What follows belongs to an exercise in optimizing a design on an open flow for small area, a short achievable clock period and few clock cycles per item; a production flow would make more cautious choices. RTL that was checked went through simulation tests only; none was proved equivalent to the original. Some runs may be left out. An edit can pass the tests and still lose a function that they never use. For runs 2 to 12, only the layout was checked, not whether the RTL still works. Treat power and IR drop as tool artefacts here; the default activity estimate runs too high for this design.

## design/flow/run.sh

```bash
#!/bin/bash
# synth_recipe.tcl (not shown) runs the flow's synth.tcl, then flattens the netlist and writes it again
# the make line also repeats each setting of config.mk as NAME=value (left out here)
make -C /OpenROAD-flow-scripts/flow DESIGN_CONFIG=/design/flow/config.mk WORK_HOME=/design/flow/orfs CLKGATE_MAP_FILE= SYNTH_SCRIPT=/design/flow/synth_recipe.tcl finish
```

## design/flow/config.mk

```make
export PLATFORM = sky130hd
export DESIGN_NAME = reciprocal_float
export DESIGN_NICKNAME = reciprocal_float
export VERILOG_FILES = /design/flow/design.v
export SDC_FILE = /design/flow/constraint.sdc
export NUM_CORES = 4
export LEC_CHECK = 0
export CAP_MARGIN = 20
export CORE_MARGIN = 2
export CORE_UTILIZATION = 40
export SLEW_MARGIN = 20
```

## design/flow/design.v

```verilog
module register_param #(
    parameter BIT_LENGTH = 2048
) (
    input clk, rst,
    input load,
    input [BIT_LENGTH - 1 : 0] parIn,
    output reg [BIT_LENGTH - 1 : 0] parOut
);
    always@(posedge clk, posedge rst) begin
        if (rst == 1)
            parOut <= 0;
        else begin
            if (load == 1)
                parOut <= parIn;
        end
    end
endmodule
module adder #(
    parameter BIT_LENGTH = 32
) (
    input signed [BIT_LENGTH - 1 : 0] in1, in2,
    input mode,  
    output signed [BIT_LENGTH - 1 : 0] out
);
    assign out = (mode == 1) ? (in1 + in2) : (in1 - in2);
endmodule
module upCounterRE #(
    parameter BIT_LENGTH = 16
) (
    input clk, rst,
    input init_cnt, en_cnt,
    output reg [BIT_LENGTH - 1 : 0] count
);
    always @(posedge clk, posedge rst) begin
        if (rst == 1)
            count <= 0;
        else begin
            if (init_cnt == 1)
                count <= 0;
            else if (en_cnt == 1)
                count <= count + 1;
        end
    end
endmodule
module cordic_linear_DP #(
    parameter FLOAT_SIZE = 24,
    parameter INT_SIZE = 8
) (
    input clk, rst,
    input signed [INT_SIZE + FLOAT_SIZE - 1:0] x, y, z,
    input mode,
    input loadX, loadY, loadZ,loadMode,
    input sel_input, adder_mode,
    input init_cnt, en_cnt,
    output signed [INT_SIZE + FLOAT_SIZE - 1:0] x_out, y_out, z_out,
    output co, phi
);
    wire signed [INT_SIZE + FLOAT_SIZE - 1:0] y_in, z_in;
    wire signed [INT_SIZE + FLOAT_SIZE - 1:0] out_adder_y, out_adder_z;
    assign y_in = (sel_input == 1) ? y : out_adder_y; 
    assign z_in = (sel_input == 1) ? z : out_adder_z; 
    register_param #(.BIT_LENGTH(INT_SIZE + FLOAT_SIZE)) X_Reg(
        .clk(clk),
        .rst(rst),
        .load(loadX),
        .parIn(x),
        .parOut(x_out)
    );
    register_param #(.BIT_LENGTH(INT_SIZE + FLOAT_SIZE)) Y_Reg(
        .clk(clk),
        .rst(rst),
        .load(loadY),
        .parIn(y_in),
        .parOut(y_out)
    );
    register_param #(.BIT_LENGTH(INT_SIZE + FLOAT_SIZE)) Z_Reg(
        .clk(clk),
        .rst(rst),
        .load(loadZ),
        .parIn(z_in),
        .parOut(z_out)
    );
    wire mode_val;
    register_param #(.BIT_LENGTH(1)) M_Reg(
        .clk(clk),
        .rst(rst),
        .load(loadMode),
        .parIn(mode),
        .parOut(mode_val)
    );
    wire [$clog2(FLOAT_SIZE) : 0] iter;
    upCounterRE #(.BIT_LENGTH($clog2(FLOAT_SIZE) + 1)) Iter_Count(
        .clk(clk),
        .rst(rst),
        .init_cnt(init_cnt),
        .en_cnt(en_cnt),
        .count(iter)
    );
    assign co = (iter == (FLOAT_SIZE)) ? 1'b1 : 1'b0;
    wire signed [INT_SIZE + FLOAT_SIZE - 1:0] x_shift, one, one_shift;
    assign x_shift = x >>> iter;
    assign one = { {(INT_SIZE-1){1'b0}}, 1'b1, {(FLOAT_SIZE){1'b0}} }; 
    assign one_shift = one >>> iter;
    adder #(.BIT_LENGTH(INT_SIZE + FLOAT_SIZE)) Y_Adder(
        .in1(y_out),
        .in2(x_shift),
        .mode(adder_mode),
        .out(out_adder_y)
    );
    adder #(.BIT_LENGTH(INT_SIZE + FLOAT_SIZE)) Z_Adder(
        .in1(z_out),
        .in2(one_shift),
        .mode(~adder_mode),
        .out(out_adder_z)
    );
    wire phi_rotate, phi_vector; 
    assign phi_rotate = (z_out[INT_SIZE + FLOAT_SIZE - 1] == 1) ? 1'b0 : 1'b1;
    assign phi_vector = (y_out[INT_SIZE + FLOAT_SIZE - 1] == 1) ? 1'b1 : 1'b0;
    assign phi = (mode_val == 1) ? phi_vector : phi_rotate;
endmodule
module cordic_linear_CU (
    input clk, rst,
    input start,
    input co, phi,
    output reg loadX, loadY, loadZ,loadMode,
    output reg sel_input, adder_mode,
    output reg init_cnt, en_cnt,
    output reg done
);
    parameter [1:0] IDLE = 0, INIT = 1, CALC = 2, DONE = 3;
    reg [1:0] ps, ns;
    always @(ps, start, co) begin
        case (ps)
            IDLE: ns = (start == 1) ? INIT : IDLE;
            INIT: ns = (start == 1 ) ? INIT : CALC;
            CALC: ns = (co == 1) ? DONE : CALC;
            DONE: ns = IDLE;
            default: ns = IDLE;
        endcase
    end
    always @(ps, phi) begin
        loadX = 0;
        loadY = 0;
        loadZ = 0;
        loadMode = 0;
        sel_input = 0;
        adder_mode = 0;
        init_cnt = 0;
        en_cnt = 0;
        done = 0;
        case (ps)
            IDLE: ;
            INIT: begin
                init_cnt = 1;
                loadX = 1;
                loadY = 1;
                loadZ = 1;
                loadMode = 1;
                sel_input = 1;
            end
            CALC: begin
                adder_mode = phi;
                en_cnt = 1;
                sel_input = 0;
                loadY = 1;
                loadZ = 1;
            end 
            DONE: done = 1;
            default: ;
        endcase
    end
    always @(posedge clk or posedge rst) begin
        if (rst == 1)
            ps <= IDLE;
        else 
            ps <= ns;
    end
endmodule
module cordic_linear #(
    parameter FLOAT_SIZE = 24,
    parameter INT_SIZE = 8
) (
    input clk, rst,
    input start,
    input signed [INT_SIZE + FLOAT_SIZE - 1:0] x, y, z,
    input mode,
    output signed [INT_SIZE + FLOAT_SIZE - 1:0] x_out, y_out, z_out,
    output done
);
    wire loadX, loadY, loadZ, loadMode;
    wire sel_input, adder_mode;
    wire init_cnt, en_cnt;
    wire co, phi;
    cordic_linear_DP #(.FLOAT_SIZE(FLOAT_SIZE), .INT_SIZE(INT_SIZE)) DP (
        .clk(clk),
        .rst(rst),
        .x(x),
        .y(y),
        .z(z),
        .mode(mode),
        .loadX(loadX),
        .loadY(loadY),
        .loadZ(loadZ),
        .loadMode(loadMode),
        .sel_input(sel_input),
        .adder_mode(adder_mode),
        .init_cnt(init_cnt),
        .en_cnt(en_cnt),
        .x_out(x_out),
        .y_out(y_out),
        .z_out(z_out),
        .co(co),
        .phi(phi)
    );
    cordic_linear_CU CU (
        .clk(clk),
        .rst(rst),
        .start(start),
        .co(co),
        .phi(phi),
        .loadX(loadX),
        .loadY(loadY),
        .loadZ(loadZ),
        .loadMode(loadMode),
        .sel_input(sel_input),
        .adder_mode(adder_mode),
        .init_cnt(init_cnt),
        .en_cnt(en_cnt),
        .done(done)
    );
endmodule
module reciprocal_float_DP (
    input clk, rst,
    input [31:0] x,
    input loadE, loadM, loadS,
    input selE, start_cordic,
    output [31:0] out,
    output done_cordic, zero_flag
);
    wire [7:0] E_val, E_in;
    wire [7:0] out_sub, E_reg_in;
    assign E_in = x[30:23];
    register_param #(.BIT_LENGTH(8)) E_Reg(
        .clk(clk),
        .rst(rst),
        .load(loadE),
        .parIn(E_reg_in),
        .parOut(E_val)
    );
    wire [22:0] M_val, M_in;
    assign M_in = x[22:0];
    register_param #(.BIT_LENGTH(23)) M_Reg(
        .clk(clk),
        .rst(rst),
        .load(loadM),
        .parIn(M_in),
        .parOut(M_val)
    );
    wire S_val, S_in;
    assign S_in = x[31];
    register_param #(.BIT_LENGTH(1)) S_Reg(
        .clk(clk),
        .rst(rst),
        .load(loadS),
        .parIn(S_in),
        .parOut(S_val)
    );
    assign E_reg_in = (selE == 1) ? E_in : out_sub;
    wire frac_zero;
    assign frac_zero = ~(|M_val);
    wire cin;
    assign cin = (frac_zero == 1) ? 1'b1 : 1'b0;
    assign out_sub = $unsigned(8'd253) - $unsigned(E_val) + cin;
    localparam FLOAT_SIZE = 24;
    localparam INT_SIZE = 2;
    wire signed [INT_SIZE + FLOAT_SIZE - 1:0] x_in, z, y;
    assign y = { {(INT_SIZE-1){1'b0}}, 1'b1, {(FLOAT_SIZE){1'b0}} };  
    assign z = {(INT_SIZE + FLOAT_SIZE){1'b0}};  
    assign x_in = { 2'b01, M_val, 1'b0};
    wire mode;
    assign mode = 1'b1;  
    wire signed [INT_SIZE + FLOAT_SIZE - 1:0] x_out, y_out, z_out;
    cordic_linear #(.FLOAT_SIZE(FLOAT_SIZE), .INT_SIZE(INT_SIZE)) Cordic_core(
        .clk(clk),
        .rst(rst),
        .start(start_cordic),
        .x(x_in),
        .y(y),
        .z(z),
        .mode(mode),
        .x_out(x_out),
        .y_out(y_out),
        .z_out(z_out),
        .done(done_cordic)
    );
    assign out = {S_val, E_val, z_out[22:0] };
    wire exp_zero;
    assign exp_zero = ~(|E_val);
    assign zero_flag = exp_zero && frac_zero;
endmodule
module reciprocal_float_CU (
    input clk, rst,
    input start,
    input done_cordic, zero_input,
    output reg loadE, loadM, loadS,
    output reg selE, start_cordic,
    output reg done, zero_flag
);
    parameter [2:0] IDLE = 0, INIT = 1, EXP = 2, CALC = 3, ZERO = 4;
    reg [2:0] ps, ns;
    always @(ps, start, zero_input, done_cordic) begin
        case (ps)
            IDLE: ns = (start == 1) ? INIT : IDLE;
            INIT: ns = (start == 1) ? INIT : EXP;
            EXP: ns = (zero_input == 1) ? ZERO : CALC;
            CALC: ns = (done_cordic == 1) ? IDLE : CALC;
            ZERO: ns = IDLE; 
            default: ns = IDLE;
        endcase
    end
    always @(ps, done_cordic, zero_input) begin
        loadE = 0;
        loadM = 0;
        loadS = 0;
        selE = 0;
        start_cordic = 0;
        done = 0;
        zero_flag = 0;
        case (ps)
            IDLE: ;
            INIT: begin
                selE = 1;
                loadE = 1;
                loadM = 1;
                loadS = 1;
            end 
            EXP: begin
                loadE = 1;
                start_cordic = ~zero_input;  
            end
            CALC: done = done_cordic;
            ZERO: begin
                done = 1;
                zero_flag = 1;
            end
            default: ;
        endcase
    end
    always @(posedge clk or posedge rst) begin
        if (rst == 1)
            ps <= IDLE;
        else 
            ps <= ns;
    end
endmodule
module reciprocal_float(
    input clk, rst,
    input start,
    input [31:0] x,
    output [31:0] out,
    output done, zero_flag
);
    wire loadE, loadM, loadS;
    wire selE, start_cordic;
    wire done_cordic, zero_input;
    reciprocal_float_DP DP (
        .clk(clk),
        .rst(rst),
        .x(x),
        .loadE(loadE),
        .loadM(loadM),
        .loadS(loadS),
        .selE(selE),
        .start_cordic(start_cordic),
        .out(out),
        .done_cordic(done_cordic),
        .zero_flag(zero_input)
    );
    reciprocal_float_CU CU (
        .clk(clk),
        .rst(rst),
        .start(start),
        .done_cordic(done_cordic),
        .zero_input(zero_input),
        .loadE(loadE),
        .loadM(loadM),
        .loadS(loadS),
        .selE(selE),
        .start_cordic(start_cordic),
        .done(done),
        .zero_flag(zero_flag)
    );
endmodule
```

## design/flow/constraint.sdc

```tcl
create_clock -name core_clock -period 11.0 [get_ports {clk}]
set_input_delay 2.2000 -clock core_clock [delete_from_list [all_inputs] [get_ports {clk}]]
set_output_delay 2.2000 -clock core_clock [all_outputs]
set_load 0.01 [all_outputs]
```

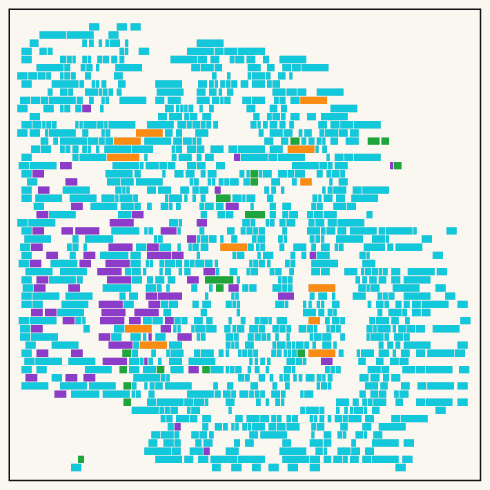
Figure 1: run 1, drive-strength map.
Drawn at 3 px/um.
Key: cyan = drive 1 or less [cells 978, share 91%, most used dfrtp_1]; green = drive 3 to 4 [cells 18, share 1.7%, most used buf_4]; purple = drive 2 [cells 69, share 6.4%, most used mux2_2]; orange = drive 6 and up [cells 12, share 1.1%, most used clkbuf_16]
Final Cell Area: 10300 um2
area added between synthesis and finish: 11.0%

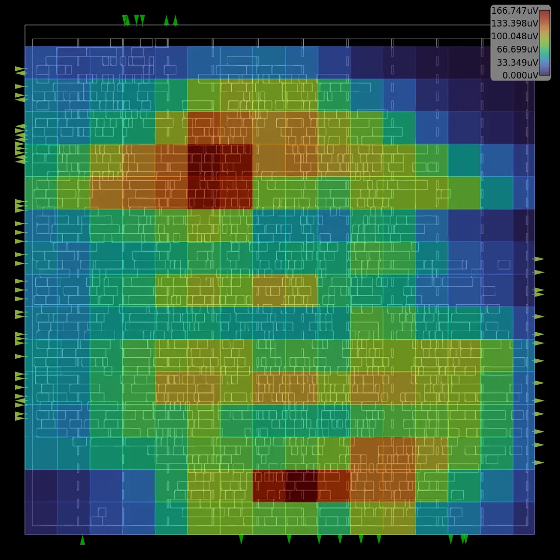
Figure 2: run 1, IR drop map.

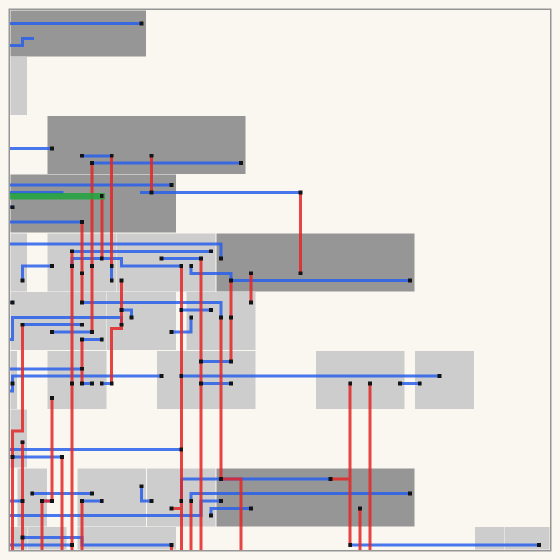
Figure 3: run 1, zoomed window.
Region (105, 105) to (130, 130) um. Cells in grey, sequential cells in the stronger grey; small squares are vias.
Key: green = met3; red = met2; blue = met1
Netlist names of flops here include DP.Cordic_core.DP.Y_Reg.parOut (5). Most frequent: dfrtp_1 (5), a22o_1 (3), ha_1 (3). 17 logic cells have their middle in the window. Sequential cells in the window: 5.

==> results by group, run 1 <==
Floorplan
  – Width of the die: 157 um
  – Ports: 69
  – Initial Util: 40.9%

Run status
  – Outcome: no timing/DRC/antenna violations

Layout
  – Register area: 2400 um2
  – Fill count: 2204
  – # clk buffers: 10
  – Area of the multi-input gates: 6360 um2
  – Antenna diode count: 0
  – Comb_multi_in: 855
  – Seq/total area: 23.2%
  – Layout Nets: 1178
  – Most frequent cells in the layout: dfrtp_1, a21oi_1, nand2_1, nor2_1, ha_1
  – Finished Layout Cells: 1390
  – Non-clk buf share: 7.31%
  – Fraction of area in multi-input gates: 61.5%
  – Final core occ: 45.4%
  – Clk cell area share: 2.97%
  – Invs w/o clock: 32
  – Top Registers: DP.Cordic_core.DP.Y_Reg.parOut (26), DP.Cordic_core.DP.Z_Reg.parOut (26), DP.M_Reg.parOut (23)

Global route
  – First-pass GRT wire length: 39.6 mm
  – GR Util met3: 3.13%
  – Largest net degree at the start of global routing: 55
  – GRT busiest layer: met2
  – GRT met2 Usage: 30.6%
  – Grt met1 use: 29.6%
  – Vias in the first global route: 7505

Routing
  – Total number of vias: 8095
  – DRT Pass-1 Iters: 5
  – Vias per std cell: 5.82
  – Highest metal used: met4
  – Number of DRC markers in iteration 0: 675
  – DRC: 0
  – Routed length on met3: 1.12 mm
  – Routed Antenna Nets: 0
  – Avg WL per Cell: 17.0 um
  – Detailed Route WL: 23.6 mm

Setup path
  – Max stage delay on crit path: 1010 ps
  – Max stage delay cell, worst path: dfrtp_1
  – R2R Path Start: DP.Cordic_core.DP.Iter_Count.count[2]
  – Critical path's most frequent cell: a21oi_1
  – Crit start category: register
  – Largest delay contributor family on the critical path: compound AO/OA/AOI/OAI gates
  – Worst setup EP type: register
  – Setup CP Type: reg -> reg
  – CP Cell Sequence: inv_2 > ha_1 > a21oi_1 > nand2_1 > a21boi_0 > a31oi_1 > a21oi_1 > o41ai_1 > xnor2_1 > ha_1 > a21oi_1 > o21ai_0 > a21oi_1 > a211oi_1 > or3_1 > o211ai_1 > mux2i_1 > o2bb2ai_1
  – WP depth: 18
  – Crit path to: DP.Cordic_core.DP.Z_Reg.parOut[25]
  – WP data arrival: 6310 ps
  – R2r endpoint: DP.Cordic_core.DP.Z_Reg.parOut[25]
  – R2r worst-path depth: 18

STA
  – RSZ-0062 raised after global routing: false
  – Max Freq: 164 MHz
  – Final hold violation count: 0
  – Max-slew violations: 0
  – Final Cycle Share: 55.3%
  – Setup WS post-layout: 4920 ps
  – TNS Setup: 0 ps
  – Least-Margin Pin Slew: 1060 ps

Synth
  – EDFF count, synth: 0
  – #FFs+latches synth: 96
  – Synth Area in Adders: 9.70%
  – Mux cell area share after synthesis: 11.0%
  – Area share of the largest cell type after synthesis: 25.8%
  – Primary FF master, synth: dfrtp_1
  – Most common cell in the netlist: dfrtp_1
  – Synth cell count leaders: dfrtp_1, a21oi_1, nand2_1
  – Synth unique cells: 80
  – Xor/xnor share of the synthesized area: 5.83%
  – Synth area leaders: dfrtp_1, ha_1, a21oi_1
  – Main combinational cell family by area after synthesis: compound AO/OA/AOI/OAI gates
  – Post-synthesis sequential area ratio: 25.8%

Clock tree
  – TritonCTS clock tree: done
  – Worst-Skew Late Latency: 360 ps
  – H-tree depth: 3
  – Post-CTS Setup Inserts: 0
  – Num CTS Buffers: 9
  – Deepest clock path buffer count: 2
  – Hold buffers post-CTS: 0
  – CTS resizes: 0

Placed design
  – Port Buffers: 68
  – Cells after DPL: 1374
  – Pre-CTS WS: 5070 ps
  – Post-DP HPWL: 17.3 mm
  – Post-Place Cell Area: 10000 um2

Hold path
  – Worst Min Path Start: DP.Cordic_core.DP.Y_Reg.parOut[4]
  – Hold path depth: 1
  – Hold crit path type: reg -> reg

Run
  – MaxCap Viol Count: 0
Testbench counts for the RTL of run 1, summed over its fixed seeds: cycles 48,000, items 1,600.
Figure 4. Cell area per tile (run 1).
Drawn at 2 px/um. 16 x 16 tiles, from white (low) to dark blue (high), 0 to 100% covered.
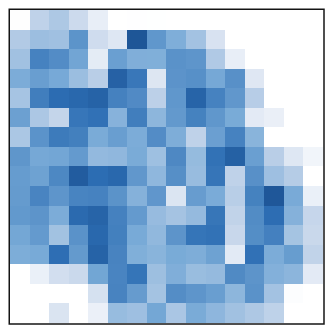

==> run 2, diff against run 1 <==
--- a/design/flow/design.v
+++ b/design/flow/design.v
@@ -360,34 +360,51 @@
     output [31:0] out,
     output done, zero_flag
 );
-    wire loadE, loadM, loadS;
-    wire selE, start_cordic;
-    wire done_cordic, zero_input;
-    reciprocal_float_DP DP (
-        .clk(clk),
-        .rst(rst),
-        .x(x),
-        .loadE(loadE),
-        .loadM(loadM),
-        .loadS(loadS),
-        .selE(selE),
-        .start_cordic(start_cordic),
-        .out(out),
-        .done_cordic(done_cordic),
-        .zero_flag(zero_input)
-    );
-    reciprocal_float_CU CU (
-        .clk(clk),
-        .rst(rst),
-        .start(start),
-        .done_cordic(done_cordic),
-        .zero_input(zero_input),
-        .loadE(loadE),
-        .loadM(loadM),
-        .loadS(loadS),
-        .selE(selE),
-        .start_cordic(start_cordic),
-        .done(done),
-        .zero_flag(zero_flag)
-    );
+    localparam NC = 22;          
+    localparam W = 29;           
+    reg busy, done_r;
+    reg [4:0] cnt;
+    reg [21:0] xm_r;             
+    reg [W-1:0] r;
+    reg s_r, zf_r, mz_r, p24_r;
+    reg [7:0] e_r;
+    wire [21:0] clr;
+    genvar k;
+    generate
+        for (k = 0; k < 22; k = k + 1) begin : dec
+            assign clr[k] = (cnt == k);
+        end
+    endgenerate
+    wire [W-1:0] xm0 = {{(W-25){1'b0}}, 1'b1, xm_r, 2'b00};
+    wire p0 = ~r[W-1];
+    wire [W-1:0] t0;
+    wire [W:0] tt0 = {r, 1'b1} + {xm0 ^ {W{p0}}, p0};
+    assign t0 = tt0[W:1];
+    wire [W-1:0] rn = {t0[W-2:0], p0};
+    wire [23:0] y2 = 24'h800000 - {1'b0, x[22:0]};
+    always @(posedge clk or posedge rst) begin
+        if (rst) begin
+            busy <= 1'b0;
+            done_r <= 1'b0;
+        end else begin
+            done_r <= busy && (cnt == NC - 1);
+            if (!busy)
+                busy <= start;
+            else if (cnt == NC - 1)
+                busy <= 1'b0;
+        end
+    end
+    always @(posedge clk) begin
+        cnt <= busy ? cnt + 5'd1 : 5'd0;
+        r <= busy ? rn : {{(W-26){y2[23]}}, y2, 2'b00};
+        xm_r <= busy ? xm_r & ~clr : x[22:1];
+        p24_r <= ~t0[W-1];
+        s_r <= x[31];
+        mz_r <= ~(|x[22:0]);
+        zf_r <= ~(|x[30:0]);
+        e_r <= ~x[30:23] - 8'd2 + {7'd0, mz_r};
+    end
+    assign done = done_r;
+    assign zero_flag = zf_r;
+    assign out = {s_r, e_r, r[20:0], p24_r, 1'b1};
 endmodule
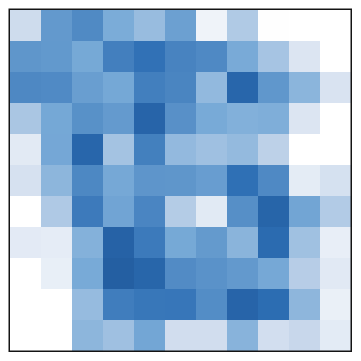
Figure 5: run 2, cell area per tile.
Drawn at 3 px/um. 11 x 11 tiles, from white (low) to dark blue (high), 0 to 100% covered.
The mean over all tiles is 43%. The fullest tile reaches 81%. 8.3% of the tiles are over 75% full. 11% of the tiles are nearly empty.
final core occ: 47.9%
Core ar.: 11900 um2
Initial Util: 40.5%

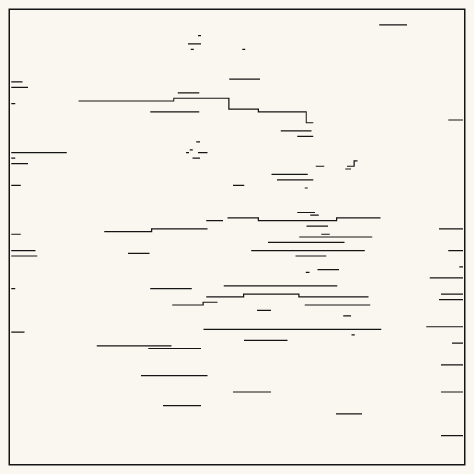
Figure 6: run 2, the metal 3 layer.
Drawn at 4 px/um.
The layer holds 5.2% of the routed length. 59 nets have wire on it. The wires run mostly horizontal. The longest straight run is 44.2 um.
GR Util met3: 4.57%
total number of vias: 4184
Detailed Route WL: 12.5 mm

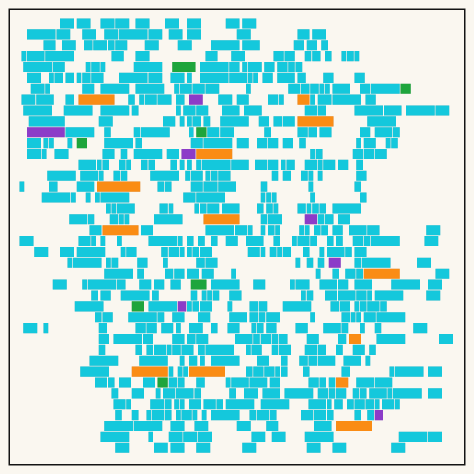
Figure 7: run 2, drive-strength map.
Drawn at 4 px/um.
Key: cyan = drive 1 or less [cells 602, share 96%, most used dfxtp_1]; purple = drive 2 [cells 7, share 1.1%]; green = drive 3 to 4 [cells 7, share 1.1%]; orange = drive 6 and up [cells 13, share 2.1%, most used clkbuf_16]
Setup WS post-layout: 6470 ps
Final Cell Area: 5690 um2
Non-CTS buffers: 69

==> results by group, run 2 <==
Clock tree
  – H-tree depth: 3 (unchanged)
  – TritonCTS clock tree: done
  – Hold buffers post-CTS: 0 (unchanged)
  – Deepest clock path buffer count: 2 (unchanged)
  – Worst-Skew Late Latency: 350 ps (about the same)
  – Num CTS Buffers: 9 (unchanged)
  – CTS resizes: 0 (unchanged)
  – Reg clk slew, reported paths: 60 ps
  – Post-CTS Setup Inserts: 0 (unchanged)

Layout
  – Register area: 1410 um2 (-41%)
  – Antenna diode count: 0 (unchanged)
  – Non-clk buf share: 12.1% (+4.7 points)
  – Area added between synthesis and finish: 18.5%
  – Invs w/o clock: 40 (+25%)
  – Fraction of area in multi-input gates: 51.9% (-9.6 points)
  – Comb_multi_in: 434 (-49%)
  – Most frequent cells in the layout: dfxtp_1, clkdlybuf4s50_1, xnor2_1, nor2_1, a21oi_1
  – # clk buffers: 9 (-1)
  – Fill count: 1121 (-49%)
  – Seq_cells: 70
  – Clk cell area share: 5.37% (+2.4 points)
  – Finished Layout Cells: 776 (-44%)
  – Area of the multi-input gates: 2950 um2 (-54%)
  – Number of flip-flops in the largest register: 29
  – Layout Nets: 697 (-41%)
  – Seq/total area: 24.8% (+1.6 points)
  – Layout cells sized above 1: 4.29%
  – Top Registers: r (29), xm_r (22), e_r (8)

Global route
  – Grt met1 use: 28.0% (-1.6 points)
  – Vias in the first global route: 4018 (-46%)
  – GRT busiest layer: met2
  – Largest net degree at the start of global routing: 85 (+55%)
  – Gr ovfl total: 0
  – Initial antenna violation count: 0
  – GRT met2 Usage: 30.9% (+0.37 points)
  – First-pass GRT wire length: 20.5 mm (-48%)

Placed design
  – Pre-CTS WS: 6120 ps (+1050 ps)
  – Cells after DPL: 760 (-45%)
  – Post-DP HPWL: 9.70 mm (-44%)
  – Post-Place Cell Area: 5380 um2 (-46%)
  – Port Buffers: 67 (-1.5%)

Synth
  – Primary FF master, synth: dfxtp_1
  – Main combinational cell family by area after synthesis: compound AO/OA/AOI/OAI gates
  – Post-synthesis sequential area ratio: 29.4% (+3.6 points)
  – Syn avg cell area: 8.06 um2
  – Mux cell area share after synthesis: 1.67% (-9.3 points)
  – Synth unique cells: 54 (-33%)
  – #FFs+latches synth: 70 (-27%)
  – Xor/xnor share of the synthesized area: 12.6% (+6.8 points)
  – Area share of the largest cell type after synthesis: 28.4% (+2.6 points)
  – Most common cell in the netlist: dfxtp_1
  – Synth cell count leaders: dfxtp_1, xnor2_1, a21oi_1, nor2_1, inv_1
  – EDFF count, synth: 0 (unchanged)
  – Yosys top cell by area: dfxtp_1
  – Synth Area in Adders: 9.91% (+0.21 points)
  – Synth area leaders: dfxtp_1, ha_1, xnor2_1

STA
  – Setup skew after layout: 6.00 ps
  – RSZ-0062 raised after global routing: false
  – TNS Setup: 0 ps (unchanged)
  – Least-Margin Pin Slew: 808 ps (-249 ps)
  – Worst rel slew slack: 46.2%
  – Max-slew violations: 0 (unchanged)
  – Max Freq: 221 MHz (+34%)
  – Final Cycle Share: 41.2% (-14 points)
  – Final hold violation count: 0 (unchanged)

Setup path
  – R2R Path Start: r[28]
  – R2r worst-path depth: 10 (-8)
  – CP Cell Sequence: clkdlybuf4s50_1 > nor3_1 > nand2_1 > nor4_1 > nand3_1 > nor3_1 > a41oi_1 > nand2_1
  – Crit start category: input pin
  – Largest delay contributor family on the critical path: simple AND/OR/NAND/NOR gates
  – Worst setup EP type: register
  – R2r endpoint: r[24]
  – Crit path to: r[25]
  – Max stage delay on crit path: 600 ps (-410 ps)
  – Required time of the critical path: 11300 ps
  – WP data arrival: 4830 ps (-1480 ps)
  – WP depth: 8 (-10)
  – Max stage delay cell, worst path: nor3_1
  – Setup CP Type: in -> reg
  – CP startpoint: x[8]

Routing
  – DRC: 0 (unchanged)
  – Met1 Wirelength: 6.06 mm
  – Highest metal used: met4
  – Routed length on met3: 652 um (-42%)
  – Routed Antenna Nets: 0 (unchanged)
  – Number of DRC markers in iteration 0: 234 (-65%)
  – Avg WL per Cell: 16.2 um (-4.8%)
  – Vias per std cell: 5.39 (-7.4%)
  – DRT Pass-1 Iters: 4 (-1)

Hold path
  – Hold crit path type: reg -> reg
  – Worst Min Path Start: mz_r
  – Hold path depth: 1 (unchanged)

Floorplan
  – Width of the die: 114 um (-27%)
  – Die ar.: 12900 um2
  – Ports: 69 (unchanged)

Run
  – MaxCap Viol Count: 0 (unchanged)

Run status
  – Outcome: no timing/DRC/antenna violations
==> run 3, diff against run 2 <==
--- a/design/flow/config.mk
+++ b/design/flow/config.mk
@@ -8,4 +8,5 @@
 export CAP_MARGIN = 20
 export CORE_MARGIN = 2
 export CORE_UTILIZATION = 40
+export SETUP_SLACK_MARGIN = 5
 export SLEW_MARGIN = 20
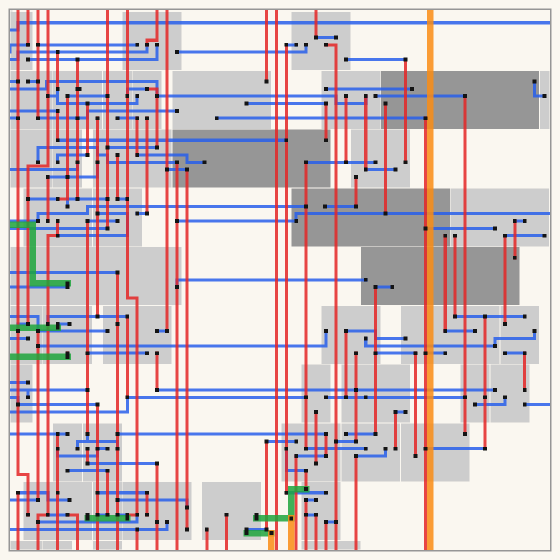
Figure 8: run 3, zoomed window.
Region (73, 73) to (98, 98) um. Cells in grey, sequential cells in the stronger grey; small squares are vias.
Key: green = met3; blue = met1; red = met2; orange = met4
Netlist names of flops here include r (4). Most frequent: nand2_1 (5), a21o_1 (4), dfxtp_1 (4). 41 logic cells have their middle in the window. Sequential cells in the window: 4.

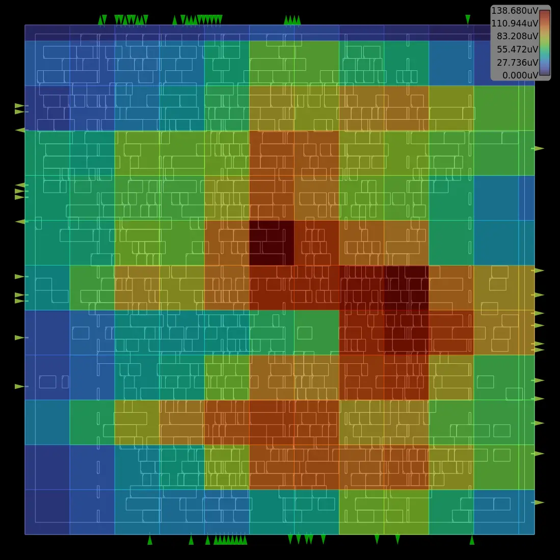
Figure 9: run 3, IR drop map.

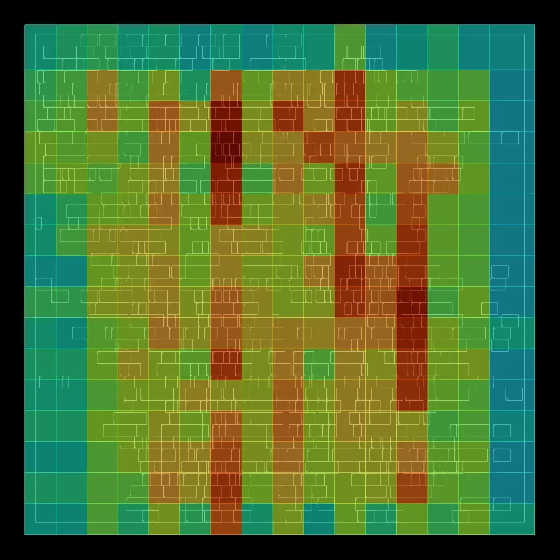
Figure 10: run 3, congestion heat map.
Avg WL per Cell: 16.2 um
GRT busiest layer: met2

==> results by group, run 3 <==
Layout
  – Layout cells sized above 1: 4.29% (unchanged)
  – Top Registers: r (29), xm_r (22), e_r (8)
  – Finished Layout Cells: 776 (unchanged)
  – Number of flip-flops in the largest register: 29 (unchanged)
  – Non-CTS buffers: 69 (unchanged)
  – Fraction of area in multi-input gates: 51.9% (unchanged)
  – Seq_cells: 70 (unchanged)
  – Invs w/o clock: 40 (unchanged)
  – Antenna diode count: 0 (unchanged)
  – Fill count: 1121 (unchanged)
  – Area of the multi-input gates: 2950 um2 (unchanged)
  – Clk cell area share: 5.37% (unchanged)
  – Final core occ: 47.9% (unchanged)
  – Area added between synthesis and finish: 18.5% (unchanged)
  – Seq/total area: 24.8% (unchanged)
  – Final Cell Area: 5690 um2 (unchanged)

Synth
  – Synth unique cells: 54 (unchanged)
  – Most common cell in the netlist: dfxtp_1
  – Mux cell area share after synthesis: 1.67% (unchanged)
  – Synth Area in Adders: 9.91% (unchanged)
  – Synth area leaders: dfxtp_1, ha_1, xnor2_1
  – Synth cell count leaders: dfxtp_1, xnor2_1, a21oi_1, nor2_1, inv_1
  – Area share of the largest cell type after synthesis: 28.4% (unchanged)
  – Yosys top cell by area: dfxtp_1
  – #FFs+latches synth: 70 (unchanged)
  – Post-synthesis sequential area ratio: 29.4% (unchanged)

Routing
  – Routed length on met3: 652 um (unchanged)
  – Routed Antenna Nets: 0 (unchanged)
  – Highest metal used: met4
  – Met1 Wirelength: 6.06 mm (unchanged)
  – Detailed Route WL: 12.5 mm (unchanged)
  – DRT Pass-1 Iters: 4 (unchanged)
  – DRC: 0 (unchanged)
  – Vias per std cell: 5.39 (unchanged)
  – Number of DRC markers in iteration 0: 234 (unchanged)
  – Total number of vias: 4184 (unchanged)

STA
  – Worst rel slew slack: 46.2% (unchanged)
  – Setup WS post-layout: 6470 ps (unchanged)
  – TNS Setup: 0 ps (unchanged)
  – Max-slew violations: 0 (unchanged)
  – Least-Margin Pin Slew: 808 ps (unchanged)
  – Setup skew after layout: 6.00 ps (unchanged)
  – Max Freq: 221 MHz (unchanged)
  – Final hold violation count: 0 (unchanged)
  – Final Cycle Share: 41.2% (unchanged)

Setup path
  – Required time of the critical path: 11300 ps (about the same)
  – Crit path to: r[25]
  – Crit start category: input pin
  – Setup CP Type: in -> reg
  – Worst setup EP type: register
  – WP data arrival: 4830 ps (about the same)
  – WP depth: 8 (unchanged)
  – R2r worst-path depth: 10 (unchanged)
  – CP Cell Sequence: clkdlybuf4s50_1 > nor3_1 > nand2_1 > nor4_1 > nand3_1 > nor3_1 > a41oi_1 > nand2_1
  – Largest delay contributor family on the critical path: simple AND/OR/NAND/NOR gates
  – Max stage delay cell, worst path: nor3_1
  – R2r endpoint: r[24]
  – CP startpoint: x[8]
  – R2R Path Start: r[28]

Placed design
  – Cells after DPL: 760 (unchanged)
  – Port Buffers: 67 (unchanged)
  – Post-Place Cell Area: 5380 um2 (unchanged)

Hold path
  – Hold crit path type: reg -> reg
  – Hold path depth: 1 (unchanged)
  – Worst Min Path Start: mz_r

Clock tree
  – Num CTS Buffers: 9 (unchanged)
  – Reg clk slew, reported paths: 60 ps (about the same)
  – Post-CTS Setup Inserts: 0 (unchanged)
  – Hold buffers post-CTS: 0 (unchanged)
  – Worst-Skew Late Latency: 350 ps (about the same)
  – CTS resizes: 0 (unchanged)

Global route
  – Largest net degree at the start of global routing: 85 (unchanged)
  – GRT met2 Usage: 30.9% (unchanged)
  – Initial antenna violation count: 0 (unchanged)
  – First-pass GRT wire length: 20.5 mm (unchanged)
  – Grt met1 use: 28.0% (unchanged)
  – Vias in the first global route: 4018 (unchanged)
  – Gr ovfl total: 0 (unchanged)

Floorplan
  – Width of the die: 114 um (unchanged)
  – Die ar.: 12900 um2 (unchanged)
  – Initial Util: 40.5% (unchanged)
  – Ports: 69 (unchanged)

Run status
  – Outcome: no timing/DRC/antenna violations
==> run 4, diff against run 3 <==
==> design/flow/flow/run.sh (new file) <==
#!/bin/bash
# The standard layout (standard.sh, unchanged synthesis), with repair_timing
# aiming below the clock period and, where set, smaller port buffers.
set -euo pipefail
bash standard.sh SETUP_SLACK_MARGIN=7.6 'BUFFER_PORTS_ARGS=-buffer_cell sky130_fd_sc_hd__buf_1' finish > standard_flow.log 2>&1
==> design/flow/standard.sh (new file) <==
#!/bin/bash
# synth_recipe.tcl (not shown) runs the flow's synth.tcl, then flattens the netlist and writes it again
# the make line also repeats each setting of config.mk as NAME=value (left out here)
make -C /OpenROAD-flow-scripts/flow DESIGN_CONFIG=/design/flow/config.mk WORK_HOME=/design/flow/orfs CLKGATE_MAP_FILE= SYNTH_SCRIPT=/design/flow/synth_recipe.tcl "${@:-finish}"
--- a/design/flow/config.mk
+++ b/design/flow/config.mk
@@ -8,5 +8,4 @@
 export CAP_MARGIN = 20
 export CORE_MARGIN = 2
 export CORE_UTILIZATION = 40
-export SETUP_SLACK_MARGIN = 5
 export SLEW_MARGIN = 20
removed: design/flow/run.sh
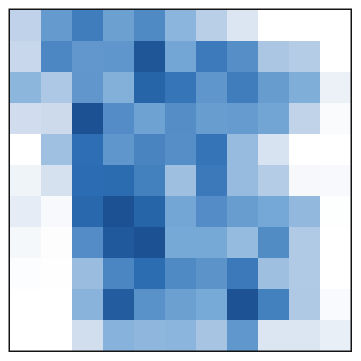
Figure 11: run 4, cell area per tile.
Drawn at 3 px/um. 11 x 11 tiles, from white (low) to dark blue (high), 0 to 100% covered.
The mean over all tiles is 42%. 11% of the tiles are over 75% full. The fullest tile reaches 86%. 14% of the tiles are nearly empty.
final core occ: 46.9%

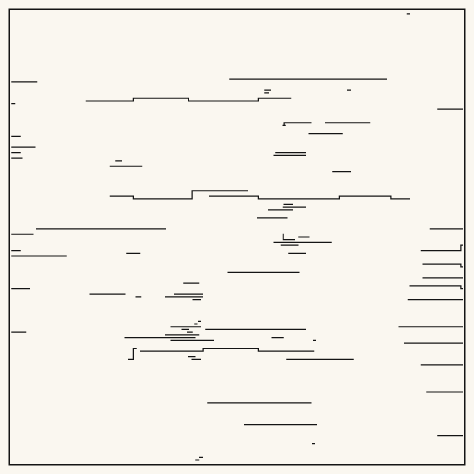
Figure 12: run 4, the metal 3 layer.
Drawn at 4 px/um.
The longest straight run is 39.1 um. The layer holds 5.9% of the routed length. The wires run mostly horizontal.
Detailed Route WL: 12.7 mm
GR Util met3: 5.53%

==> results by group, run 4 <==
Placed design
  – Cells after DPL: 760 (unchanged)

Synth
  – Mux cell area share after synthesis: 1.67% (unchanged)
  – Post-synthesis sequential area ratio: 29.4% (unchanged)
  – #FFs+latches synth: 70 (unchanged)
  – Synth unique cells: 54 (unchanged)

Clock tree
  – CTS resizes: 16 (+16)
  – Hold buffers post-CTS: 0 (unchanged)
  – Num CTS Buffers: 9 (unchanged)
  – Post-CTS Setup Inserts: 4 (+4)

Setup path
  – R2R Path Start: r[28]
  – WP data arrival: 4020 ps (-810 ps)
  – Worst setup EP type: register
  – R2r endpoint: r[24]
  – Setup CP Type: in -> reg
  – Crit path to: r[24]
  – Largest delay contributor family on the critical path: simple AND/OR/NAND/NOR gates
  – Crit start category: input pin
  – R2r worst-path depth: 10 (unchanged)

Layout
  – Area added between synthesis and finish: 15.8%
  – Top Registers: r (29), xm_r (22), e_r (8)
  – Number of flip-flops in the largest register: 29 (unchanged)
  – Non-CTS buffers: 78 (+13%)
  – Final Cell Area: 5560 um2 (-2.3%)
  – Area of the multi-input gates: 3130 um2 (+6.1%)
  – Finished Layout Cells: 785 (+1.2%)
  – Fill count: 1170 (+4.4%)

Global route
  – Initial antenna violation count: 0 (unchanged)
  – Vias in the first global route: 4031 (+0.32%)
  – GRT busiest layer: met2
  – Largest net degree at the start of global routing: 85 (unchanged)
  – First-pass GRT wire length: 20.4 mm (-0.41%)

STA
  – Final hold violation count: 0 (unchanged)
  – Setup skew after layout: 8.18 ps (+2.18 ps)
  – Max Freq: 261 MHz (+19%)
  – Setup WS post-layout: 7180 ps (+708 ps)
  – Least-Margin Pin Slew: 842 ps (+34.3 ps)
  – TNS Setup: 0 ps (unchanged)
  – Max-slew violations: 0 (unchanged)

Hold path
  – Hold crit path type: reg -> reg

Routing
  – Routed length on met3: 741 um (+14%)
  – Routed Antenna Nets: 0 (unchanged)
  – DRC: 0 (unchanged)
  – Total number of vias: 4270 (+2.1%)
  – Vias per std cell: 5.44 (+0.89%)
  – Met1 Wirelength: 5.86 mm (-3.3%)

Run status
  – Outcome: no timing/DRC/antenna violations

Floorplan
  – Die ar.: 12900 um2 (unchanged)
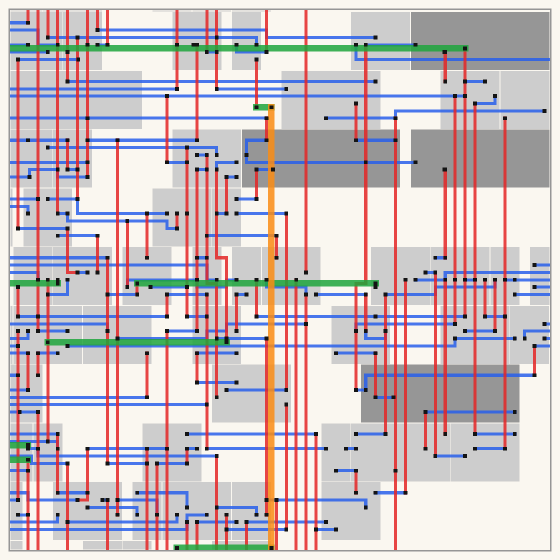
Figure 13: run 4, zoomed window.
Region (73, 73) to (98, 98) um. Cells in grey, sequential cells in the stronger grey; small squares are vias.
Key: red = met2; orange = met4; green = met3; blue = met1
Most frequent: nand2_1 (6), a21o_1 (5), dfxtp_1 (4). Sequential cells in the window: 4. 47 logic cells have their middle in the window. Netlist names of flops here include r (4).

Figure 14. Drive-strength map (run 4).
Drawn at 4 px/um.
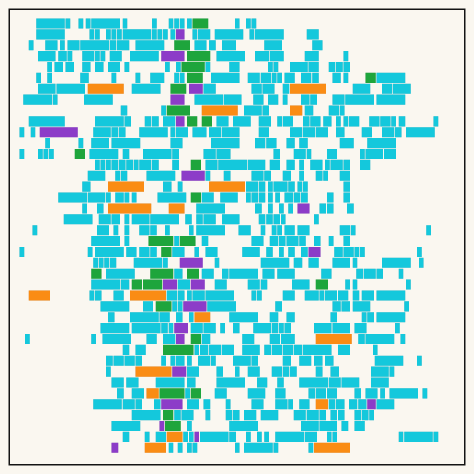

==> run 5, diff against run 4 <==
==> design/flow/flow/run.sh (replaced) <==
#!/bin/bash
# The standard layout (standard.sh, unchanged synthesis), with repair_timing
# aiming below the clock period and, where set, smaller port buffers.
set -euo pipefail
bash standard.sh SETUP_SLACK_MARGIN=7.0 finish > standard_flow.log 2>&1
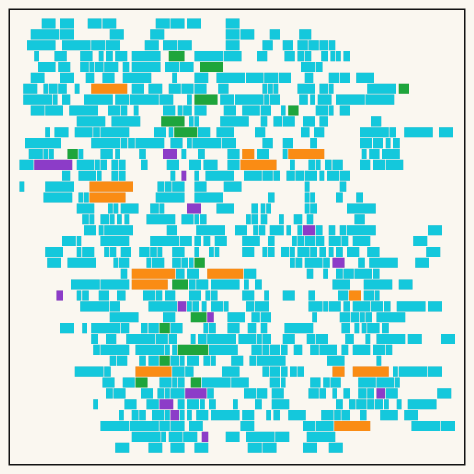
Figure 15: run 5, drive-strength map.
Drawn at 4 px/um.
Key: purple = drive 2 [cells 14, share 2.2%, most used clkbuf_2]; orange = drive 6 and up [cells 14, share 2.2%, most used clkbuf_16]; green = drive 3 to 4 [cells 16, share 2.5%, most used buf_4]; cyan = drive 1 or less [cells 589, share 93%, most used dfxtp_1]
Non-CTS buffers: 73
Setup WS post-layout: 7050 ps

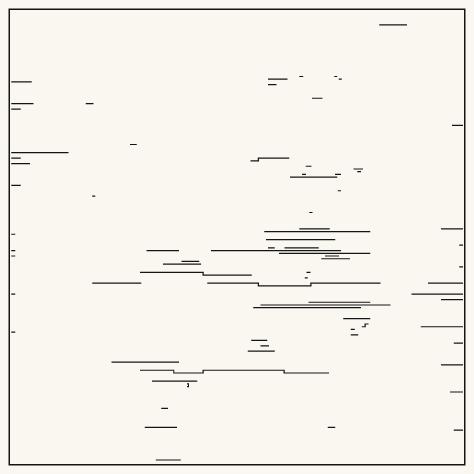
Figure 16: run 5, the metal 3 layer.
Drawn at 4 px/um.
The layer holds 4.4% of the routed length. The wires run mostly horizontal. The longest straight run is 32.2 um. The layer carries 567 um of wire. 63 nets have wire on it.
Detailed Route WL: 13.0 mm
total number of vias: 4257
GR Util met3: 4.20%

==> results by group, run 5 <==
Synth
  – Cells after synthesis: 595
  – Post-synthesis sequential area ratio: 29.4% (unchanged)
  – Synth unique cells: 54 (unchanged)
  – Primary FF master, synth: dfxtp_1
  – Mux cell area share after synthesis: 1.67% (unchanged)
  – #FFs+latches synth: 70 (unchanged)
  – Main combinational cell family by area after synthesis: compound AO/OA/AOI/OAI gates

Setup path
  – Largest delay contributor family on the critical path: simple AND/OR/NAND/NOR gates
  – WP data arrival: 4150 ps (+130 ps)
  – Setup CP Type: in -> reg
  – Worst setup EP type: register
  – R2R Path Start: r[28]
  – R2r endpoint: r[26]
  – Crit path to: r[24]
  – R2r worst-path depth: 10 (unchanged)
  – Crit start category: input pin

STA
  – Final hold violation count: 0 (unchanged)
  – Max Freq: 253 MHz (-3.2%)
  – Max-slew violations: 0 (unchanged)
  – Setup skew after layout: 6.35 ps (-1.84 ps)
  – Least-Margin Pin Slew: 811 ps (-30.9 ps)
  – TNS Setup: 0 ps (unchanged)

Layout
  – Area added between synthesis and finish: 20.8%
  – Area of the multi-input gates: 3020 um2 (-3.6%)
  – Final Cell Area: 5790 um2 (+4.3%)
  – Number of flip-flops in the largest register: 29 (unchanged)
  – Final core occ: 48.9% (+2.0 points)
  – Reg with most FFs: r
  – Fraction of area in multi-input gates: 52.1%
  – Finished Layout Cells: 780 (-0.64%)
  – Fill count: 1143 (-2.3%)
  – Top Registers: r (29), xm_r (22), e_r (8)
  – Seq_cells: 70

Global route
  – First-pass GRT wire length: 20.9 mm (+2.7%)
  – GRT met2 Usage: 31.3%
  – Largest net degree at the start of global routing: 85 (unchanged)
  – GRT busiest layer: met2
  – Initial antenna violation count: 0 (unchanged)
  – Vias in the first global route: 4062 (+0.77%)

Clock tree
  – Num CTS Buffers: 9 (unchanged)
  – CTS resizes: 7 (-9)
  – Hold buffers post-CTS: 0 (unchanged)
  – # clock sinks: 70
  – Post-CTS Setup Inserts: 0 (-4)

Run
  – MaxCap Viol Count: 0

Hold path
  – Hold crit path type: reg -> reg

Placed design
  – Cells after DPL: 760 (unchanged)
  – Post-Place Cell Area: 5380 um2

Floorplan
  – Row count: 40
  – Die H: 114 um
  – Width of the die: 114 um
  – Die ar.: 12900 um2 (unchanged)

Routing
  – Highest metal used: met4
  – Vias per std cell: 5.46 (+0.33%)
  – Routed Antenna Nets: 0 (unchanged)
  – Met1 Wirelength: 6.27 mm (+7.0%)
  – DRC: 0 (unchanged)
  – Routed length on met3: 566 um (-24%)

Run status
  – Outcome: no timing/DRC/antenna violations
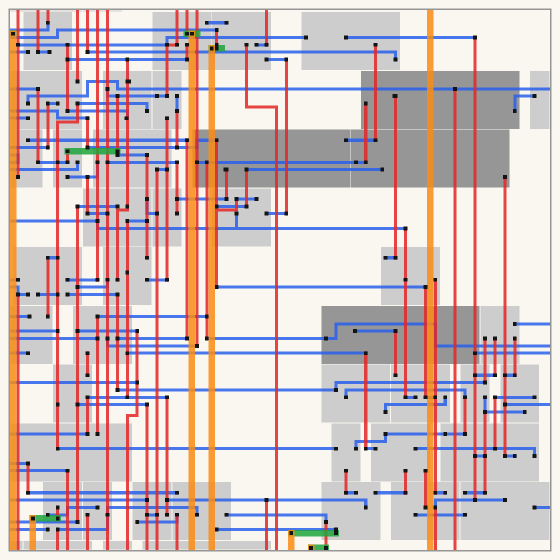
Figure 17: run 5, zoomed window.
Region (73, 73) to (98, 98) um. Cells in grey, sequential cells in the stronger grey; small squares are vias.
Key: green = met3; red = met2; orange = met4; blue = met1
Sequential cells in the window: 4. Netlist names of flops here include r (4). 39 logic cells have their middle in the window.

Figure 18. Congestion heat map (run 5).
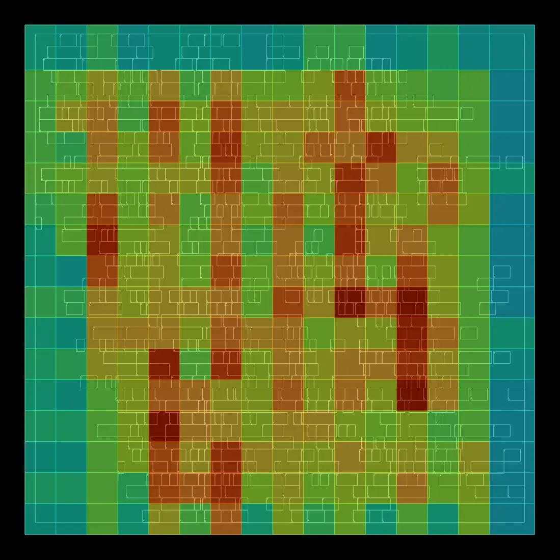

==> run 6, diff against run 5 <==
--- a/design/flow/design.v
+++ b/design/flow/design.v
@@ -381,7 +381,20 @@
     wire [W:0] tt0 = {r, 1'b1} + {xm0 ^ {W{p0}}, p0};
     assign t0 = tt0[W:1];
     wire [W-1:0] rn = {t0[W-2:0], p0};
-    wire [23:0] y2 = 24'h800000 - {1'b0, x[22:0]};
+    wire [22:0] orp [0:5];
+    assign orp[0] = x[22:0];
+    genvar l, q;
+    generate
+        for (l = 0; l < 5; l = l + 1) begin : pre
+            for (q = 0; q < 23; q = q + 1) begin : b
+                if ((q >> l) & 1)
+                    assign orp[l+1][q] = orp[l][q] | orp[l][((q >> l) << l) - 1];
+                else
+                    assign orp[l+1][q] = orp[l][q];
+            end
+        end
+    endgenerate
+    wire [23:0] y2 = {~orp[5][22], x[22:1] ^ orp[5][21:0], x[0]};
     always @(posedge clk or posedge rst) begin
         if (rst) begin
             busy <= 1'b0;
@@ -400,7 +413,7 @@
         xm_r <= busy ? xm_r & ~clr : x[22:1];
         p24_r <= ~t0[W-1];
         s_r <= x[31];
-        mz_r <= ~(|x[22:0]);
+        mz_r <= ~orp[5][22];
         zf_r <= ~(|x[30:0]);
         e_r <= ~x[30:23] - 8'd2 + {7'd0, mz_r};
     end
==> design/flow/flow/run.sh (replaced) <==
#!/bin/bash
# The standard layout (standard.sh, unchanged synthesis), with repair_timing
# aiming below the clock period and smaller port buffers.
set -euo pipefail
bash standard.sh SETUP_SLACK_MARGIN=7.4 'BUFFER_PORTS_ARGS=-buffer_cell sky130_fd_sc_hd__buf_1' finish > standard_flow.log 2>&1
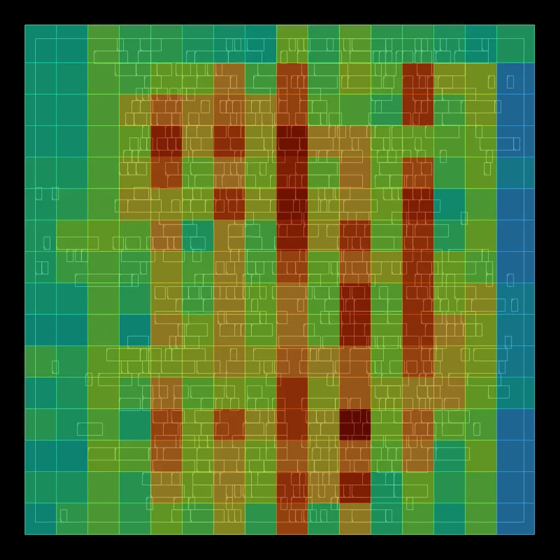
Figure 19: run 6, congestion heat map.
grt met1 use: 23.3%
GR Util met3: 3.86%
GRT met2 Usage: 31.4%

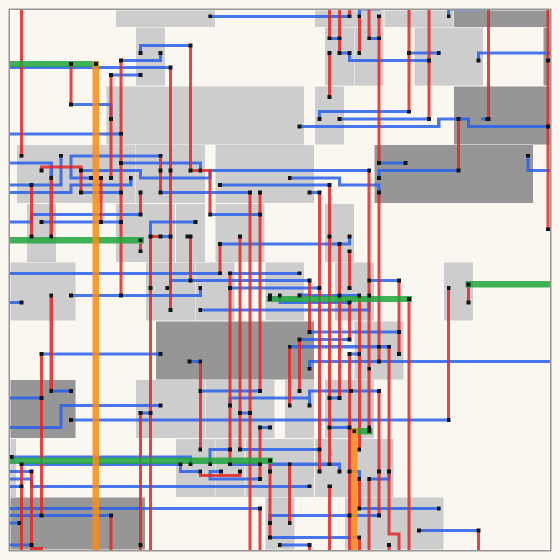
Figure 20: run 6, zoomed window.
Region (71, 71) to (96, 96) um. Cells in grey, sequential cells in the stronger grey; small squares are vias.
Key: blue = met1; orange = met4; red = met2; green = met3
Netlist names of flops here include e_r (2). Sequential cells in the window: 4. Most frequent: nand2_1 (6), o21ai_0 (4), dfxtp_1 (4). 37 logic cells have their middle in the window.

==> results by group, run 6 <==
Setup path
  – Crit path to: r[24]
  – WP data arrival: 4140 ps (about the same)
  – Max stage delay cell, worst path: or4_4
  – Worst setup EP type: register
  – R2R Path Start: r[28]
  – R2r worst-path depth: 11 (+1)
  – Crit start category: input pin
  – R2r endpoint: r[17]
  – Largest delay contributor family on the critical path: simple AND/OR/NAND/NOR gates

Floorplan
  – Die ar.: 12500 um2 (-3.0%)
  – Die H: 112 um (-1.5%)
  – Row count: 39 (-2.5%)
  – Initial Util: 40.9%

Layout
  – Antenna diode count: 0
  – Fraction of area in multi-input gates: 54.8% (+2.7 points)
  – Number of flip-flops in the largest register: 29 (unchanged)
  – Top Registers: r (29), xm_r (22), e_r (8)
  – Final core occ: 47.0% (-1.9 points)
  – Fill count: 1137 (-0.52%)
  – Area of the multi-input gates: 2930 um2 (-3.0%)
  – Seq_cells: 70 (unchanged)
  – Finished Layout Cells: 746 (-4.4%)

STA
  – Setup skew after layout: 10.2 ps (+3.89 ps)
  – Max-slew violations: 0 (unchanged)
  – RSZ-0062 raised after global routing: true
  – TNS Setup: 0 ps (unchanged)
  – Least-Margin Pin Slew: 771 ps (-40.6 ps)
  – Max Freq: 259 MHz (+2.4%)
  – Minimum clock period: 3860 ps

Run status
  – Outcome: no timing/DRC/antenna violations

Routing
  – Routed length on met3: 591 um (+4.4%)
  – DRC: 0 (unchanged)
  – Met1 Wirelength: 5.15 mm (-18%)
  – Highest metal used: met4
  – Detailed Route WL: 11.6 mm (-11%)
  – Routed Antenna Nets: 0 (unchanged)
  – Vias per std cell: 5.40 (-1.0%)
  – Total number of vias: 4029 (-5.4%)

Synth
  – Syn avg cell area: 8.37 um2
  – Primary FF master, synth: dfxtp_1
  – Synth unique cells: 58 (+7.4%)
  – Mux cell area share after synthesis: 1.64% (-0.026 points)
  – Post-synthesis sequential area ratio: 30.4% (+0.96 points)
  – Cells after synthesis: 555 (-6.7%)
  – Area share of the largest cell type after synthesis: 29.3%
  – Main combinational cell family by area after synthesis: compound AO/OA/AOI/OAI gates
  – #FFs+latches synth: 70 (unchanged)

Run
  – MaxCap Viol Count: 0 (unchanged)

Global route
  – Initial antenna violation count: 0 (unchanged)
  – Vias in the first global route: 3855 (-5.1%)
  – Largest net degree at the start of global routing: 81 (-4.7%)
  – GRT busiest layer: met2
  – First-pass GRT wire length: 18.7 mm (-11%)
  – Tot GR Track Use: 18.6%

Clock tree
  – Hold buffers post-CTS: 0 (unchanged)
  – Post-CTS Setup Inserts: 5 (+5)
  – # clock sinks: 70 (unchanged)
  – Num CTS Buffers: 9 (unchanged)
  – Deepest clock path buffer count: 2

Hold path
  – Hold crit path type: reg -> reg

Placed design
  – Cells after DPL: 724 (-4.7%)
  – Post-Place Cell Area: 4880 um2 (-9.3%)
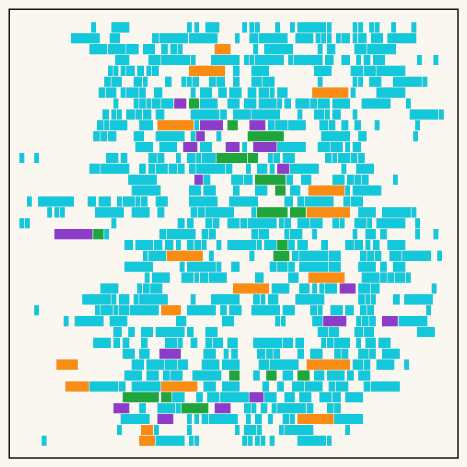
Figure 21: run 6, drive-strength map.
Drawn at 4 px/um.
Key: purple = drive 2 [cells 18, share 3.0%, most used mux2_2]; cyan = drive 1 or less [cells 550, share 91%, most used dfxtp_1]; orange = drive 6 and up [cells 17, share 2.8%, most used clkbuf_16]; green = drive 3 to 4 [cells 18, share 3.0%, most used buf_4]
Final Cell Area: 5340 um2
area added between synthesis and finish: 15.0%
Setup WS post-layout: 7140 ps
Non-CTS buffers: 75

Figure 22. Cell area per tile (run 6).
Drawn at 3 px/um. 11 x 11 tiles, from white (low) to dark blue (high), 0 to 100% covered.
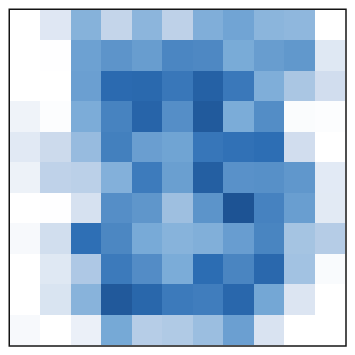

==> run 7, diff against run 6 <==
==> design/flow/flow/run.sh (replaced) <==
#!/bin/bash
# The standard layout (standard.sh, unchanged synthesis), with repair_timing
# aiming below the clock period and smaller port buffers.
set -euo pipefail
bash standard.sh SETUP_SLACK_MARGIN=7.8 'BUFFER_PORTS_ARGS=-buffer_cell sky130_fd_sc_hd__buf_1' finish > standard_flow.log 2>&1
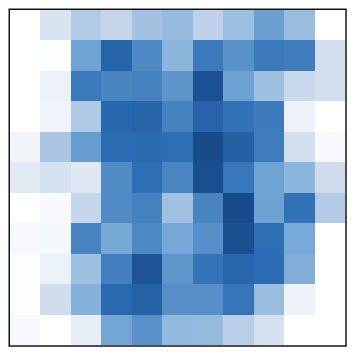
Figure 23: run 7, cell area per tile.
Drawn at 3 px/um. 11 x 11 tiles, from white (low) to dark blue (high), 0 to 100% covered.
The fullest tile reaches 89%. 15% of the tiles are over 75% full. 13% of the tiles are nearly empty. The mean over all tiles is 43%. The densest ninth of the die: centre.
Core ar.: 11400 um2
final core occ: 49.0%
Initial Util: 40.9%

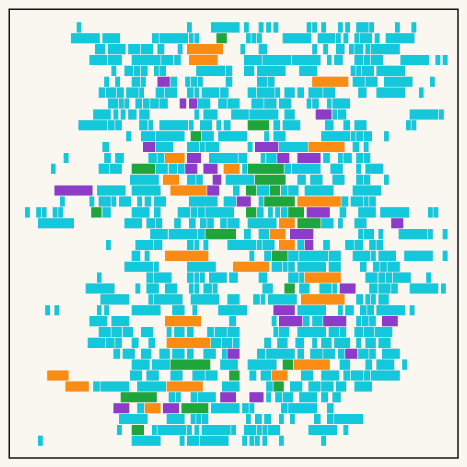
Figure 24: run 7, drive-strength map.
Drawn at 4 px/um.
Key: green = drive 3 to 4 [cells 23, share 3.8%, most used buf_4]; orange = drive 6 and up [cells 24, share 3.9%, most used clkbuf_16]; purple = drive 2 [cells 30, share 4.9%, most used a21oi_2]; cyan = drive 1 or less [cells 534, share 87%, most used dfxtp_1]
Non-CTS buffers: 83
area added between synthesis and finish: 20.0%

==> results by group, run 7 <==
Placed design
  – Final weighted congestion in routability-driven placement: 0.875
  – Cells after DPL: 724 (unchanged)
  – Post-Place Cell Area: 4880 um2 (unchanged)
  – Port Buffers: 67
  – Post-DP HPWL: 8.71 mm

Run
  – MaxCap Viol Count: 0 (unchanged)

Synth
  – Post-synthesis sequential area ratio: 30.4% (unchanged)
  – Xor/xnor share of the synthesized area: 12.1%
  – Syn avg cell area: 8.37 um2 (unchanged)
  – Area share of the largest cell type after synthesis: 29.3% (unchanged)
  – Most common cell in the netlist: dfxtp_1
  – Syn_nets: 632
  – Mux cell area share after synthesis: 1.64% (unchanged)
  – Synth unique cells: 58 (unchanged)
  – Cells after synthesis: 555 (unchanged)
  – #FFs+latches synth: 70 (unchanged)
  – Primary FF master, synth: dfxtp_1
  – Main combinational cell family by area after synthesis: compound AO/OA/AOI/OAI gates
  – Synth area leaders: dfxtp_1, ha_1, xnor2_1

STA
  – Final Cycle Share: 35.5%
  – TNS Setup: 0 ps (unchanged)
  – Setup WS post-layout: 7090 ps (-45.9 ps)
  – Setup skew after layout: 7.91 ps (-2.32 ps)
  – RSZ-0062 raised after global routing: true
  – Least-Margin Pin Slew: 812 ps (+41.7 ps)
  – Max-slew violations: 0 (unchanged)
  – Minimum clock period: 3910 ps (+45.9 ps)
  – Max Freq: 256 MHz (-1.2%)

Routing
  – DRC: 0 (unchanged)
  – Detailed Route WL: 12.0 mm (+3.2%)
  – Routed Antenna Nets: 0 (unchanged)
  – Vias per std cell: 5.42 (+0.34%)
  – Highest metal used: met4
  – Met1 Wirelength: 5.37 mm (+4.3%)
  – Avg WL per Cell: 15.9 um
  – Total number of vias: 4086 (+1.4%)
  – Routed length on met3: 567 um (-4.1%)

Setup path
  – R2R Path Start: r[28]
  – Crit path to: r[22]
  – Setup CP Type: in -> reg
  – WP data arrival: 4100 ps (-40 ps)
  – R2r setup slk: 7800 ps
  – Worst setup EP type: register
  – Largest delay contributor family on the critical path: simple AND/OR/NAND/NOR gates
  – Crit start category: input pin
  – R2r endpoint: r[27]
  – R2r worst-path depth: 11 (unchanged)
  – Max stage delay cell, worst path: or4_4

Layout
  – Fill count: 1115 (-1.9%)
  – Number of flip-flops in the largest register: 29 (unchanged)
  – Commonest non-fill, non-tap cell in the layout: dfxtp_1
  – Seq_cells: 70 (unchanged)
  – Fraction of area in multi-input gates: 54.2% (-0.55 points)
  – Dominant kind of cell by area: multi-input gates
  – Area of the multi-input gates: 3020 um2 (+3.3%)
  – Top Registers: r (29), xm_r (22), e_r (8)
  – Layout cells sized above 1: 12.6%
  – Layout Nets: 683
  – Finished Layout Cells: 754 (+1.1%)
  – Final Cell Area: 5580 um2 (+4.4%)
  – Antenna diode count: 0 (unchanged)
  – Seq/total area: 25.3%

Global route
  – Grt met1 use: 24.3% (+1.0 points)
  – Tot GR Track Use: 19.0% (+0.38 points)
  – GR Util met3: 3.05% (-0.82 points)
  – GRT met2 Usage: 32.4% (+0.93 points)
  – Largest net degree at the start of global routing: 81 (unchanged)
  – Vias in the first global route: 3946 (+2.4%)
  – First-pass GRT wire length: 19.1 mm (+2.1%)
  – Initial antenna violation count: 0 (unchanged)
  – GRT busiest layer: met2

Floorplan
  – Die H: 112 um (unchanged)
  – Row count: 39 (unchanged)
  – Die ar.: 12500 um2 (unchanged)
  – Tapcell Cnt: 143

Hold path
  – Worst Min Path Start: xm_r[21]
  – Hold crit path type: reg -> reg
  – WHS Endpoint: xm_r[21]

Clock tree
  – Post-CTS Setup Inserts: 8 (+3)
  – Worst-Skew Late Latency: 340 ps
  – Deepest clock path buffer count: 2 (unchanged)
  – Num CTS Buffers: 9 (unchanged)
  – # clock sinks: 70 (unchanged)
  – Hold buffers post-CTS: 0 (unchanged)
  – Root Driver: clkbuf_16

Run status
  – Outcome: no timing/DRC/antenna violations
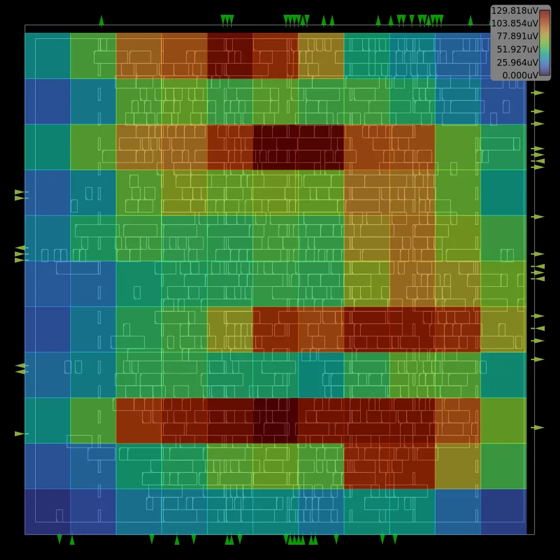
Figure 25: run 7, IR drop map.

Figure 26. Zoomed window (run 7).
Region (71, 71) to (96, 96) um. Cells in grey, sequential cells in the stronger grey; small squares are vias.
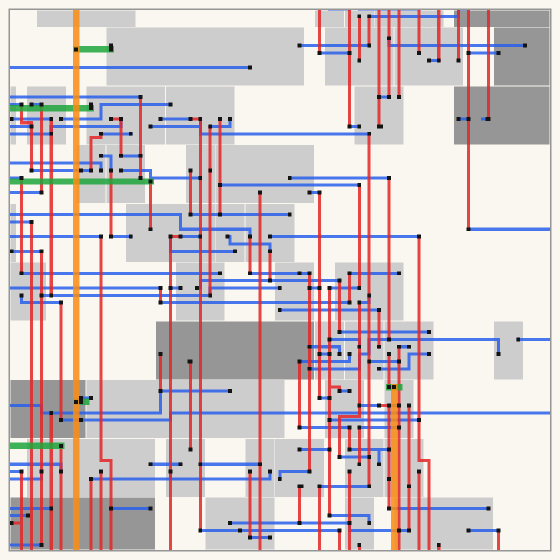

==> run 8, diff against run 7 <==
--- a/design/flow/design.v
+++ b/design/flow/design.v
@@ -381,20 +381,9 @@
     wire [W:0] tt0 = {r, 1'b1} + {xm0 ^ {W{p0}}, p0};
     assign t0 = tt0[W:1];
     wire [W-1:0] rn = {t0[W-2:0], p0};
-    wire [22:0] orp [0:5];
-    assign orp[0] = x[22:0];
-    genvar l, q;
-    generate
-        for (l = 0; l < 5; l = l + 1) begin : pre
-            for (q = 0; q < 23; q = q + 1) begin : b
-                if ((q >> l) & 1)
-                    assign orp[l+1][q] = orp[l][q] | orp[l][((q >> l) << l) - 1];
-                else
-                    assign orp[l+1][q] = orp[l][q];
-            end
-        end
-    endgenerate
-    wire [23:0] y2 = {~orp[5][22], x[22:1] ^ orp[5][21:0], x[0]};
+    wire [23:0] y2;
+    wire mz;
+    recip_y2 Y2 (.m(x[22:0]), .y2(y2), .mz(mz));
     always @(posedge clk or posedge rst) begin
         if (rst) begin
             busy <= 1'b0;
@@ -413,7 +402,7 @@
         xm_r <= busy ? xm_r & ~clr : x[22:1];
         p24_r <= ~t0[W-1];
         s_r <= x[31];
-        mz_r <= ~orp[5][22];
+        mz_r <= mz;
         zf_r <= ~(|x[30:0]);
         e_r <= ~x[30:23] - 8'd2 + {7'd0, mz_r};
     end
@@ -421,3 +410,24 @@
     assign zero_flag = zf_r;
     assign out = {s_r, e_r, r[20:0], p24_r, 1'b1};
 endmodule
+module recip_y2 (
+    input [22:0] m,
+    output [23:0] y2,
+    output mz
+);
+    wire [22:0] orp [0:5];
+    assign orp[0] = m;
+    genvar l, q;
+    generate
+        for (l = 0; l < 5; l = l + 1) begin : pre
+            for (q = 0; q < 23; q = q + 1) begin : b
+                if ((q >> l) & 1)
+                    assign orp[l+1][q] = orp[l][q] | orp[l][((q >> l) << l) - 1];
+                else
+                    assign orp[l+1][q] = orp[l][q];
+            end
+        end
+    endgenerate
+    assign y2 = {~orp[5][22], m[22:1] ^ orp[5][21:0], m[0]};
+    assign mz = ~orp[5][22];
+endmodule
==> design/flow/flow/run.sh (replaced) <==
#!/bin/bash
# The standard layout (standard.sh, unchanged synthesis), with repair_timing
# aiming below the clock period and smaller port buffers.
set -euo pipefail
bash standard.sh SETUP_SLACK_MARGIN=7.4 'BUFFER_PORTS_ARGS=-buffer_cell sky130_fd_sc_hd__buf_1' finish > standard_flow.log 2>&1
--- a/design/flow/config.mk
+++ b/design/flow/config.mk
@@ -9,3 +9,5 @@
 export CORE_MARGIN = 2
 export CORE_UTILIZATION = 40
 export SLEW_MARGIN = 20
+export SYNTH_HIERARCHICAL = 1
+export SYNTH_MINIMUM_KEEP_SIZE = 0
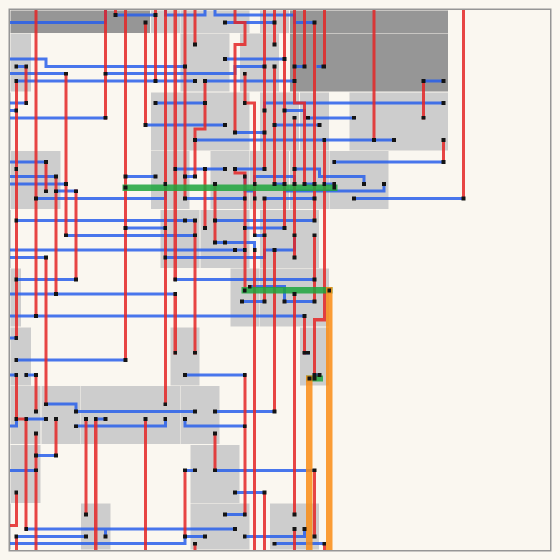
Figure 27: run 8, zoomed window.
Region (74, 74) to (99, 99) um. Cells in grey, sequential cells in the stronger grey; small squares are vias.
Key: orange = met4; blue = met1; green = met3; red = met2
Most frequent: o21ai_0 (4), inv_1 (3), a21oi_1 (3). 29 logic cells have their middle in the window. Netlist names of flops here include r (1). Sequential cells in the window: 1.

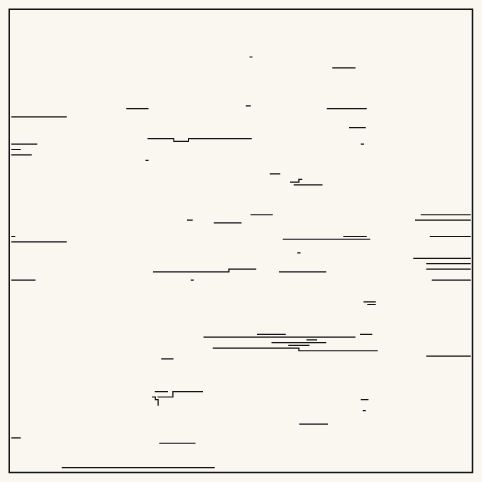
Figure 28: run 8, the metal 3 layer.
Drawn at 4 px/um.
The layer holds 3.8% of the routed length. The layer carries 476 um of wire. 44 nets have wire on it.
total number of vias: 4173
Detailed Route WL: 12.6 mm
GR Util met3: 3.24%

==> results by group, run 8 <==
Run
  – MaxCap Viol Count: 0 (unchanged)

Clock tree
  – Num CTS Buffers: 9 (unchanged)
  – Reg clk slew, reported paths: 60 ps
  – Post-CTS Setup Inserts: 4 (-4)
  – Deepest clock path buffer count: 2 (unchanged)
  – H-tree depth: 3
  – Hold buffers post-CTS: 0 (unchanged)
  – TritonCTS clock tree: done
  – Root Driver: clkbuf_16
  – # clock sinks: 70 (unchanged)
  – Worst-Skew Late Latency: 340 ps (about the same)

Setup path
  – Setup CP Type: in -> reg
  – R2r worst-path depth: 10 (-1)
  – R2r endpoint: r[27]
  – Required time of the critical path: 11280 ps
  – Largest delay contributor family on the critical path: simple AND/OR/NAND/NOR gates
  – R2r setup slk: 7830 ps (+30 ps)
  – Buf/Inv on CP: 1
  – CP Max Fanout: 4
  – Crit path to: r[27]
  – WP data arrival: 3860 ps (-240 ps)
  – Worst setup EP type: register
  – R2R Path Start: r[28]
  – Max stage delay cell, worst path: or4_4
  – Crit start category: input pin
  – WP depth: 8

STA
  – TNS Setup: 0 ps (unchanged)
  – Setup WS post-layout: 7420 ps (+326 ps)
  – Finish-stage setup viols: 0
  – Final Cycle Share: 32.5% (-3.0 points)
  – RSZ-0062 raised after global routing: true
  – Final hold violation count: 0
  – Max-slew violations: 0 (unchanged)
  – Max Freq: 279 MHz (+9.1%)
  – Least-Margin Pin Slew: 770 ps (-42.3 ps)
  – Setup skew after layout: 7.98 ps (+0.0719 ps)
  – Minimum clock period: 3580 ps (-326 ps)

Synth
  – Syn_nets: 655 (+3.6%)
  – Simple-gate share of the synthesized area: 16.1%
  – Cells after synthesis: 578 (+4.1%)
  – #FFs+latches synth: 70 (unchanged)
  – Synth area leaders: dfxtp_1, ha_1, xnor2_1
  – Yosys top cell by area: dfxtp_1
  – Area share of the largest cell type after synthesis: 27.4% (-1.9 points)
  – EDFF count, synth: 0
  – Syn avg cell area: 8.60 um2 (+2.7%)
  – Most common cell in the netlist: dfxtp_1
  – Main combinational cell family by area after synthesis: compound AO/OA/AOI/OAI gates
  – Synth unique cells: 70 (+21%)
  – Post-synthesis sequential area ratio: 28.4% (-2.0 points)
  – Primary FF master, synth: dfxtp_1
  – Xor/xnor share of the synthesized area: 12.3% (+0.28 points)
  – Synth cell count leaders: dfxtp_1, xnor2_1, inv_1
  – Mux cell area share after synthesis: 4.71% (+3.1 points)

Global route
  – First-pass GRT wire length: 19.6 mm (+2.9%)
  – Initial antenna violation count: 0 (unchanged)
  – Largest net degree at the start of global routing: 79 (-2.5%)
  – GRT busiest layer: met2
  – Vias in the first global route: 3923 (-0.58%)

Placed design
  – Post-DP HPWL: 9.61 mm (+10%)
  – Port Buffers: 67 (unchanged)
  – Post-Place Cell Area: 5160 um2 (+5.8%)
  – Cells after DPL: 769 (+6.2%)
  – Final weighted congestion in routability-driven placement: 0.882 (+0.70%)

Layout
  – Dominant kind of cell by area: multi-input gates
  – Area of the multi-input gates: 3180 um2 (+5.2%)
  – Commonest non-fill, non-tap cell in the layout: dfxtp_1
  – Final Cell Area: 5610 um2 (+0.67%)
  – Fraction of area in multi-input gates: 56.7% (+2.4 points)
  – Finished Layout Cells: 793 (+5.2%)
  – Clk cell area share: 5.01%
  – Seq_cells: 70 (unchanged)
  – Layout cells sized above 1: 13.9% (+1.3 points)
  – Fill count: 1175 (+5.4%)
  – Antenna diode count: 0 (unchanged)
  – Non-CTS buffers: 78 (-6.0%)
  – Layout Nets: 698 (+2.2%)
  – Top Registers: r (29), xm_r (22), e_r (8)
  – Seq/total area: 25.2% (-0.17 points)
  – Area added between synthesis and finish: 13.0%
  – Number of flip-flops in the largest register: 29 (unchanged)

Floorplan
  – Initial Util: 41.2% (+0.32 points)
  – Tapcell Cnt: 168 (+17%)
  – Core ar.: 12100 um2 (+6.1%)
  – Die ar.: 13300 um2 (+6.7%)
  – Row count: 40 (+2.6%)
  – Die H: 115 um (+3.3%)

Routing
  – Met1 Wirelength: 6.06 mm (+13%)
  – DRC: 0 (unchanged)
  – Highest metal used: met4
  – Vias per std cell: 5.26 (-2.9%)
  – Routed Antenna Nets: 0 (unchanged)
  – Routed length on met3: 475 um (-16%)

Hold path
  – Worst Min Path Start: mz_r
  – WHS Endpoint: e_r[0]
  – Hold crit path type: reg -> reg

Run status
  – Outcome: no timing/DRC/antenna violations
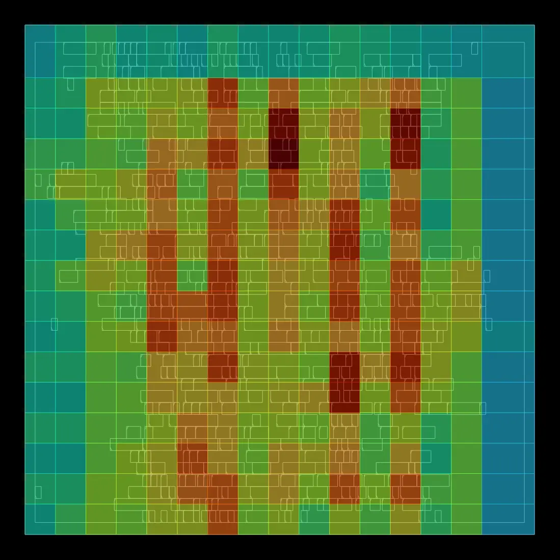
Figure 29: run 8, congestion heat map.
Avg WL per Cell: 15.9 um
final core occ: 46.5%
grt met1 use: 25.8%
GRT met2 Usage: 29.6%
Tot GR Track Use: 19.1%

Figure 30. IR drop map (run 8).
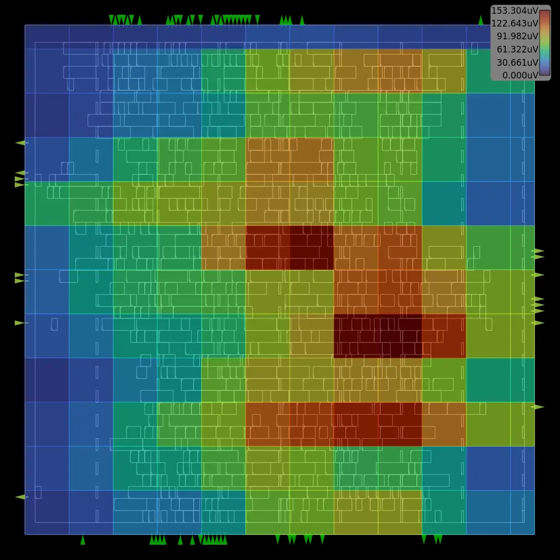

==> run 9, diff against run 8 <==
--- a/design/flow/design.v
+++ b/design/flow/design.v
@@ -24,6 +24,32 @@
 );
     assign out = (mode == 1) ? (in1 + in2) : (in1 - in2);
 endmodule
+module pfx_add #(parameter W = 30) (
+    input [W-1:0] a, b,
+    input cin,
+    output [W-1:0] s
+);
+    localparam L = $clog2(W + 1);
+    wire [W:0] g [0:L];
+    wire [W:0] p [0:L];
+    assign g[0] = {a & b, cin};
+    assign p[0] = {a ^ b, 1'b0};
+    genvar l, i;
+    generate
+        for (l = 0; l < L; l = l + 1) begin : lv
+            for (i = 0; i <= W; i = i + 1) begin : b
+                if ((i >> l) & 1) begin
+                    assign g[l+1][i] = g[l][i] | (p[l][i] & g[l][((i >> l) << l) - 1]);
+                    assign p[l+1][i] = p[l][i] & p[l][((i >> l) << l) - 1];
+                end else begin
+                    assign g[l+1][i] = g[l][i];
+                    assign p[l+1][i] = p[l][i];
+                end
+            end
+        end
+    endgenerate
+    assign s = p[0][W:1] ^ g[L][W-1:0];
+endmodule
 module upCounterRE #(
     parameter BIT_LENGTH = 16
 ) (
@@ -378,8 +404,7 @@
     wire [W-1:0] xm0 = {{(W-25){1'b0}}, 1'b1, xm_r, 2'b00};
     wire p0 = ~r[W-1];
     wire [W-1:0] t0;
-    wire [W:0] tt0 = {r, 1'b1} + {xm0 ^ {W{p0}}, p0};
-    assign t0 = tt0[W:1];
+    pfx_add #(.W(W)) ad0 (.a(r), .b(xm0 ^ {W{p0}}), .cin(p0), .s(t0));
     wire [W-1:0] rn = {t0[W-2:0], p0};
     wire [23:0] y2;
     wire mz;
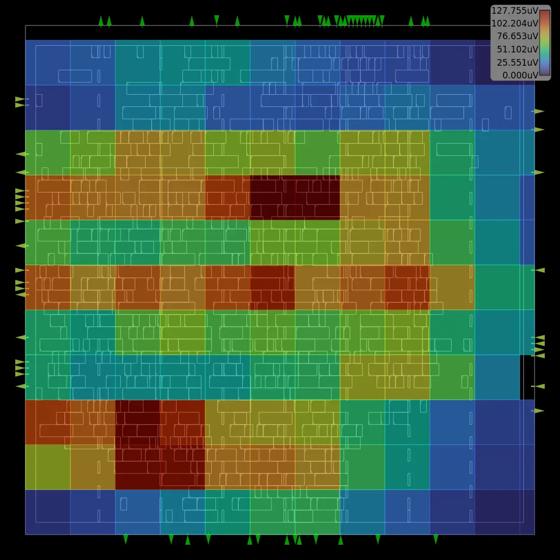
Figure 31: run 9, IR drop map.

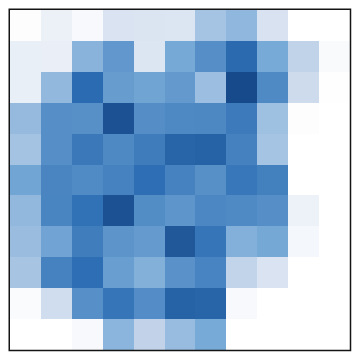
Figure 32: run 9, cell area per tile.
Drawn at 3 px/um. 11 x 11 tiles, from white (low) to dark blue (high), 0 to 100% covered.
Initial Util: 41.5%
Core ar.: 11500 um2
final core occ: 46.6%

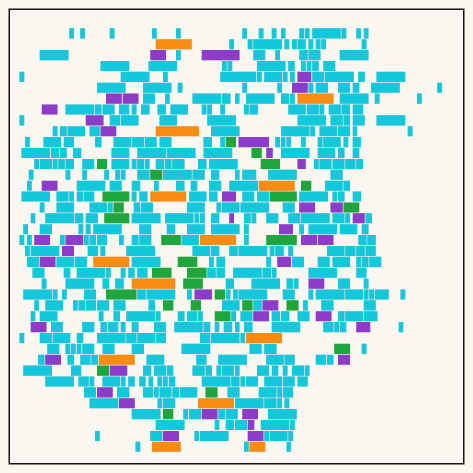
Figure 33: run 9, drive-strength map.
Drawn at 4 px/um.
Key: orange = drive 6 and up [cells 13, share 2.3%, most used clkbuf_16]; cyan = drive 1 or less [cells 486, share 85%, most used dfxtp_1]; purple = drive 2 [cells 43, share 7.5%, most used mux2_2]; green = drive 3 to 4 [cells 28, share 4.9%, most used buf_4]
Non-CTS buffers: 76
Final Cell Area: 5370 um2

==> results by group, run 9 <==
Setup path
  – WP depth: 7 (-1)
  – R2r worst-path depth: 11 (+1)
  – R2r setup slk: 7710 ps (-120 ps)
  – Crit path to: r[28]
  – R2R Path Start: r[28]
  – CP Max Fanout: 4 (unchanged)
  – R2r endpoint: r[22]
  – Max stage delay cell, worst path: or4_4
  – Worst setup EP type: register
  – Crit start category: input pin
  – Buf/Inv on CP: 1 (unchanged)

Synth
  – Cells after synthesis: 520 (-10%)
  – Syn avg cell area: 9.19 um2 (+6.9%)
  – Mux cell area share after synthesis: 5.84% (+1.1 points)
  – Simple-gate share of the synthesized area: 16.5% (+0.36 points)
  – EDFF count, synth: 0 (unchanged)
  – Area share of the largest cell type after synthesis: 28.5% (+1.1 points)
  – Primary FF master, synth: dfxtp_1
  – Main combinational cell family by area after synthesis: simple AND/OR/NAND/NOR gates
  – Most common cell in the netlist: dfxtp_1
  – Synth area leaders: dfxtp_1, ha_1, xnor2_1
  – #FFs+latches synth: 70 (unchanged)
  – Xor/xnor share of the synthesized area: 11.7% (-0.61 points)

Layout
  – Layout cells sized above 1: 14.7% (+0.82 points)
  – Clk cell area share: 6.04% (+1.0 points)
  – Area of the multi-input gates: 2900 um2 (-8.9%)
  – Finished Layout Cells: 713 (-10%)
  – Number of flip-flops in the largest register: 29 (unchanged)
  – Commonest non-fill, non-tap cell in the layout: dfxtp_1
  – Dominant kind of cell by area: multi-input gates
  – Top Registers: r (29), xm_r (22), e_r (8)
  – Layout Nets: 645 (-7.6%)

Placed design
  – Cells after DPL: 690 (-10%)
  – Port Buffers: 67 (unchanged)
  – Final weighted congestion in routability-driven placement: 0.880 (-0.22%)
  – Post-Place Cell Area: 4910 um2 (-4.9%)

Global route
  – Grt met1 use: 21.8% (-4.0 points)
  – Initial antenna violation count: 0 (unchanged)
  – GR Util met3: 3.86% (+0.61 points)
  – Tot GR Track Use: 17.7% (-1.4 points)
  – Vias in the first global route: 3753 (-4.3%)
  – GRT busiest layer: met2
  – Largest net degree at the start of global routing: 63 (-20%)

Clock tree
  – Hold buffers post-CTS: 0 (unchanged)
  – H-tree depth: 3 (unchanged)
  – Num CTS Buffers: 9 (unchanged)
  – Post-CTS Setup Inserts: 1 (-3)
  – Worst-Skew Late Latency: 340 ps (about the same)
  – TritonCTS clock tree: done

Routing
  – Vias per std cell: 5.21 (-0.93%)
  – Routed Antenna Nets: 0 (unchanged)
  – Met1 Wirelength: 4.89 mm (-19%)
  – Highest metal used: met4
  – Detailed Route WL: 10.8 mm (-14%)
  – Total number of vias: 3717 (-11%)
  – Routed length on met3: 450 um (-5.3%)

Run status
  – Outcome: no timing/DRC/antenna violations

STA
  – Setup WS post-layout: 7400 ps (-24.3 ps)
  – Final hold violation count: 0 (unchanged)
  – Finish-stage setup viols: 0 (unchanged)
  – Max-slew violations: 0 (unchanged)
  – Minimum clock period: 3600 ps (+24.3 ps)
  – Max Freq: 277 MHz (-0.67%)
  – Least-Margin Pin Slew: 629 ps (-141 ps)
  – Final Cycle Share: 32.8% (+0.22 points)
  – TNS Setup: 0 ps (unchanged)
  – RSZ-0062 raised after global routing: true

Floorplan
  – Die ar.: 12800 um2 (-3.7%)
  – Tapcell Cnt: 143 (-15%)
  – Die H: 113 um (-1.9%)

Hold path
  – WHS Endpoint: e_r[0]
  – Worst Min Path Start: mz_r

Run
  – MaxCap Viol Count: 0 (unchanged)
Figure 34. Zoomed window (run 9).
Region (72, 72) to (97, 97) um. Cells in grey, sequential cells in the stronger grey; small squares are vias.
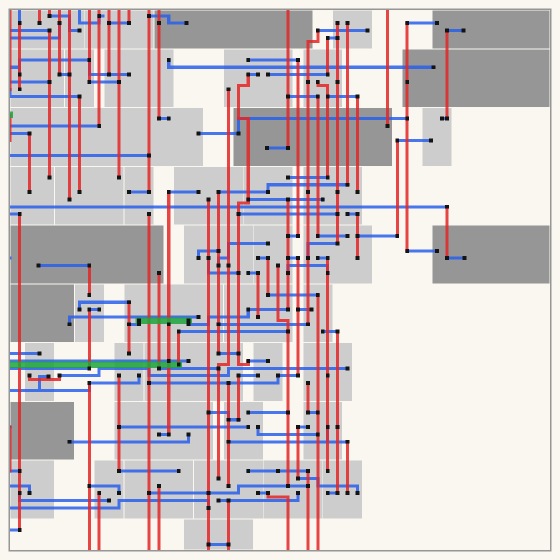

==> run 10, diff against run 9 <==
--- a/design/flow/design.v
+++ b/design/flow/design.v
@@ -386,26 +386,37 @@
     output [31:0] out,
     output done, zero_flag
 );
-    localparam NC = 22;          
+    localparam NC = 11;          
     localparam W = 29;           
     reg busy, done_r;
-    reg [4:0] cnt;
+    reg [3:0] cnt;
     reg [21:0] xm_r;             
     reg [W-1:0] r;
     reg s_r, zf_r, mz_r, p24_r;
     reg [7:0] e_r;
-    wire [21:0] clr;
+    wire [21:0] clr_a, clr_b;    
     genvar k;
     generate
         for (k = 0; k < 22; k = k + 1) begin : dec
-            assign clr[k] = (cnt == k);
+            if (k % 2 == 0) begin
+                assign clr_a[k] = (cnt == k / 2);
+                assign clr_b[k] = 1'b0;
+            end else begin
+                assign clr_a[k] = 1'b0;
+                assign clr_b[k] = (cnt == k / 2);
+            end
         end
     endgenerate
     wire [W-1:0] xm0 = {{(W-25){1'b0}}, 1'b1, xm_r, 2'b00};
+    wire [W-1:0] xm1 = {{(W-25){1'b0}}, 1'b1, xm_r & ~clr_a, 2'b00};
     wire p0 = ~r[W-1];
     wire [W-1:0] t0;
     pfx_add #(.W(W)) ad0 (.a(r), .b(xm0 ^ {W{p0}}), .cin(p0), .s(t0));
-    wire [W-1:0] rn = {t0[W-2:0], p0};
+    wire [W-1:0] r1 = {t0[W-2:0], p0};
+    wire p1 = ~r1[W-1];
+    wire [W-1:0] t1;
+    pfx_add #(.W(W)) ad1 (.a(r1), .b(xm1 ^ {W{p1}}), .cin(p1), .s(t1));
+    wire [W-1:0] r2 = {t1[W-2:0], p1};
     wire [23:0] y2;
     wire mz;
     recip_y2 Y2 (.m(x[22:0]), .y2(y2), .mz(mz));
@@ -422,12 +433,12 @@
         end
     end
     always @(posedge clk) begin
-        cnt <= busy ? cnt + 5'd1 : 5'd0;
-        r <= busy ? rn : {{(W-26){y2[23]}}, y2, 2'b00};
-        xm_r <= busy ? xm_r & ~clr : x[22:1];
-        p24_r <= ~t0[W-1];
-        s_r <= x[31];
+        cnt <= busy ? cnt + 4'd1 : 4'd0;
+        r <= busy ? r2 : {{(W-26){y2[23]}}, y2, 2'b00};
+        xm_r <= busy ? xm_r & ~clr_a & ~clr_b : x[22:1];
+        p24_r <= ~t1[W-1];
         mz_r <= mz;
+        s_r <= x[31];
         zf_r <= ~(|x[30:0]);
         e_r <= ~x[30:23] - 8'd2 + {7'd0, mz_r};
     end
==> design/flow/flow/run.sh (replaced) <==
#!/bin/bash
# The standard layout (standard.sh, unchanged synthesis), with repair_timing
# aiming below the clock period and smaller port buffers.
set -euo pipefail
bash standard.sh SETUP_SLACK_MARGIN=6.5 'BUFFER_PORTS_ARGS=-buffer_cell sky130_fd_sc_hd__buf_1' finish > standard_flow.log 2>&1
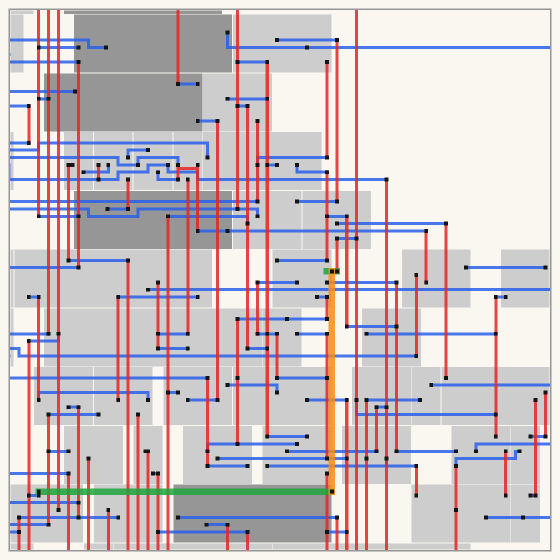
Figure 35: run 10, zoomed window.
Region (84, 84) to (109, 109) um. Cells in grey, sequential cells in the stronger grey; small squares are vias.

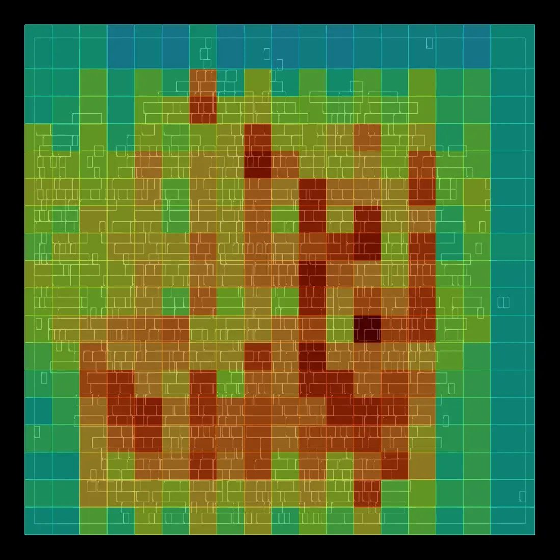
Figure 36: run 10, congestion heat map.
grt met1 use: 26.3%
GRT met2 Usage: 35.1%

==> results by group, run 10 <==
Setup path
  – Max stage delay cell, worst path: or4b_4
  – Crit path to: r[22]
  – CP Max Fanout: 5 (+1)
  – Buf/Inv on CP: 7 (+6)
  – Worst setup EP type: register
  – R2R Path Start: r[28]
  – R2r worst-path depth: 26 (+15)
  – Crit start category: register
  – R2r endpoint: r[22]
  – WP depth: 26 (+19)
  – R2r setup slk: 5870 ps (-1840 ps)
  – Required time of the critical path: 11310 ps

Layout
  – # clk buffers: 10
  – Antenna diode count: 0
  – Dominant kind of cell by area: multi-input gates
  – Clk cell area share: 3.45% (-2.6 points)
  – Layout Nets: 917 (+42%)
  – Final Cell Area: 8030 um2 (+50%)
  – Finished Layout Cells: 1000 (+40%)
  – Number of flip-flops in the largest register: 29 (unchanged)
  – Non-clk buf share: 13.2%
  – Top Registers: r (29), xm_r (22), e_r (8)
  – Area of the multi-input gates: 4780 um2 (+65%)
  – Area added between synthesis and finish: 29.7%
  – Commonest non-fill, non-tap cell in the layout: xnor2_1
  – Non-CTS buffers: 149 (+96%)
  – Final core occ: 53.0% (+6.4 points)
  – Layout cells sized above 1: 28.4% (+14 points)

Clock tree
  – H-tree depth: 3 (unchanged)
  – Deepest clock path buffer count: 2
  – TritonCTS clock tree: done
  – Reg clk slew, reported paths: 70 ps
  – Num CTS Buffers: 9 (unchanged)
  – Worst-Skew Late Latency: 360 ps (+20 ps)
  – Post-CTS Setup Inserts: 49 (+48)
  – Hold buffers post-CTS: 0 (unchanged)

Placed design
  – Pre-CTS WS: 4990 ps
  – Cells after DPL: 903 (+31%)
  – Final weighted congestion in routability-driven placement: 0.888 (+0.90%)
  – Post-DP HPWL: 12.1 mm
  – Post-Place Cell Area: 6480 um2 (+32%)
  – Port Buffers: 67 (unchanged)

Floorplan
  – Tapcell Cnt: 188 (+31%)
  – Initial Util: 40.8% (-0.64 points)
  – Core ar.: 15100 um2 (+32%)
  – Die H: 128 um (+13%)
  – Ports: 69
  – Die ar.: 16500 um2 (+28%)

Routing
  – Routed Antenna Nets: 0 (unchanged)
  – Avg WL per Cell: 18.1 um
  – Detailed Route WL: 18.1 mm (+67%)
  – Met1 Wirelength: 7.75 mm (+59%)
  – Vias per std cell: 5.35 (+2.6%)
  – Highest metal used: met4
  – Total number of vias: 5349 (+44%)
  – Routed length on met3: 949 um (+110%)

Hold path
  – Worst Min Path Start: mz_r
  – Hold path depth: 1
  – WHS Endpoint: e_r[0]

STA
  – Least-Margin Pin Slew: 678 ps (+48.8 ps)
  – Final Cycle Share: 46.7% (+14 points)
  – Max Freq: 195 MHz (-30%)
  – Worst rel slew slack: 54.8%
  – Final hold violation count: 0 (unchanged)
  – Finish-stage setup viols: 0 (unchanged)
  – Minimum clock period: 5130 ps (+1530 ps)
  – Setup WS post-layout: 5870 ps (-1530 ps)
  – TNS Setup: 0 ps (unchanged)
  – RSZ-0062 raised after global routing: true
  – Max-slew violations: 0 (unchanged)

Global route
  – Initial antenna violation count: 0 (unchanged)
  – GRT busiest layer: met2
  – GR Util met3: 5.11% (+1.3 points)
  – Tot GR Track Use: 21.3% (+3.6 points)
  – First-pass GRT wire length: 27.1 mm
  – Vias in the first global route: 5229 (+39%)
  – Largest net degree at the start of global routing: 42 (-33%)

Run status
  – Outcome: no timing/DRC/antenna violations

Synth
  – Yosys warning total: 9
  – Syn avg cell area: 8.95 um2 (-2.6%)
  – Cells after synthesis: 691 (+33%)

Run
  – MaxCap Viol Count: 0 (unchanged)
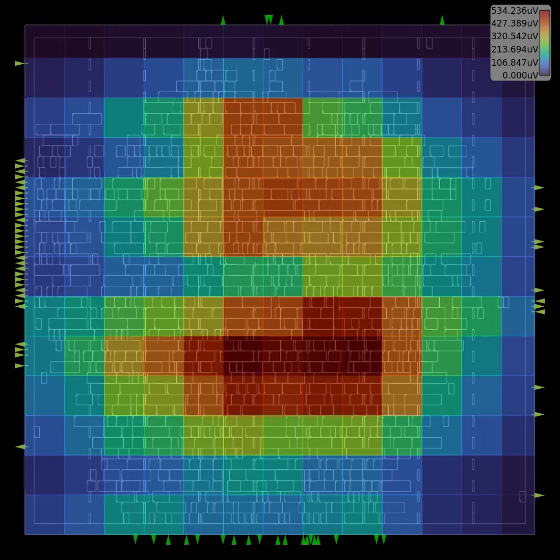
Figure 37: run 10, IR drop map.

Figure 38. The metal 3 layer (run 10).
Drawn at 4 px/um.
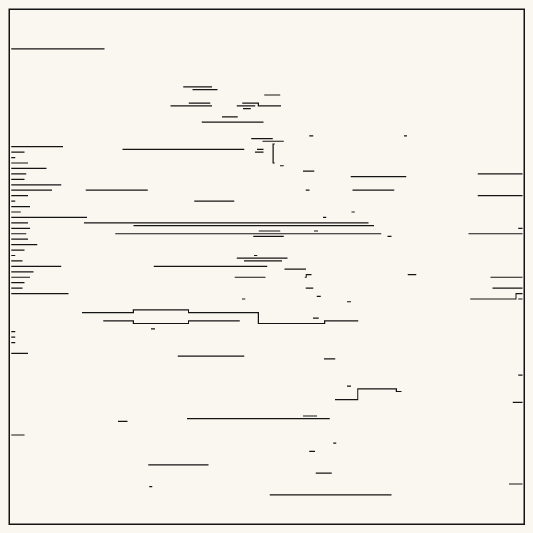

==> run 11, diff against run 10 <==
--- a/design/flow/design.v
+++ b/design/flow/design.v
@@ -24,32 +24,6 @@
 );
     assign out = (mode == 1) ? (in1 + in2) : (in1 - in2);
 endmodule
-module pfx_add #(parameter W = 30) (
-    input [W-1:0] a, b,
-    input cin,
-    output [W-1:0] s
-);
-    localparam L = $clog2(W + 1);
-    wire [W:0] g [0:L];
-    wire [W:0] p [0:L];
-    assign g[0] = {a & b, cin};
-    assign p[0] = {a ^ b, 1'b0};
-    genvar l, i;
-    generate
-        for (l = 0; l < L; l = l + 1) begin : lv
-            for (i = 0; i <= W; i = i + 1) begin : b
-                if ((i >> l) & 1) begin
-                    assign g[l+1][i] = g[l][i] | (p[l][i] & g[l][((i >> l) << l) - 1]);
-                    assign p[l+1][i] = p[l][i] & p[l][((i >> l) << l) - 1];
-                end else begin
-                    assign g[l+1][i] = g[l][i];
-                    assign p[l+1][i] = p[l][i];
-                end
-            end
-        end
-    endgenerate
-    assign s = p[0][W:1] ^ g[L][W-1:0];
-endmodule
 module upCounterRE #(
     parameter BIT_LENGTH = 16
 ) (
@@ -411,11 +385,13 @@
     wire [W-1:0] xm1 = {{(W-25){1'b0}}, 1'b1, xm_r & ~clr_a, 2'b00};
     wire p0 = ~r[W-1];
     wire [W-1:0] t0;
-    pfx_add #(.W(W)) ad0 (.a(r), .b(xm0 ^ {W{p0}}), .cin(p0), .s(t0));
+    wire [W:0] tt0 = {r, 1'b1} + {xm0 ^ {W{p0}}, p0};
+    assign t0 = tt0[W:1];
     wire [W-1:0] r1 = {t0[W-2:0], p0};
     wire p1 = ~r1[W-1];
     wire [W-1:0] t1;
-    pfx_add #(.W(W)) ad1 (.a(r1), .b(xm1 ^ {W{p1}}), .cin(p1), .s(t1));
+    wire [W:0] tt1 = {r1, 1'b1} + {xm1 ^ {W{p1}}, p1};
+    assign t1 = tt1[W:1];
     wire [W-1:0] r2 = {t1[W-2:0], p1};
     wire [23:0] y2;
     wire mz;
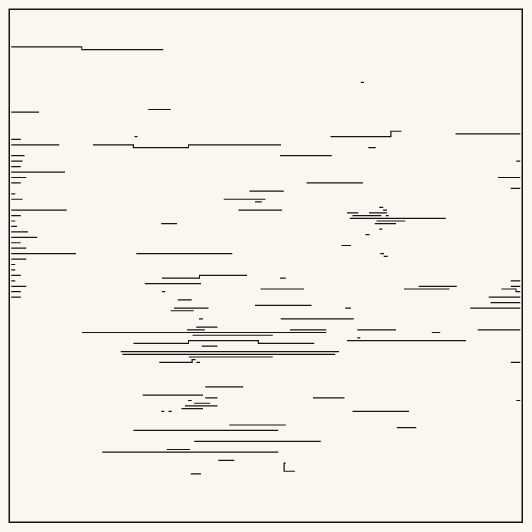
Figure 39: run 11, the metal 3 layer.
Drawn at 4 px/um.
The layer holds 5.9% of the routed length. The longest straight run is 60.7 um. The wires run mostly horizontal.
GR Util met3: 5.43%
Detailed Route WL: 18.4 mm

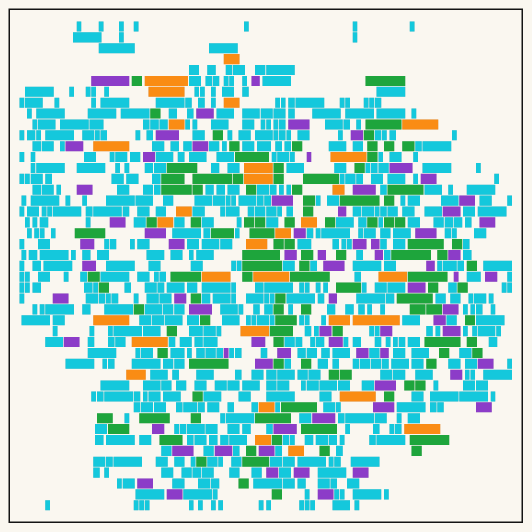
Figure 40: run 11, drive-strength map.
Drawn at 4 px/um.
Key: purple = drive 2 [cells 71, share 8.2%, most used mux2_2]; green = drive 3 to 4 [cells 110, share 13%, most used buf_4]; orange = drive 6 and up [cells 30, share 3.5%, most used buf_6]; cyan = drive 1 or less [cells 652, share 76%, most used xnor2_1]
Final Cell Area: 8000 um2
Non-CTS buffers: 151
Setup WS post-layout: 5880 ps
area added between synthesis and finish: 30.3%

==> results by group, run 11 <==
Floorplan
  – Core ar.: 15100 um2 (-0.37%)
  – Die ar.: 16400 um2 (-0.72%)
  – Width of the die: 128 um
  – Row count: 45
  – Initial Util: 40.7% (-0.15 points)
  – Ports: 69 (unchanged)
  – Tapcell Cnt: 188 (unchanged)
  – Die H: 128 um (-0.36%)

Synth
  – Yosys warning total: 8 (-1)
  – #FFs+latches synth: 69
  – Most common cell in the netlist: xnor2_1
  – Cells after synthesis: 738 (+6.8%)
  – Xor/xnor share of the synthesized area: 16.5%
  – Synth area leaders: dfxtp_1, ha_1, xnor2_1
  – Syn avg cell area: 8.32 um2 (-7.1%)
  – Post-Syn Area: 6140 um2
  – Synth cell count leaders: xnor2_1, dfxtp_1, nand2_1
  – Synth unique cells: 73
  – Primary FF master, synth: dfxtp_1
  – Syn_nets: 838

Layout
  – Fraction of area in multi-input gates: 60.9%
  – Area of the multi-input gates: 4880 um2 (+1.9%)
  – Non-clk buf share: 12.8% (-0.46 points)
  – # clk buffers: 10 (unchanged)
  – Top Registers: r (29), xm_r (22), e_r (8)
  – Seq/total area: 17.5%
  – Antenna diode count: 0 (unchanged)
  – Invs w/o clock: 43
  – Layout cells sized above 1: 24.4% (-4.0 points)
  – Layout Nets: 958 (+4.5%)
  – Commonest non-fill, non-tap cell in the layout: xnor2_1
  – Comb_multi_in: 584
  – Clk cell area share: 3.88% (+0.43 points)
  – Number of flip-flops in the largest register: 29 (unchanged)
  – Finished Layout Cells: 1051 (+5.1%)
  – Final core occ: 53.0% (about the same)
  – Fill count: 1409
  – Dominant kind of cell by area: multi-input gates

Global route
  – Grt met1 use: 28.8% (+2.5 points)
  – First-pass GRT wire length: 28.4 mm (+5.0%)
  – Vias in the first global route: 5444 (+4.1%)
  – Largest net degree at the start of global routing: 60 (+43%)
  – Initial antenna violation count: 0 (unchanged)
  – GRT met2 Usage: 36.5% (+1.4 points)
  – GRT busiest layer: met2
  – Tot GR Track Use: 22.3% (+1.0 points)
  – Gr ovfl total: 0

Run
  – MaxCap Viol Count: 0 (unchanged)

Placed design
  – Post-Place Cell Area: 6560 um2 (+1.1%)
  – Post-DP HPWL: 12.7 mm (+5.3%)
  – Cells after DPL: 953 (+5.5%)
  – Port Buffers: 67 (unchanged)
  – Pre-CTS WS: 4380 ps (-614 ps)
  – Final weighted congestion in routability-driven placement: 0.905 (+2.0%)

STA
  – Max-slew violations: 0 (unchanged)
  – Final Cycle Share: 46.5% (-0.15 points)
  – Least-Margin Pin Slew: 1040 ps (+366 ps)
  – Worst hold margin: 459 ps
  – RSZ-0062 raised after global routing: true
  – Finish-stage setup viols: 0 (unchanged)
  – Minimum clock period: 5120 ps (-16.7 ps)
  – Max Freq: 195 MHz (+0.33%)
  – Worst rel slew slack: 29.8% (-25 points)
  – TNS Setup: 0 ps (unchanged)
  – Final hold violation count: 0 (unchanged)

Routing
  – Vias per std cell: 5.54 (+3.5%)
  – Routed met2 length: 8.69 mm
  – Routed length on met3: 1.10 mm (+15%)
  – Total number of vias: 5820 (+8.8%)
  – Number of DRC markers in iteration 0: 481
  – Highest metal used: met4
  – Routed Antenna Nets: 0 (unchanged)
  – Met1 Wirelength: 8.26 mm (+6.6%)
  – Avg WL per Cell: 17.6 um (-2.8%)

Setup path
  – Required time of the critical path: 11290 ps (-20 ps)
  – Worst setup EP type: register
  – WP depth: 22 (-15%)
  – R2r endpoint: r[26]
  – Max stage delay on crit path: 420 ps
  – Crit path to: r[26]
  – Crit start category: register
  – Setup CP Type: reg -> reg
  – R2r worst-path depth: 22 (-15%)
  – CP Cell Sequence: buf_12 > xnor2_2 > ha_1 > nand2_2 > a2111oi_4 > nor2_2 > or2_4 > a2111oi_4 > a311oi_4 > buf_6 > buf_12 > xor2_1 > ha_1 > buf_4 > and4_4 > and3_4 > nand2_2 > o31a_4 > o211ai_4 > a31oi_4 > or4_1 > nand4_1
  – CP Max Fanout: 7 (+2)
  – R2R Path Start: r[28]
  – Buf/Inv on CP: 4 (-3)
  – Max stage delay cell, worst path: or4_1
  – R2r setup slk: 5880 ps (+20 ps)

Hold path
  – Hold path depth: 1 (unchanged)
  – Worst Min Path Start: mz_r
  – WHS Endpoint: e_r[0]

Run status
  – Outcome: no timing/DRC/antenna violations

Clock tree
  – H-tree depth: 3 (unchanged)
  – Worst-Skew Late Latency: 360 ps (about the same)
  – TritonCTS clock tree: done
  – Deepest clock path buffer count: 2 (unchanged)
  – Num CTS Buffers: 9 (unchanged)
  – Hold buffers post-CTS: 0 (unchanged)
  – Reg clk slew, reported paths: 60 ps (about the same)
  – Post-CTS Setup Inserts: 45 (-8.2%)
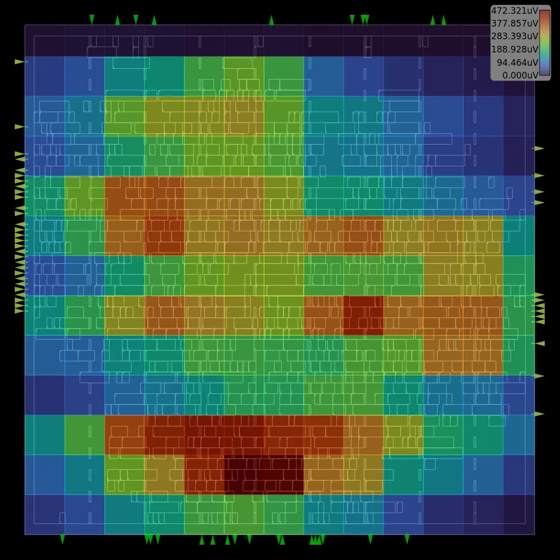
Figure 41: run 11, IR drop map.

Figure 42. Zoomed window (run 11).
Region (83, 83) to (108, 108) um. Cells in grey, sequential cells in the stronger grey; small squares are vias.
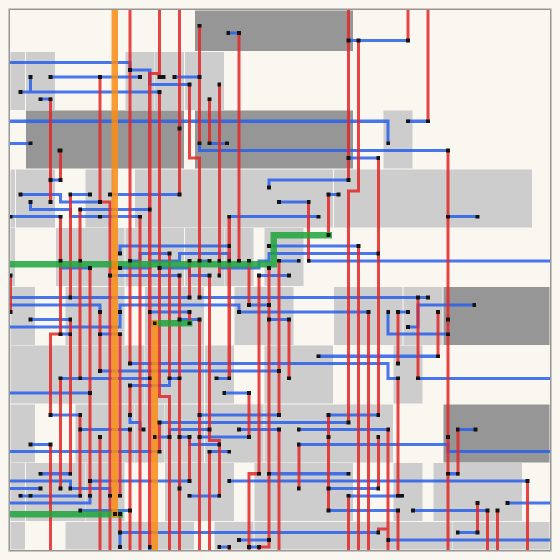

==> run 12, diff against run 11 <==
--- a/design/flow/design.v
+++ b/design/flow/design.v
@@ -393,9 +393,20 @@
     wire [W:0] tt1 = {r1, 1'b1} + {xm1 ^ {W{p1}}, p1};
     assign t1 = tt1[W:1];
     wire [W-1:0] r2 = {t1[W-2:0], p1};
-    wire [23:0] y2;
-    wire mz;
-    recip_y2 Y2 (.m(x[22:0]), .y2(y2), .mz(mz));
+    wire [22:0] orp [0:5];
+    assign orp[0] = x[22:0];
+    genvar l, q;
+    generate
+        for (l = 0; l < 5; l = l + 1) begin : pre
+            for (q = 0; q < 23; q = q + 1) begin : b
+                if ((q >> l) & 1)
+                    assign orp[l+1][q] = orp[l][q] | orp[l][((q >> l) << l) - 1];
+                else
+                    assign orp[l+1][q] = orp[l][q];
+            end
+        end
+    endgenerate
+    wire [23:0] y2 = {~orp[5][22], x[22:1] ^ orp[5][21:0], x[0]};
     always @(posedge clk or posedge rst) begin
         if (rst) begin
             busy <= 1'b0;
@@ -413,7 +424,7 @@
         r <= busy ? r2 : {{(W-26){y2[23]}}, y2, 2'b00};
         xm_r <= busy ? xm_r & ~clr_a & ~clr_b : x[22:1];
         p24_r <= ~t1[W-1];
-        mz_r <= mz;
+        mz_r <= ~orp[5][22];
         s_r <= x[31];
         zf_r <= ~(|x[30:0]);
         e_r <= ~x[30:23] - 8'd2 + {7'd0, mz_r};
@@ -422,24 +433,3 @@
     assign zero_flag = zf_r;
     assign out = {s_r, e_r, r[20:0], p24_r, 1'b1};
 endmodule
-module recip_y2 (
-    input [22:0] m,
-    output [23:0] y2,
-    output mz
-);
-    wire [22:0] orp [0:5];
-    assign orp[0] = m;
-    genvar l, q;
-    generate
-        for (l = 0; l < 5; l = l + 1) begin : pre
-            for (q = 0; q < 23; q = q + 1) begin : b
-                if ((q >> l) & 1)
-                    assign orp[l+1][q] = orp[l][q] | orp[l][((q >> l) << l) - 1];
-                else
-                    assign orp[l+1][q] = orp[l][q];
-            end
-        end
-    endgenerate
-    assign y2 = {~orp[5][22], m[22:1] ^ orp[5][21:0], m[0]};
-    assign mz = ~orp[5][22];
-endmodule
--- a/design/flow/config.mk
+++ b/design/flow/config.mk
@@ -9,5 +9,3 @@
 export CORE_MARGIN = 2
 export CORE_UTILIZATION = 40
 export SLEW_MARGIN = 20
-export SYNTH_HIERARCHICAL = 1
-export SYNTH_MINIMUM_KEEP_SIZE = 0
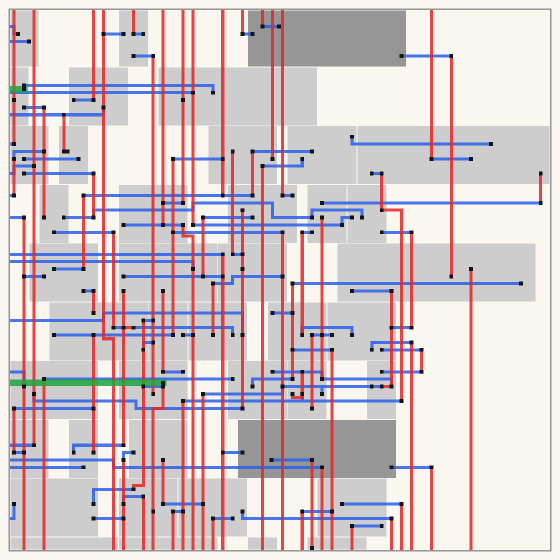
Figure 43: run 12, zoomed window.
Region (81, 81) to (106, 106) um. Cells in grey, sequential cells in the stronger grey; small squares are vias.
Key: green = met3; blue = met1; red = met2
Sequential cells in the window: 2. Netlist names of flops here include r (2). 37 logic cells have their middle in the window. Most frequent: buf_4 (4), xnor2_1 (3), xor2_1 (3).

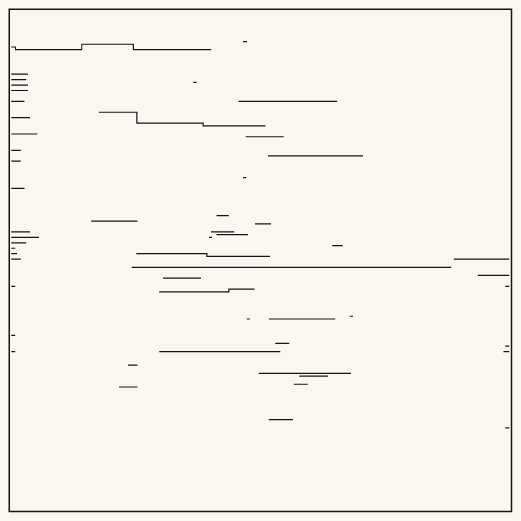
Figure 44: run 12, the metal 3 layer.
Drawn at 4 px/um.
Detailed Route WL: 15.8 mm
total number of vias: 5247
GR Util met3: 3.51%

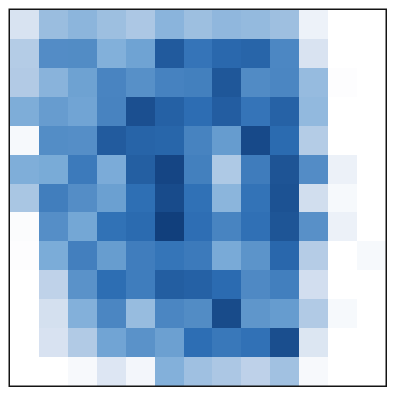
Figure 45: run 12, cell area per tile.
Drawn at 3 px/um. 13 x 13 tiles, from white (low) to dark blue (high), 0 to 100% covered.
Initial Util: 40.7%
final core occ: 51.4%
Core ar.: 14400 um2

==> results by group, run 12 <==
Setup path
  – R2r setup slk: 6180 ps (+300 ps)
  – Crit start category: register
  – R2r worst-path depth: 23 (+4.5%)
  – Setup CP Type: reg -> reg
  – Worst setup EP type: register
  – Required time of the critical path: 11250 ps (-40 ps)
  – R2r endpoint: r[28]
  – R2R Path Start: r[28]

STA
  – Final hold violation count: 0 (unchanged)
  – Max Freq: 208 MHz (+6.2%)
  – RSZ-0062 raised after global routing: true
  – Minimum clock period: 4820 ps (-301 ps)
  – Finish-stage setup viols: 0 (unchanged)
  – Least-Margin Pin Slew: 811 ps (-233 ps)

Global route
  – Largest net degree at the start of global routing: 52 (-13%)
  – GRT met2 Usage: 33.9% (-2.6 points)
  – Vias in the first global route: 5143 (-5.5%)
  – Initial antenna violation count: 0 (unchanged)
  – Tot GR Track Use: 19.6% (-2.7 points)

Floorplan
  – Row count: 44 (-2.2%)

Hold path
  – WHS Endpoint: e_r[0]

Clock tree
  – Hold buffers post-CTS: 0 (unchanged)
  – Deepest clock path buffer count: 2 (unchanged)

Layout
  – Commonest non-fill, non-tap cell in the layout: xnor2_1
  – Non-CTS buffers: 134 (-11%)
  – Antenna diode count: 0 (unchanged)
  – Seq/total area: 18.8% (+1.4 points)
  – Final Cell Area: 7420 um2 (-7.3%)
  – Fraction of area in multi-input gates: 60.1% (-0.83 points)
  – # clk buffers: 10 (unchanged)

Routing
  – Number of DRC markers in iteration 0: 263 (-45%)
  – Avg WL per Cell: 15.4 um (-12%)
  – Routed met2 length: 7.60 mm (-13%)
  – Met1 Wirelength: 7.51 mm (-9.1%)

Placed design
  – Post-Place Cell Area: 6160 um2 (-6.1%)
  – Pre-CTS WS: 5000 ps (+627 ps)

Synth
  – Cells after synthesis: 739 (+0.14%)
  – Post-Syn Area: 5870 um2 (-4.3%)

Run status
  – Outcome: no timing/DRC/antenna violations

## Gallery

Congestion heat map.
panel A
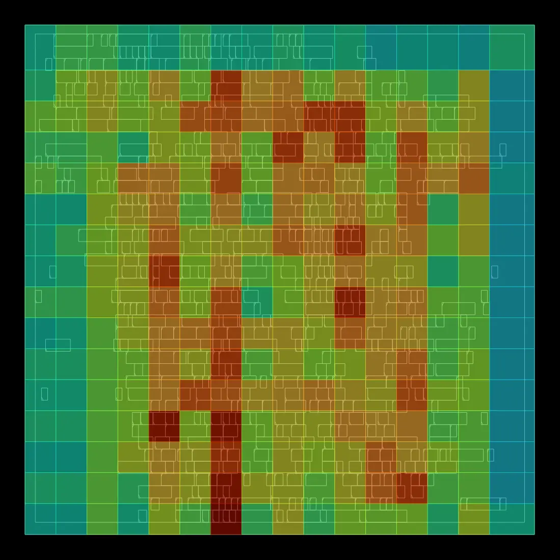
panel B
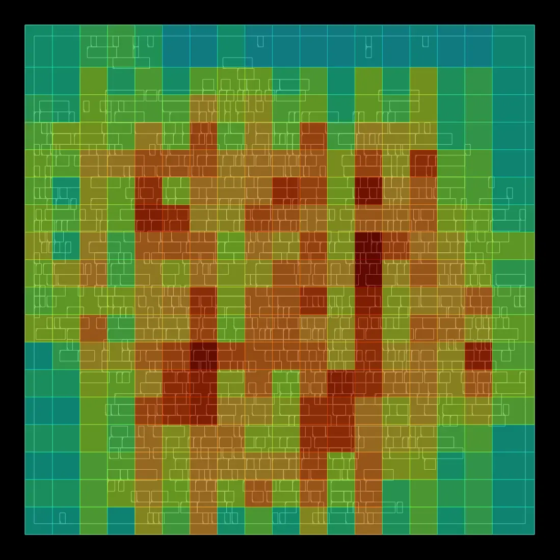
panel C
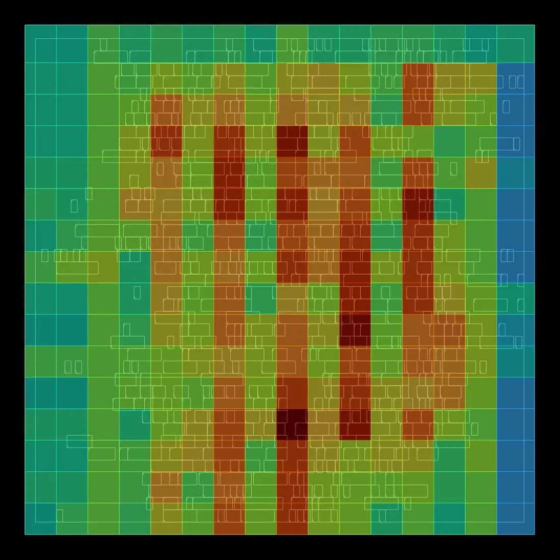
panel D
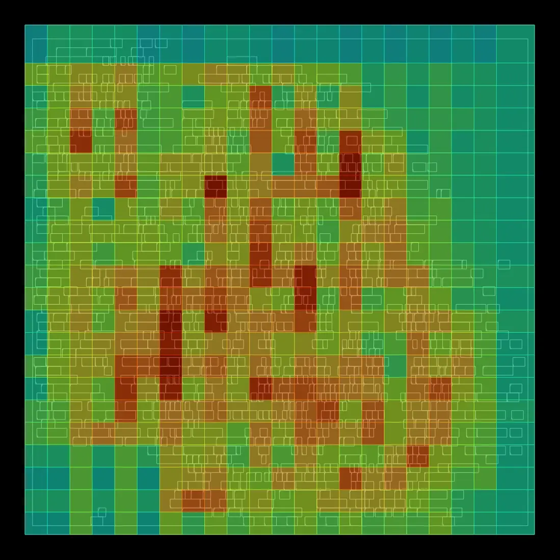
panel E
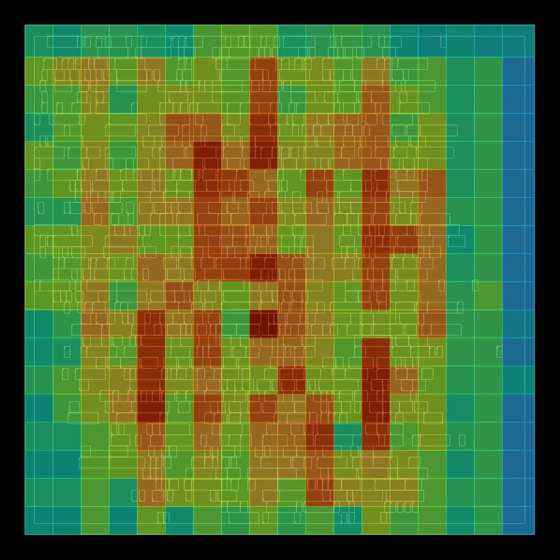
run 7: panel C
run 12: panel E
run 1: panel D
run 11: panel B
run 4: panel A


==> layout pictures side by side <==
Cell area per tile.
Plate I
Drawn at 3 px/um. 13 x 13 tiles, from white (low) to dark blue (high), 0 to 100% covered.
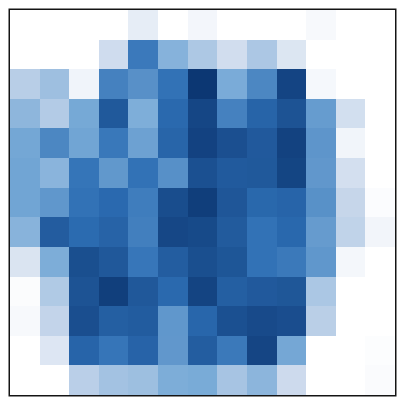
Plate II
Drawn at 3 px/um. 11 x 11 tiles, from white (low) to dark blue (high), 0 to 100% covered.
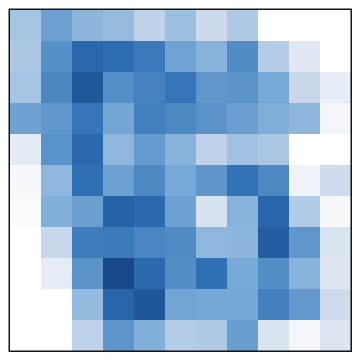
Plate III
Drawn at 3 px/um. 12 x 12 tiles, from white (low) to dark blue (high), 0 to 100% covered.
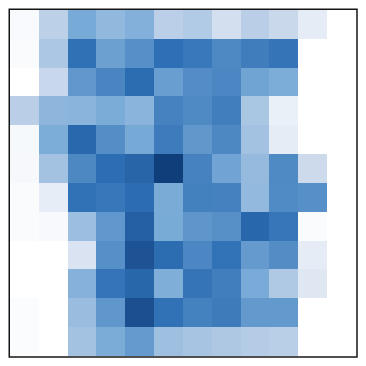
| picture | from |
|---|---|
| Plate III | run 8 |
| Plate I | run 10 |
| Plate II | run 5 |

Key to Plate I:
The emptiest ninth of the die: north-east. 21% of the tiles are nearly empty. The densest ninth of the die: centre. The fullest tile reaches 97%. The mean over all tiles is 47%. 31% of the tiles are over 75% full.

==> static timing again, ports no longer ideal <==
No port has a modelled driver above. Below, the same layouts with a new extraction and two added sets of constraints.
Step 1 sets driving cells, clkbuf_16 on the clock port and buf_2 on the other inputs (assumed; they add their load-dependent delay and slew).
Step 2 times the ports against the registers' clock, not the clock port: input delays grow and output delays shrink by t, the midpoint of the rising clock arrivals with the driver on.
a / b / c = no drivers / after step 1 / after step 2; a / b = the first two.
run	t, ns	slack for setup (ns)	worst setup path at the end	cell pins on the clock port's net
run 1	0.401	4.918 / 4.918 / 4.918	register to register	1
run 2	0.390	6.468 / 6.477 / 6.087	input to register	1
run 3	0.390	6.468 / 6.477 / 6.087	input to register	1
run 4	0.383	7.175 / 7.166 / 6.783	input to register	1
run 5	0.386	7.048 / 7.054 / 6.668	input to register	1
run 6	0.372	7.140 / 7.135 / 6.763	input to register	1
run 7	0.371	7.094 / 7.090 / 6.719	input to register	1
run 8	0.372	7.420 / 7.412 / 7.040	input to register	1
run 9	0.374	7.396 / 7.386 / 7.012	input to register	1
run 10	0.390	5.867 / 5.867 / 5.867	register to register	1
run 11	0.391	5.884 / 5.884 / 5.884	register to register	1
run 12	0.387	6.184 / 6.184 / 6.109	input to register	1
After both steps every run listed still meets setup and hold. The setup slack of run 4, which loses most, moves by -0.009 ns with the drivers and by -0.392 ns with both steps.
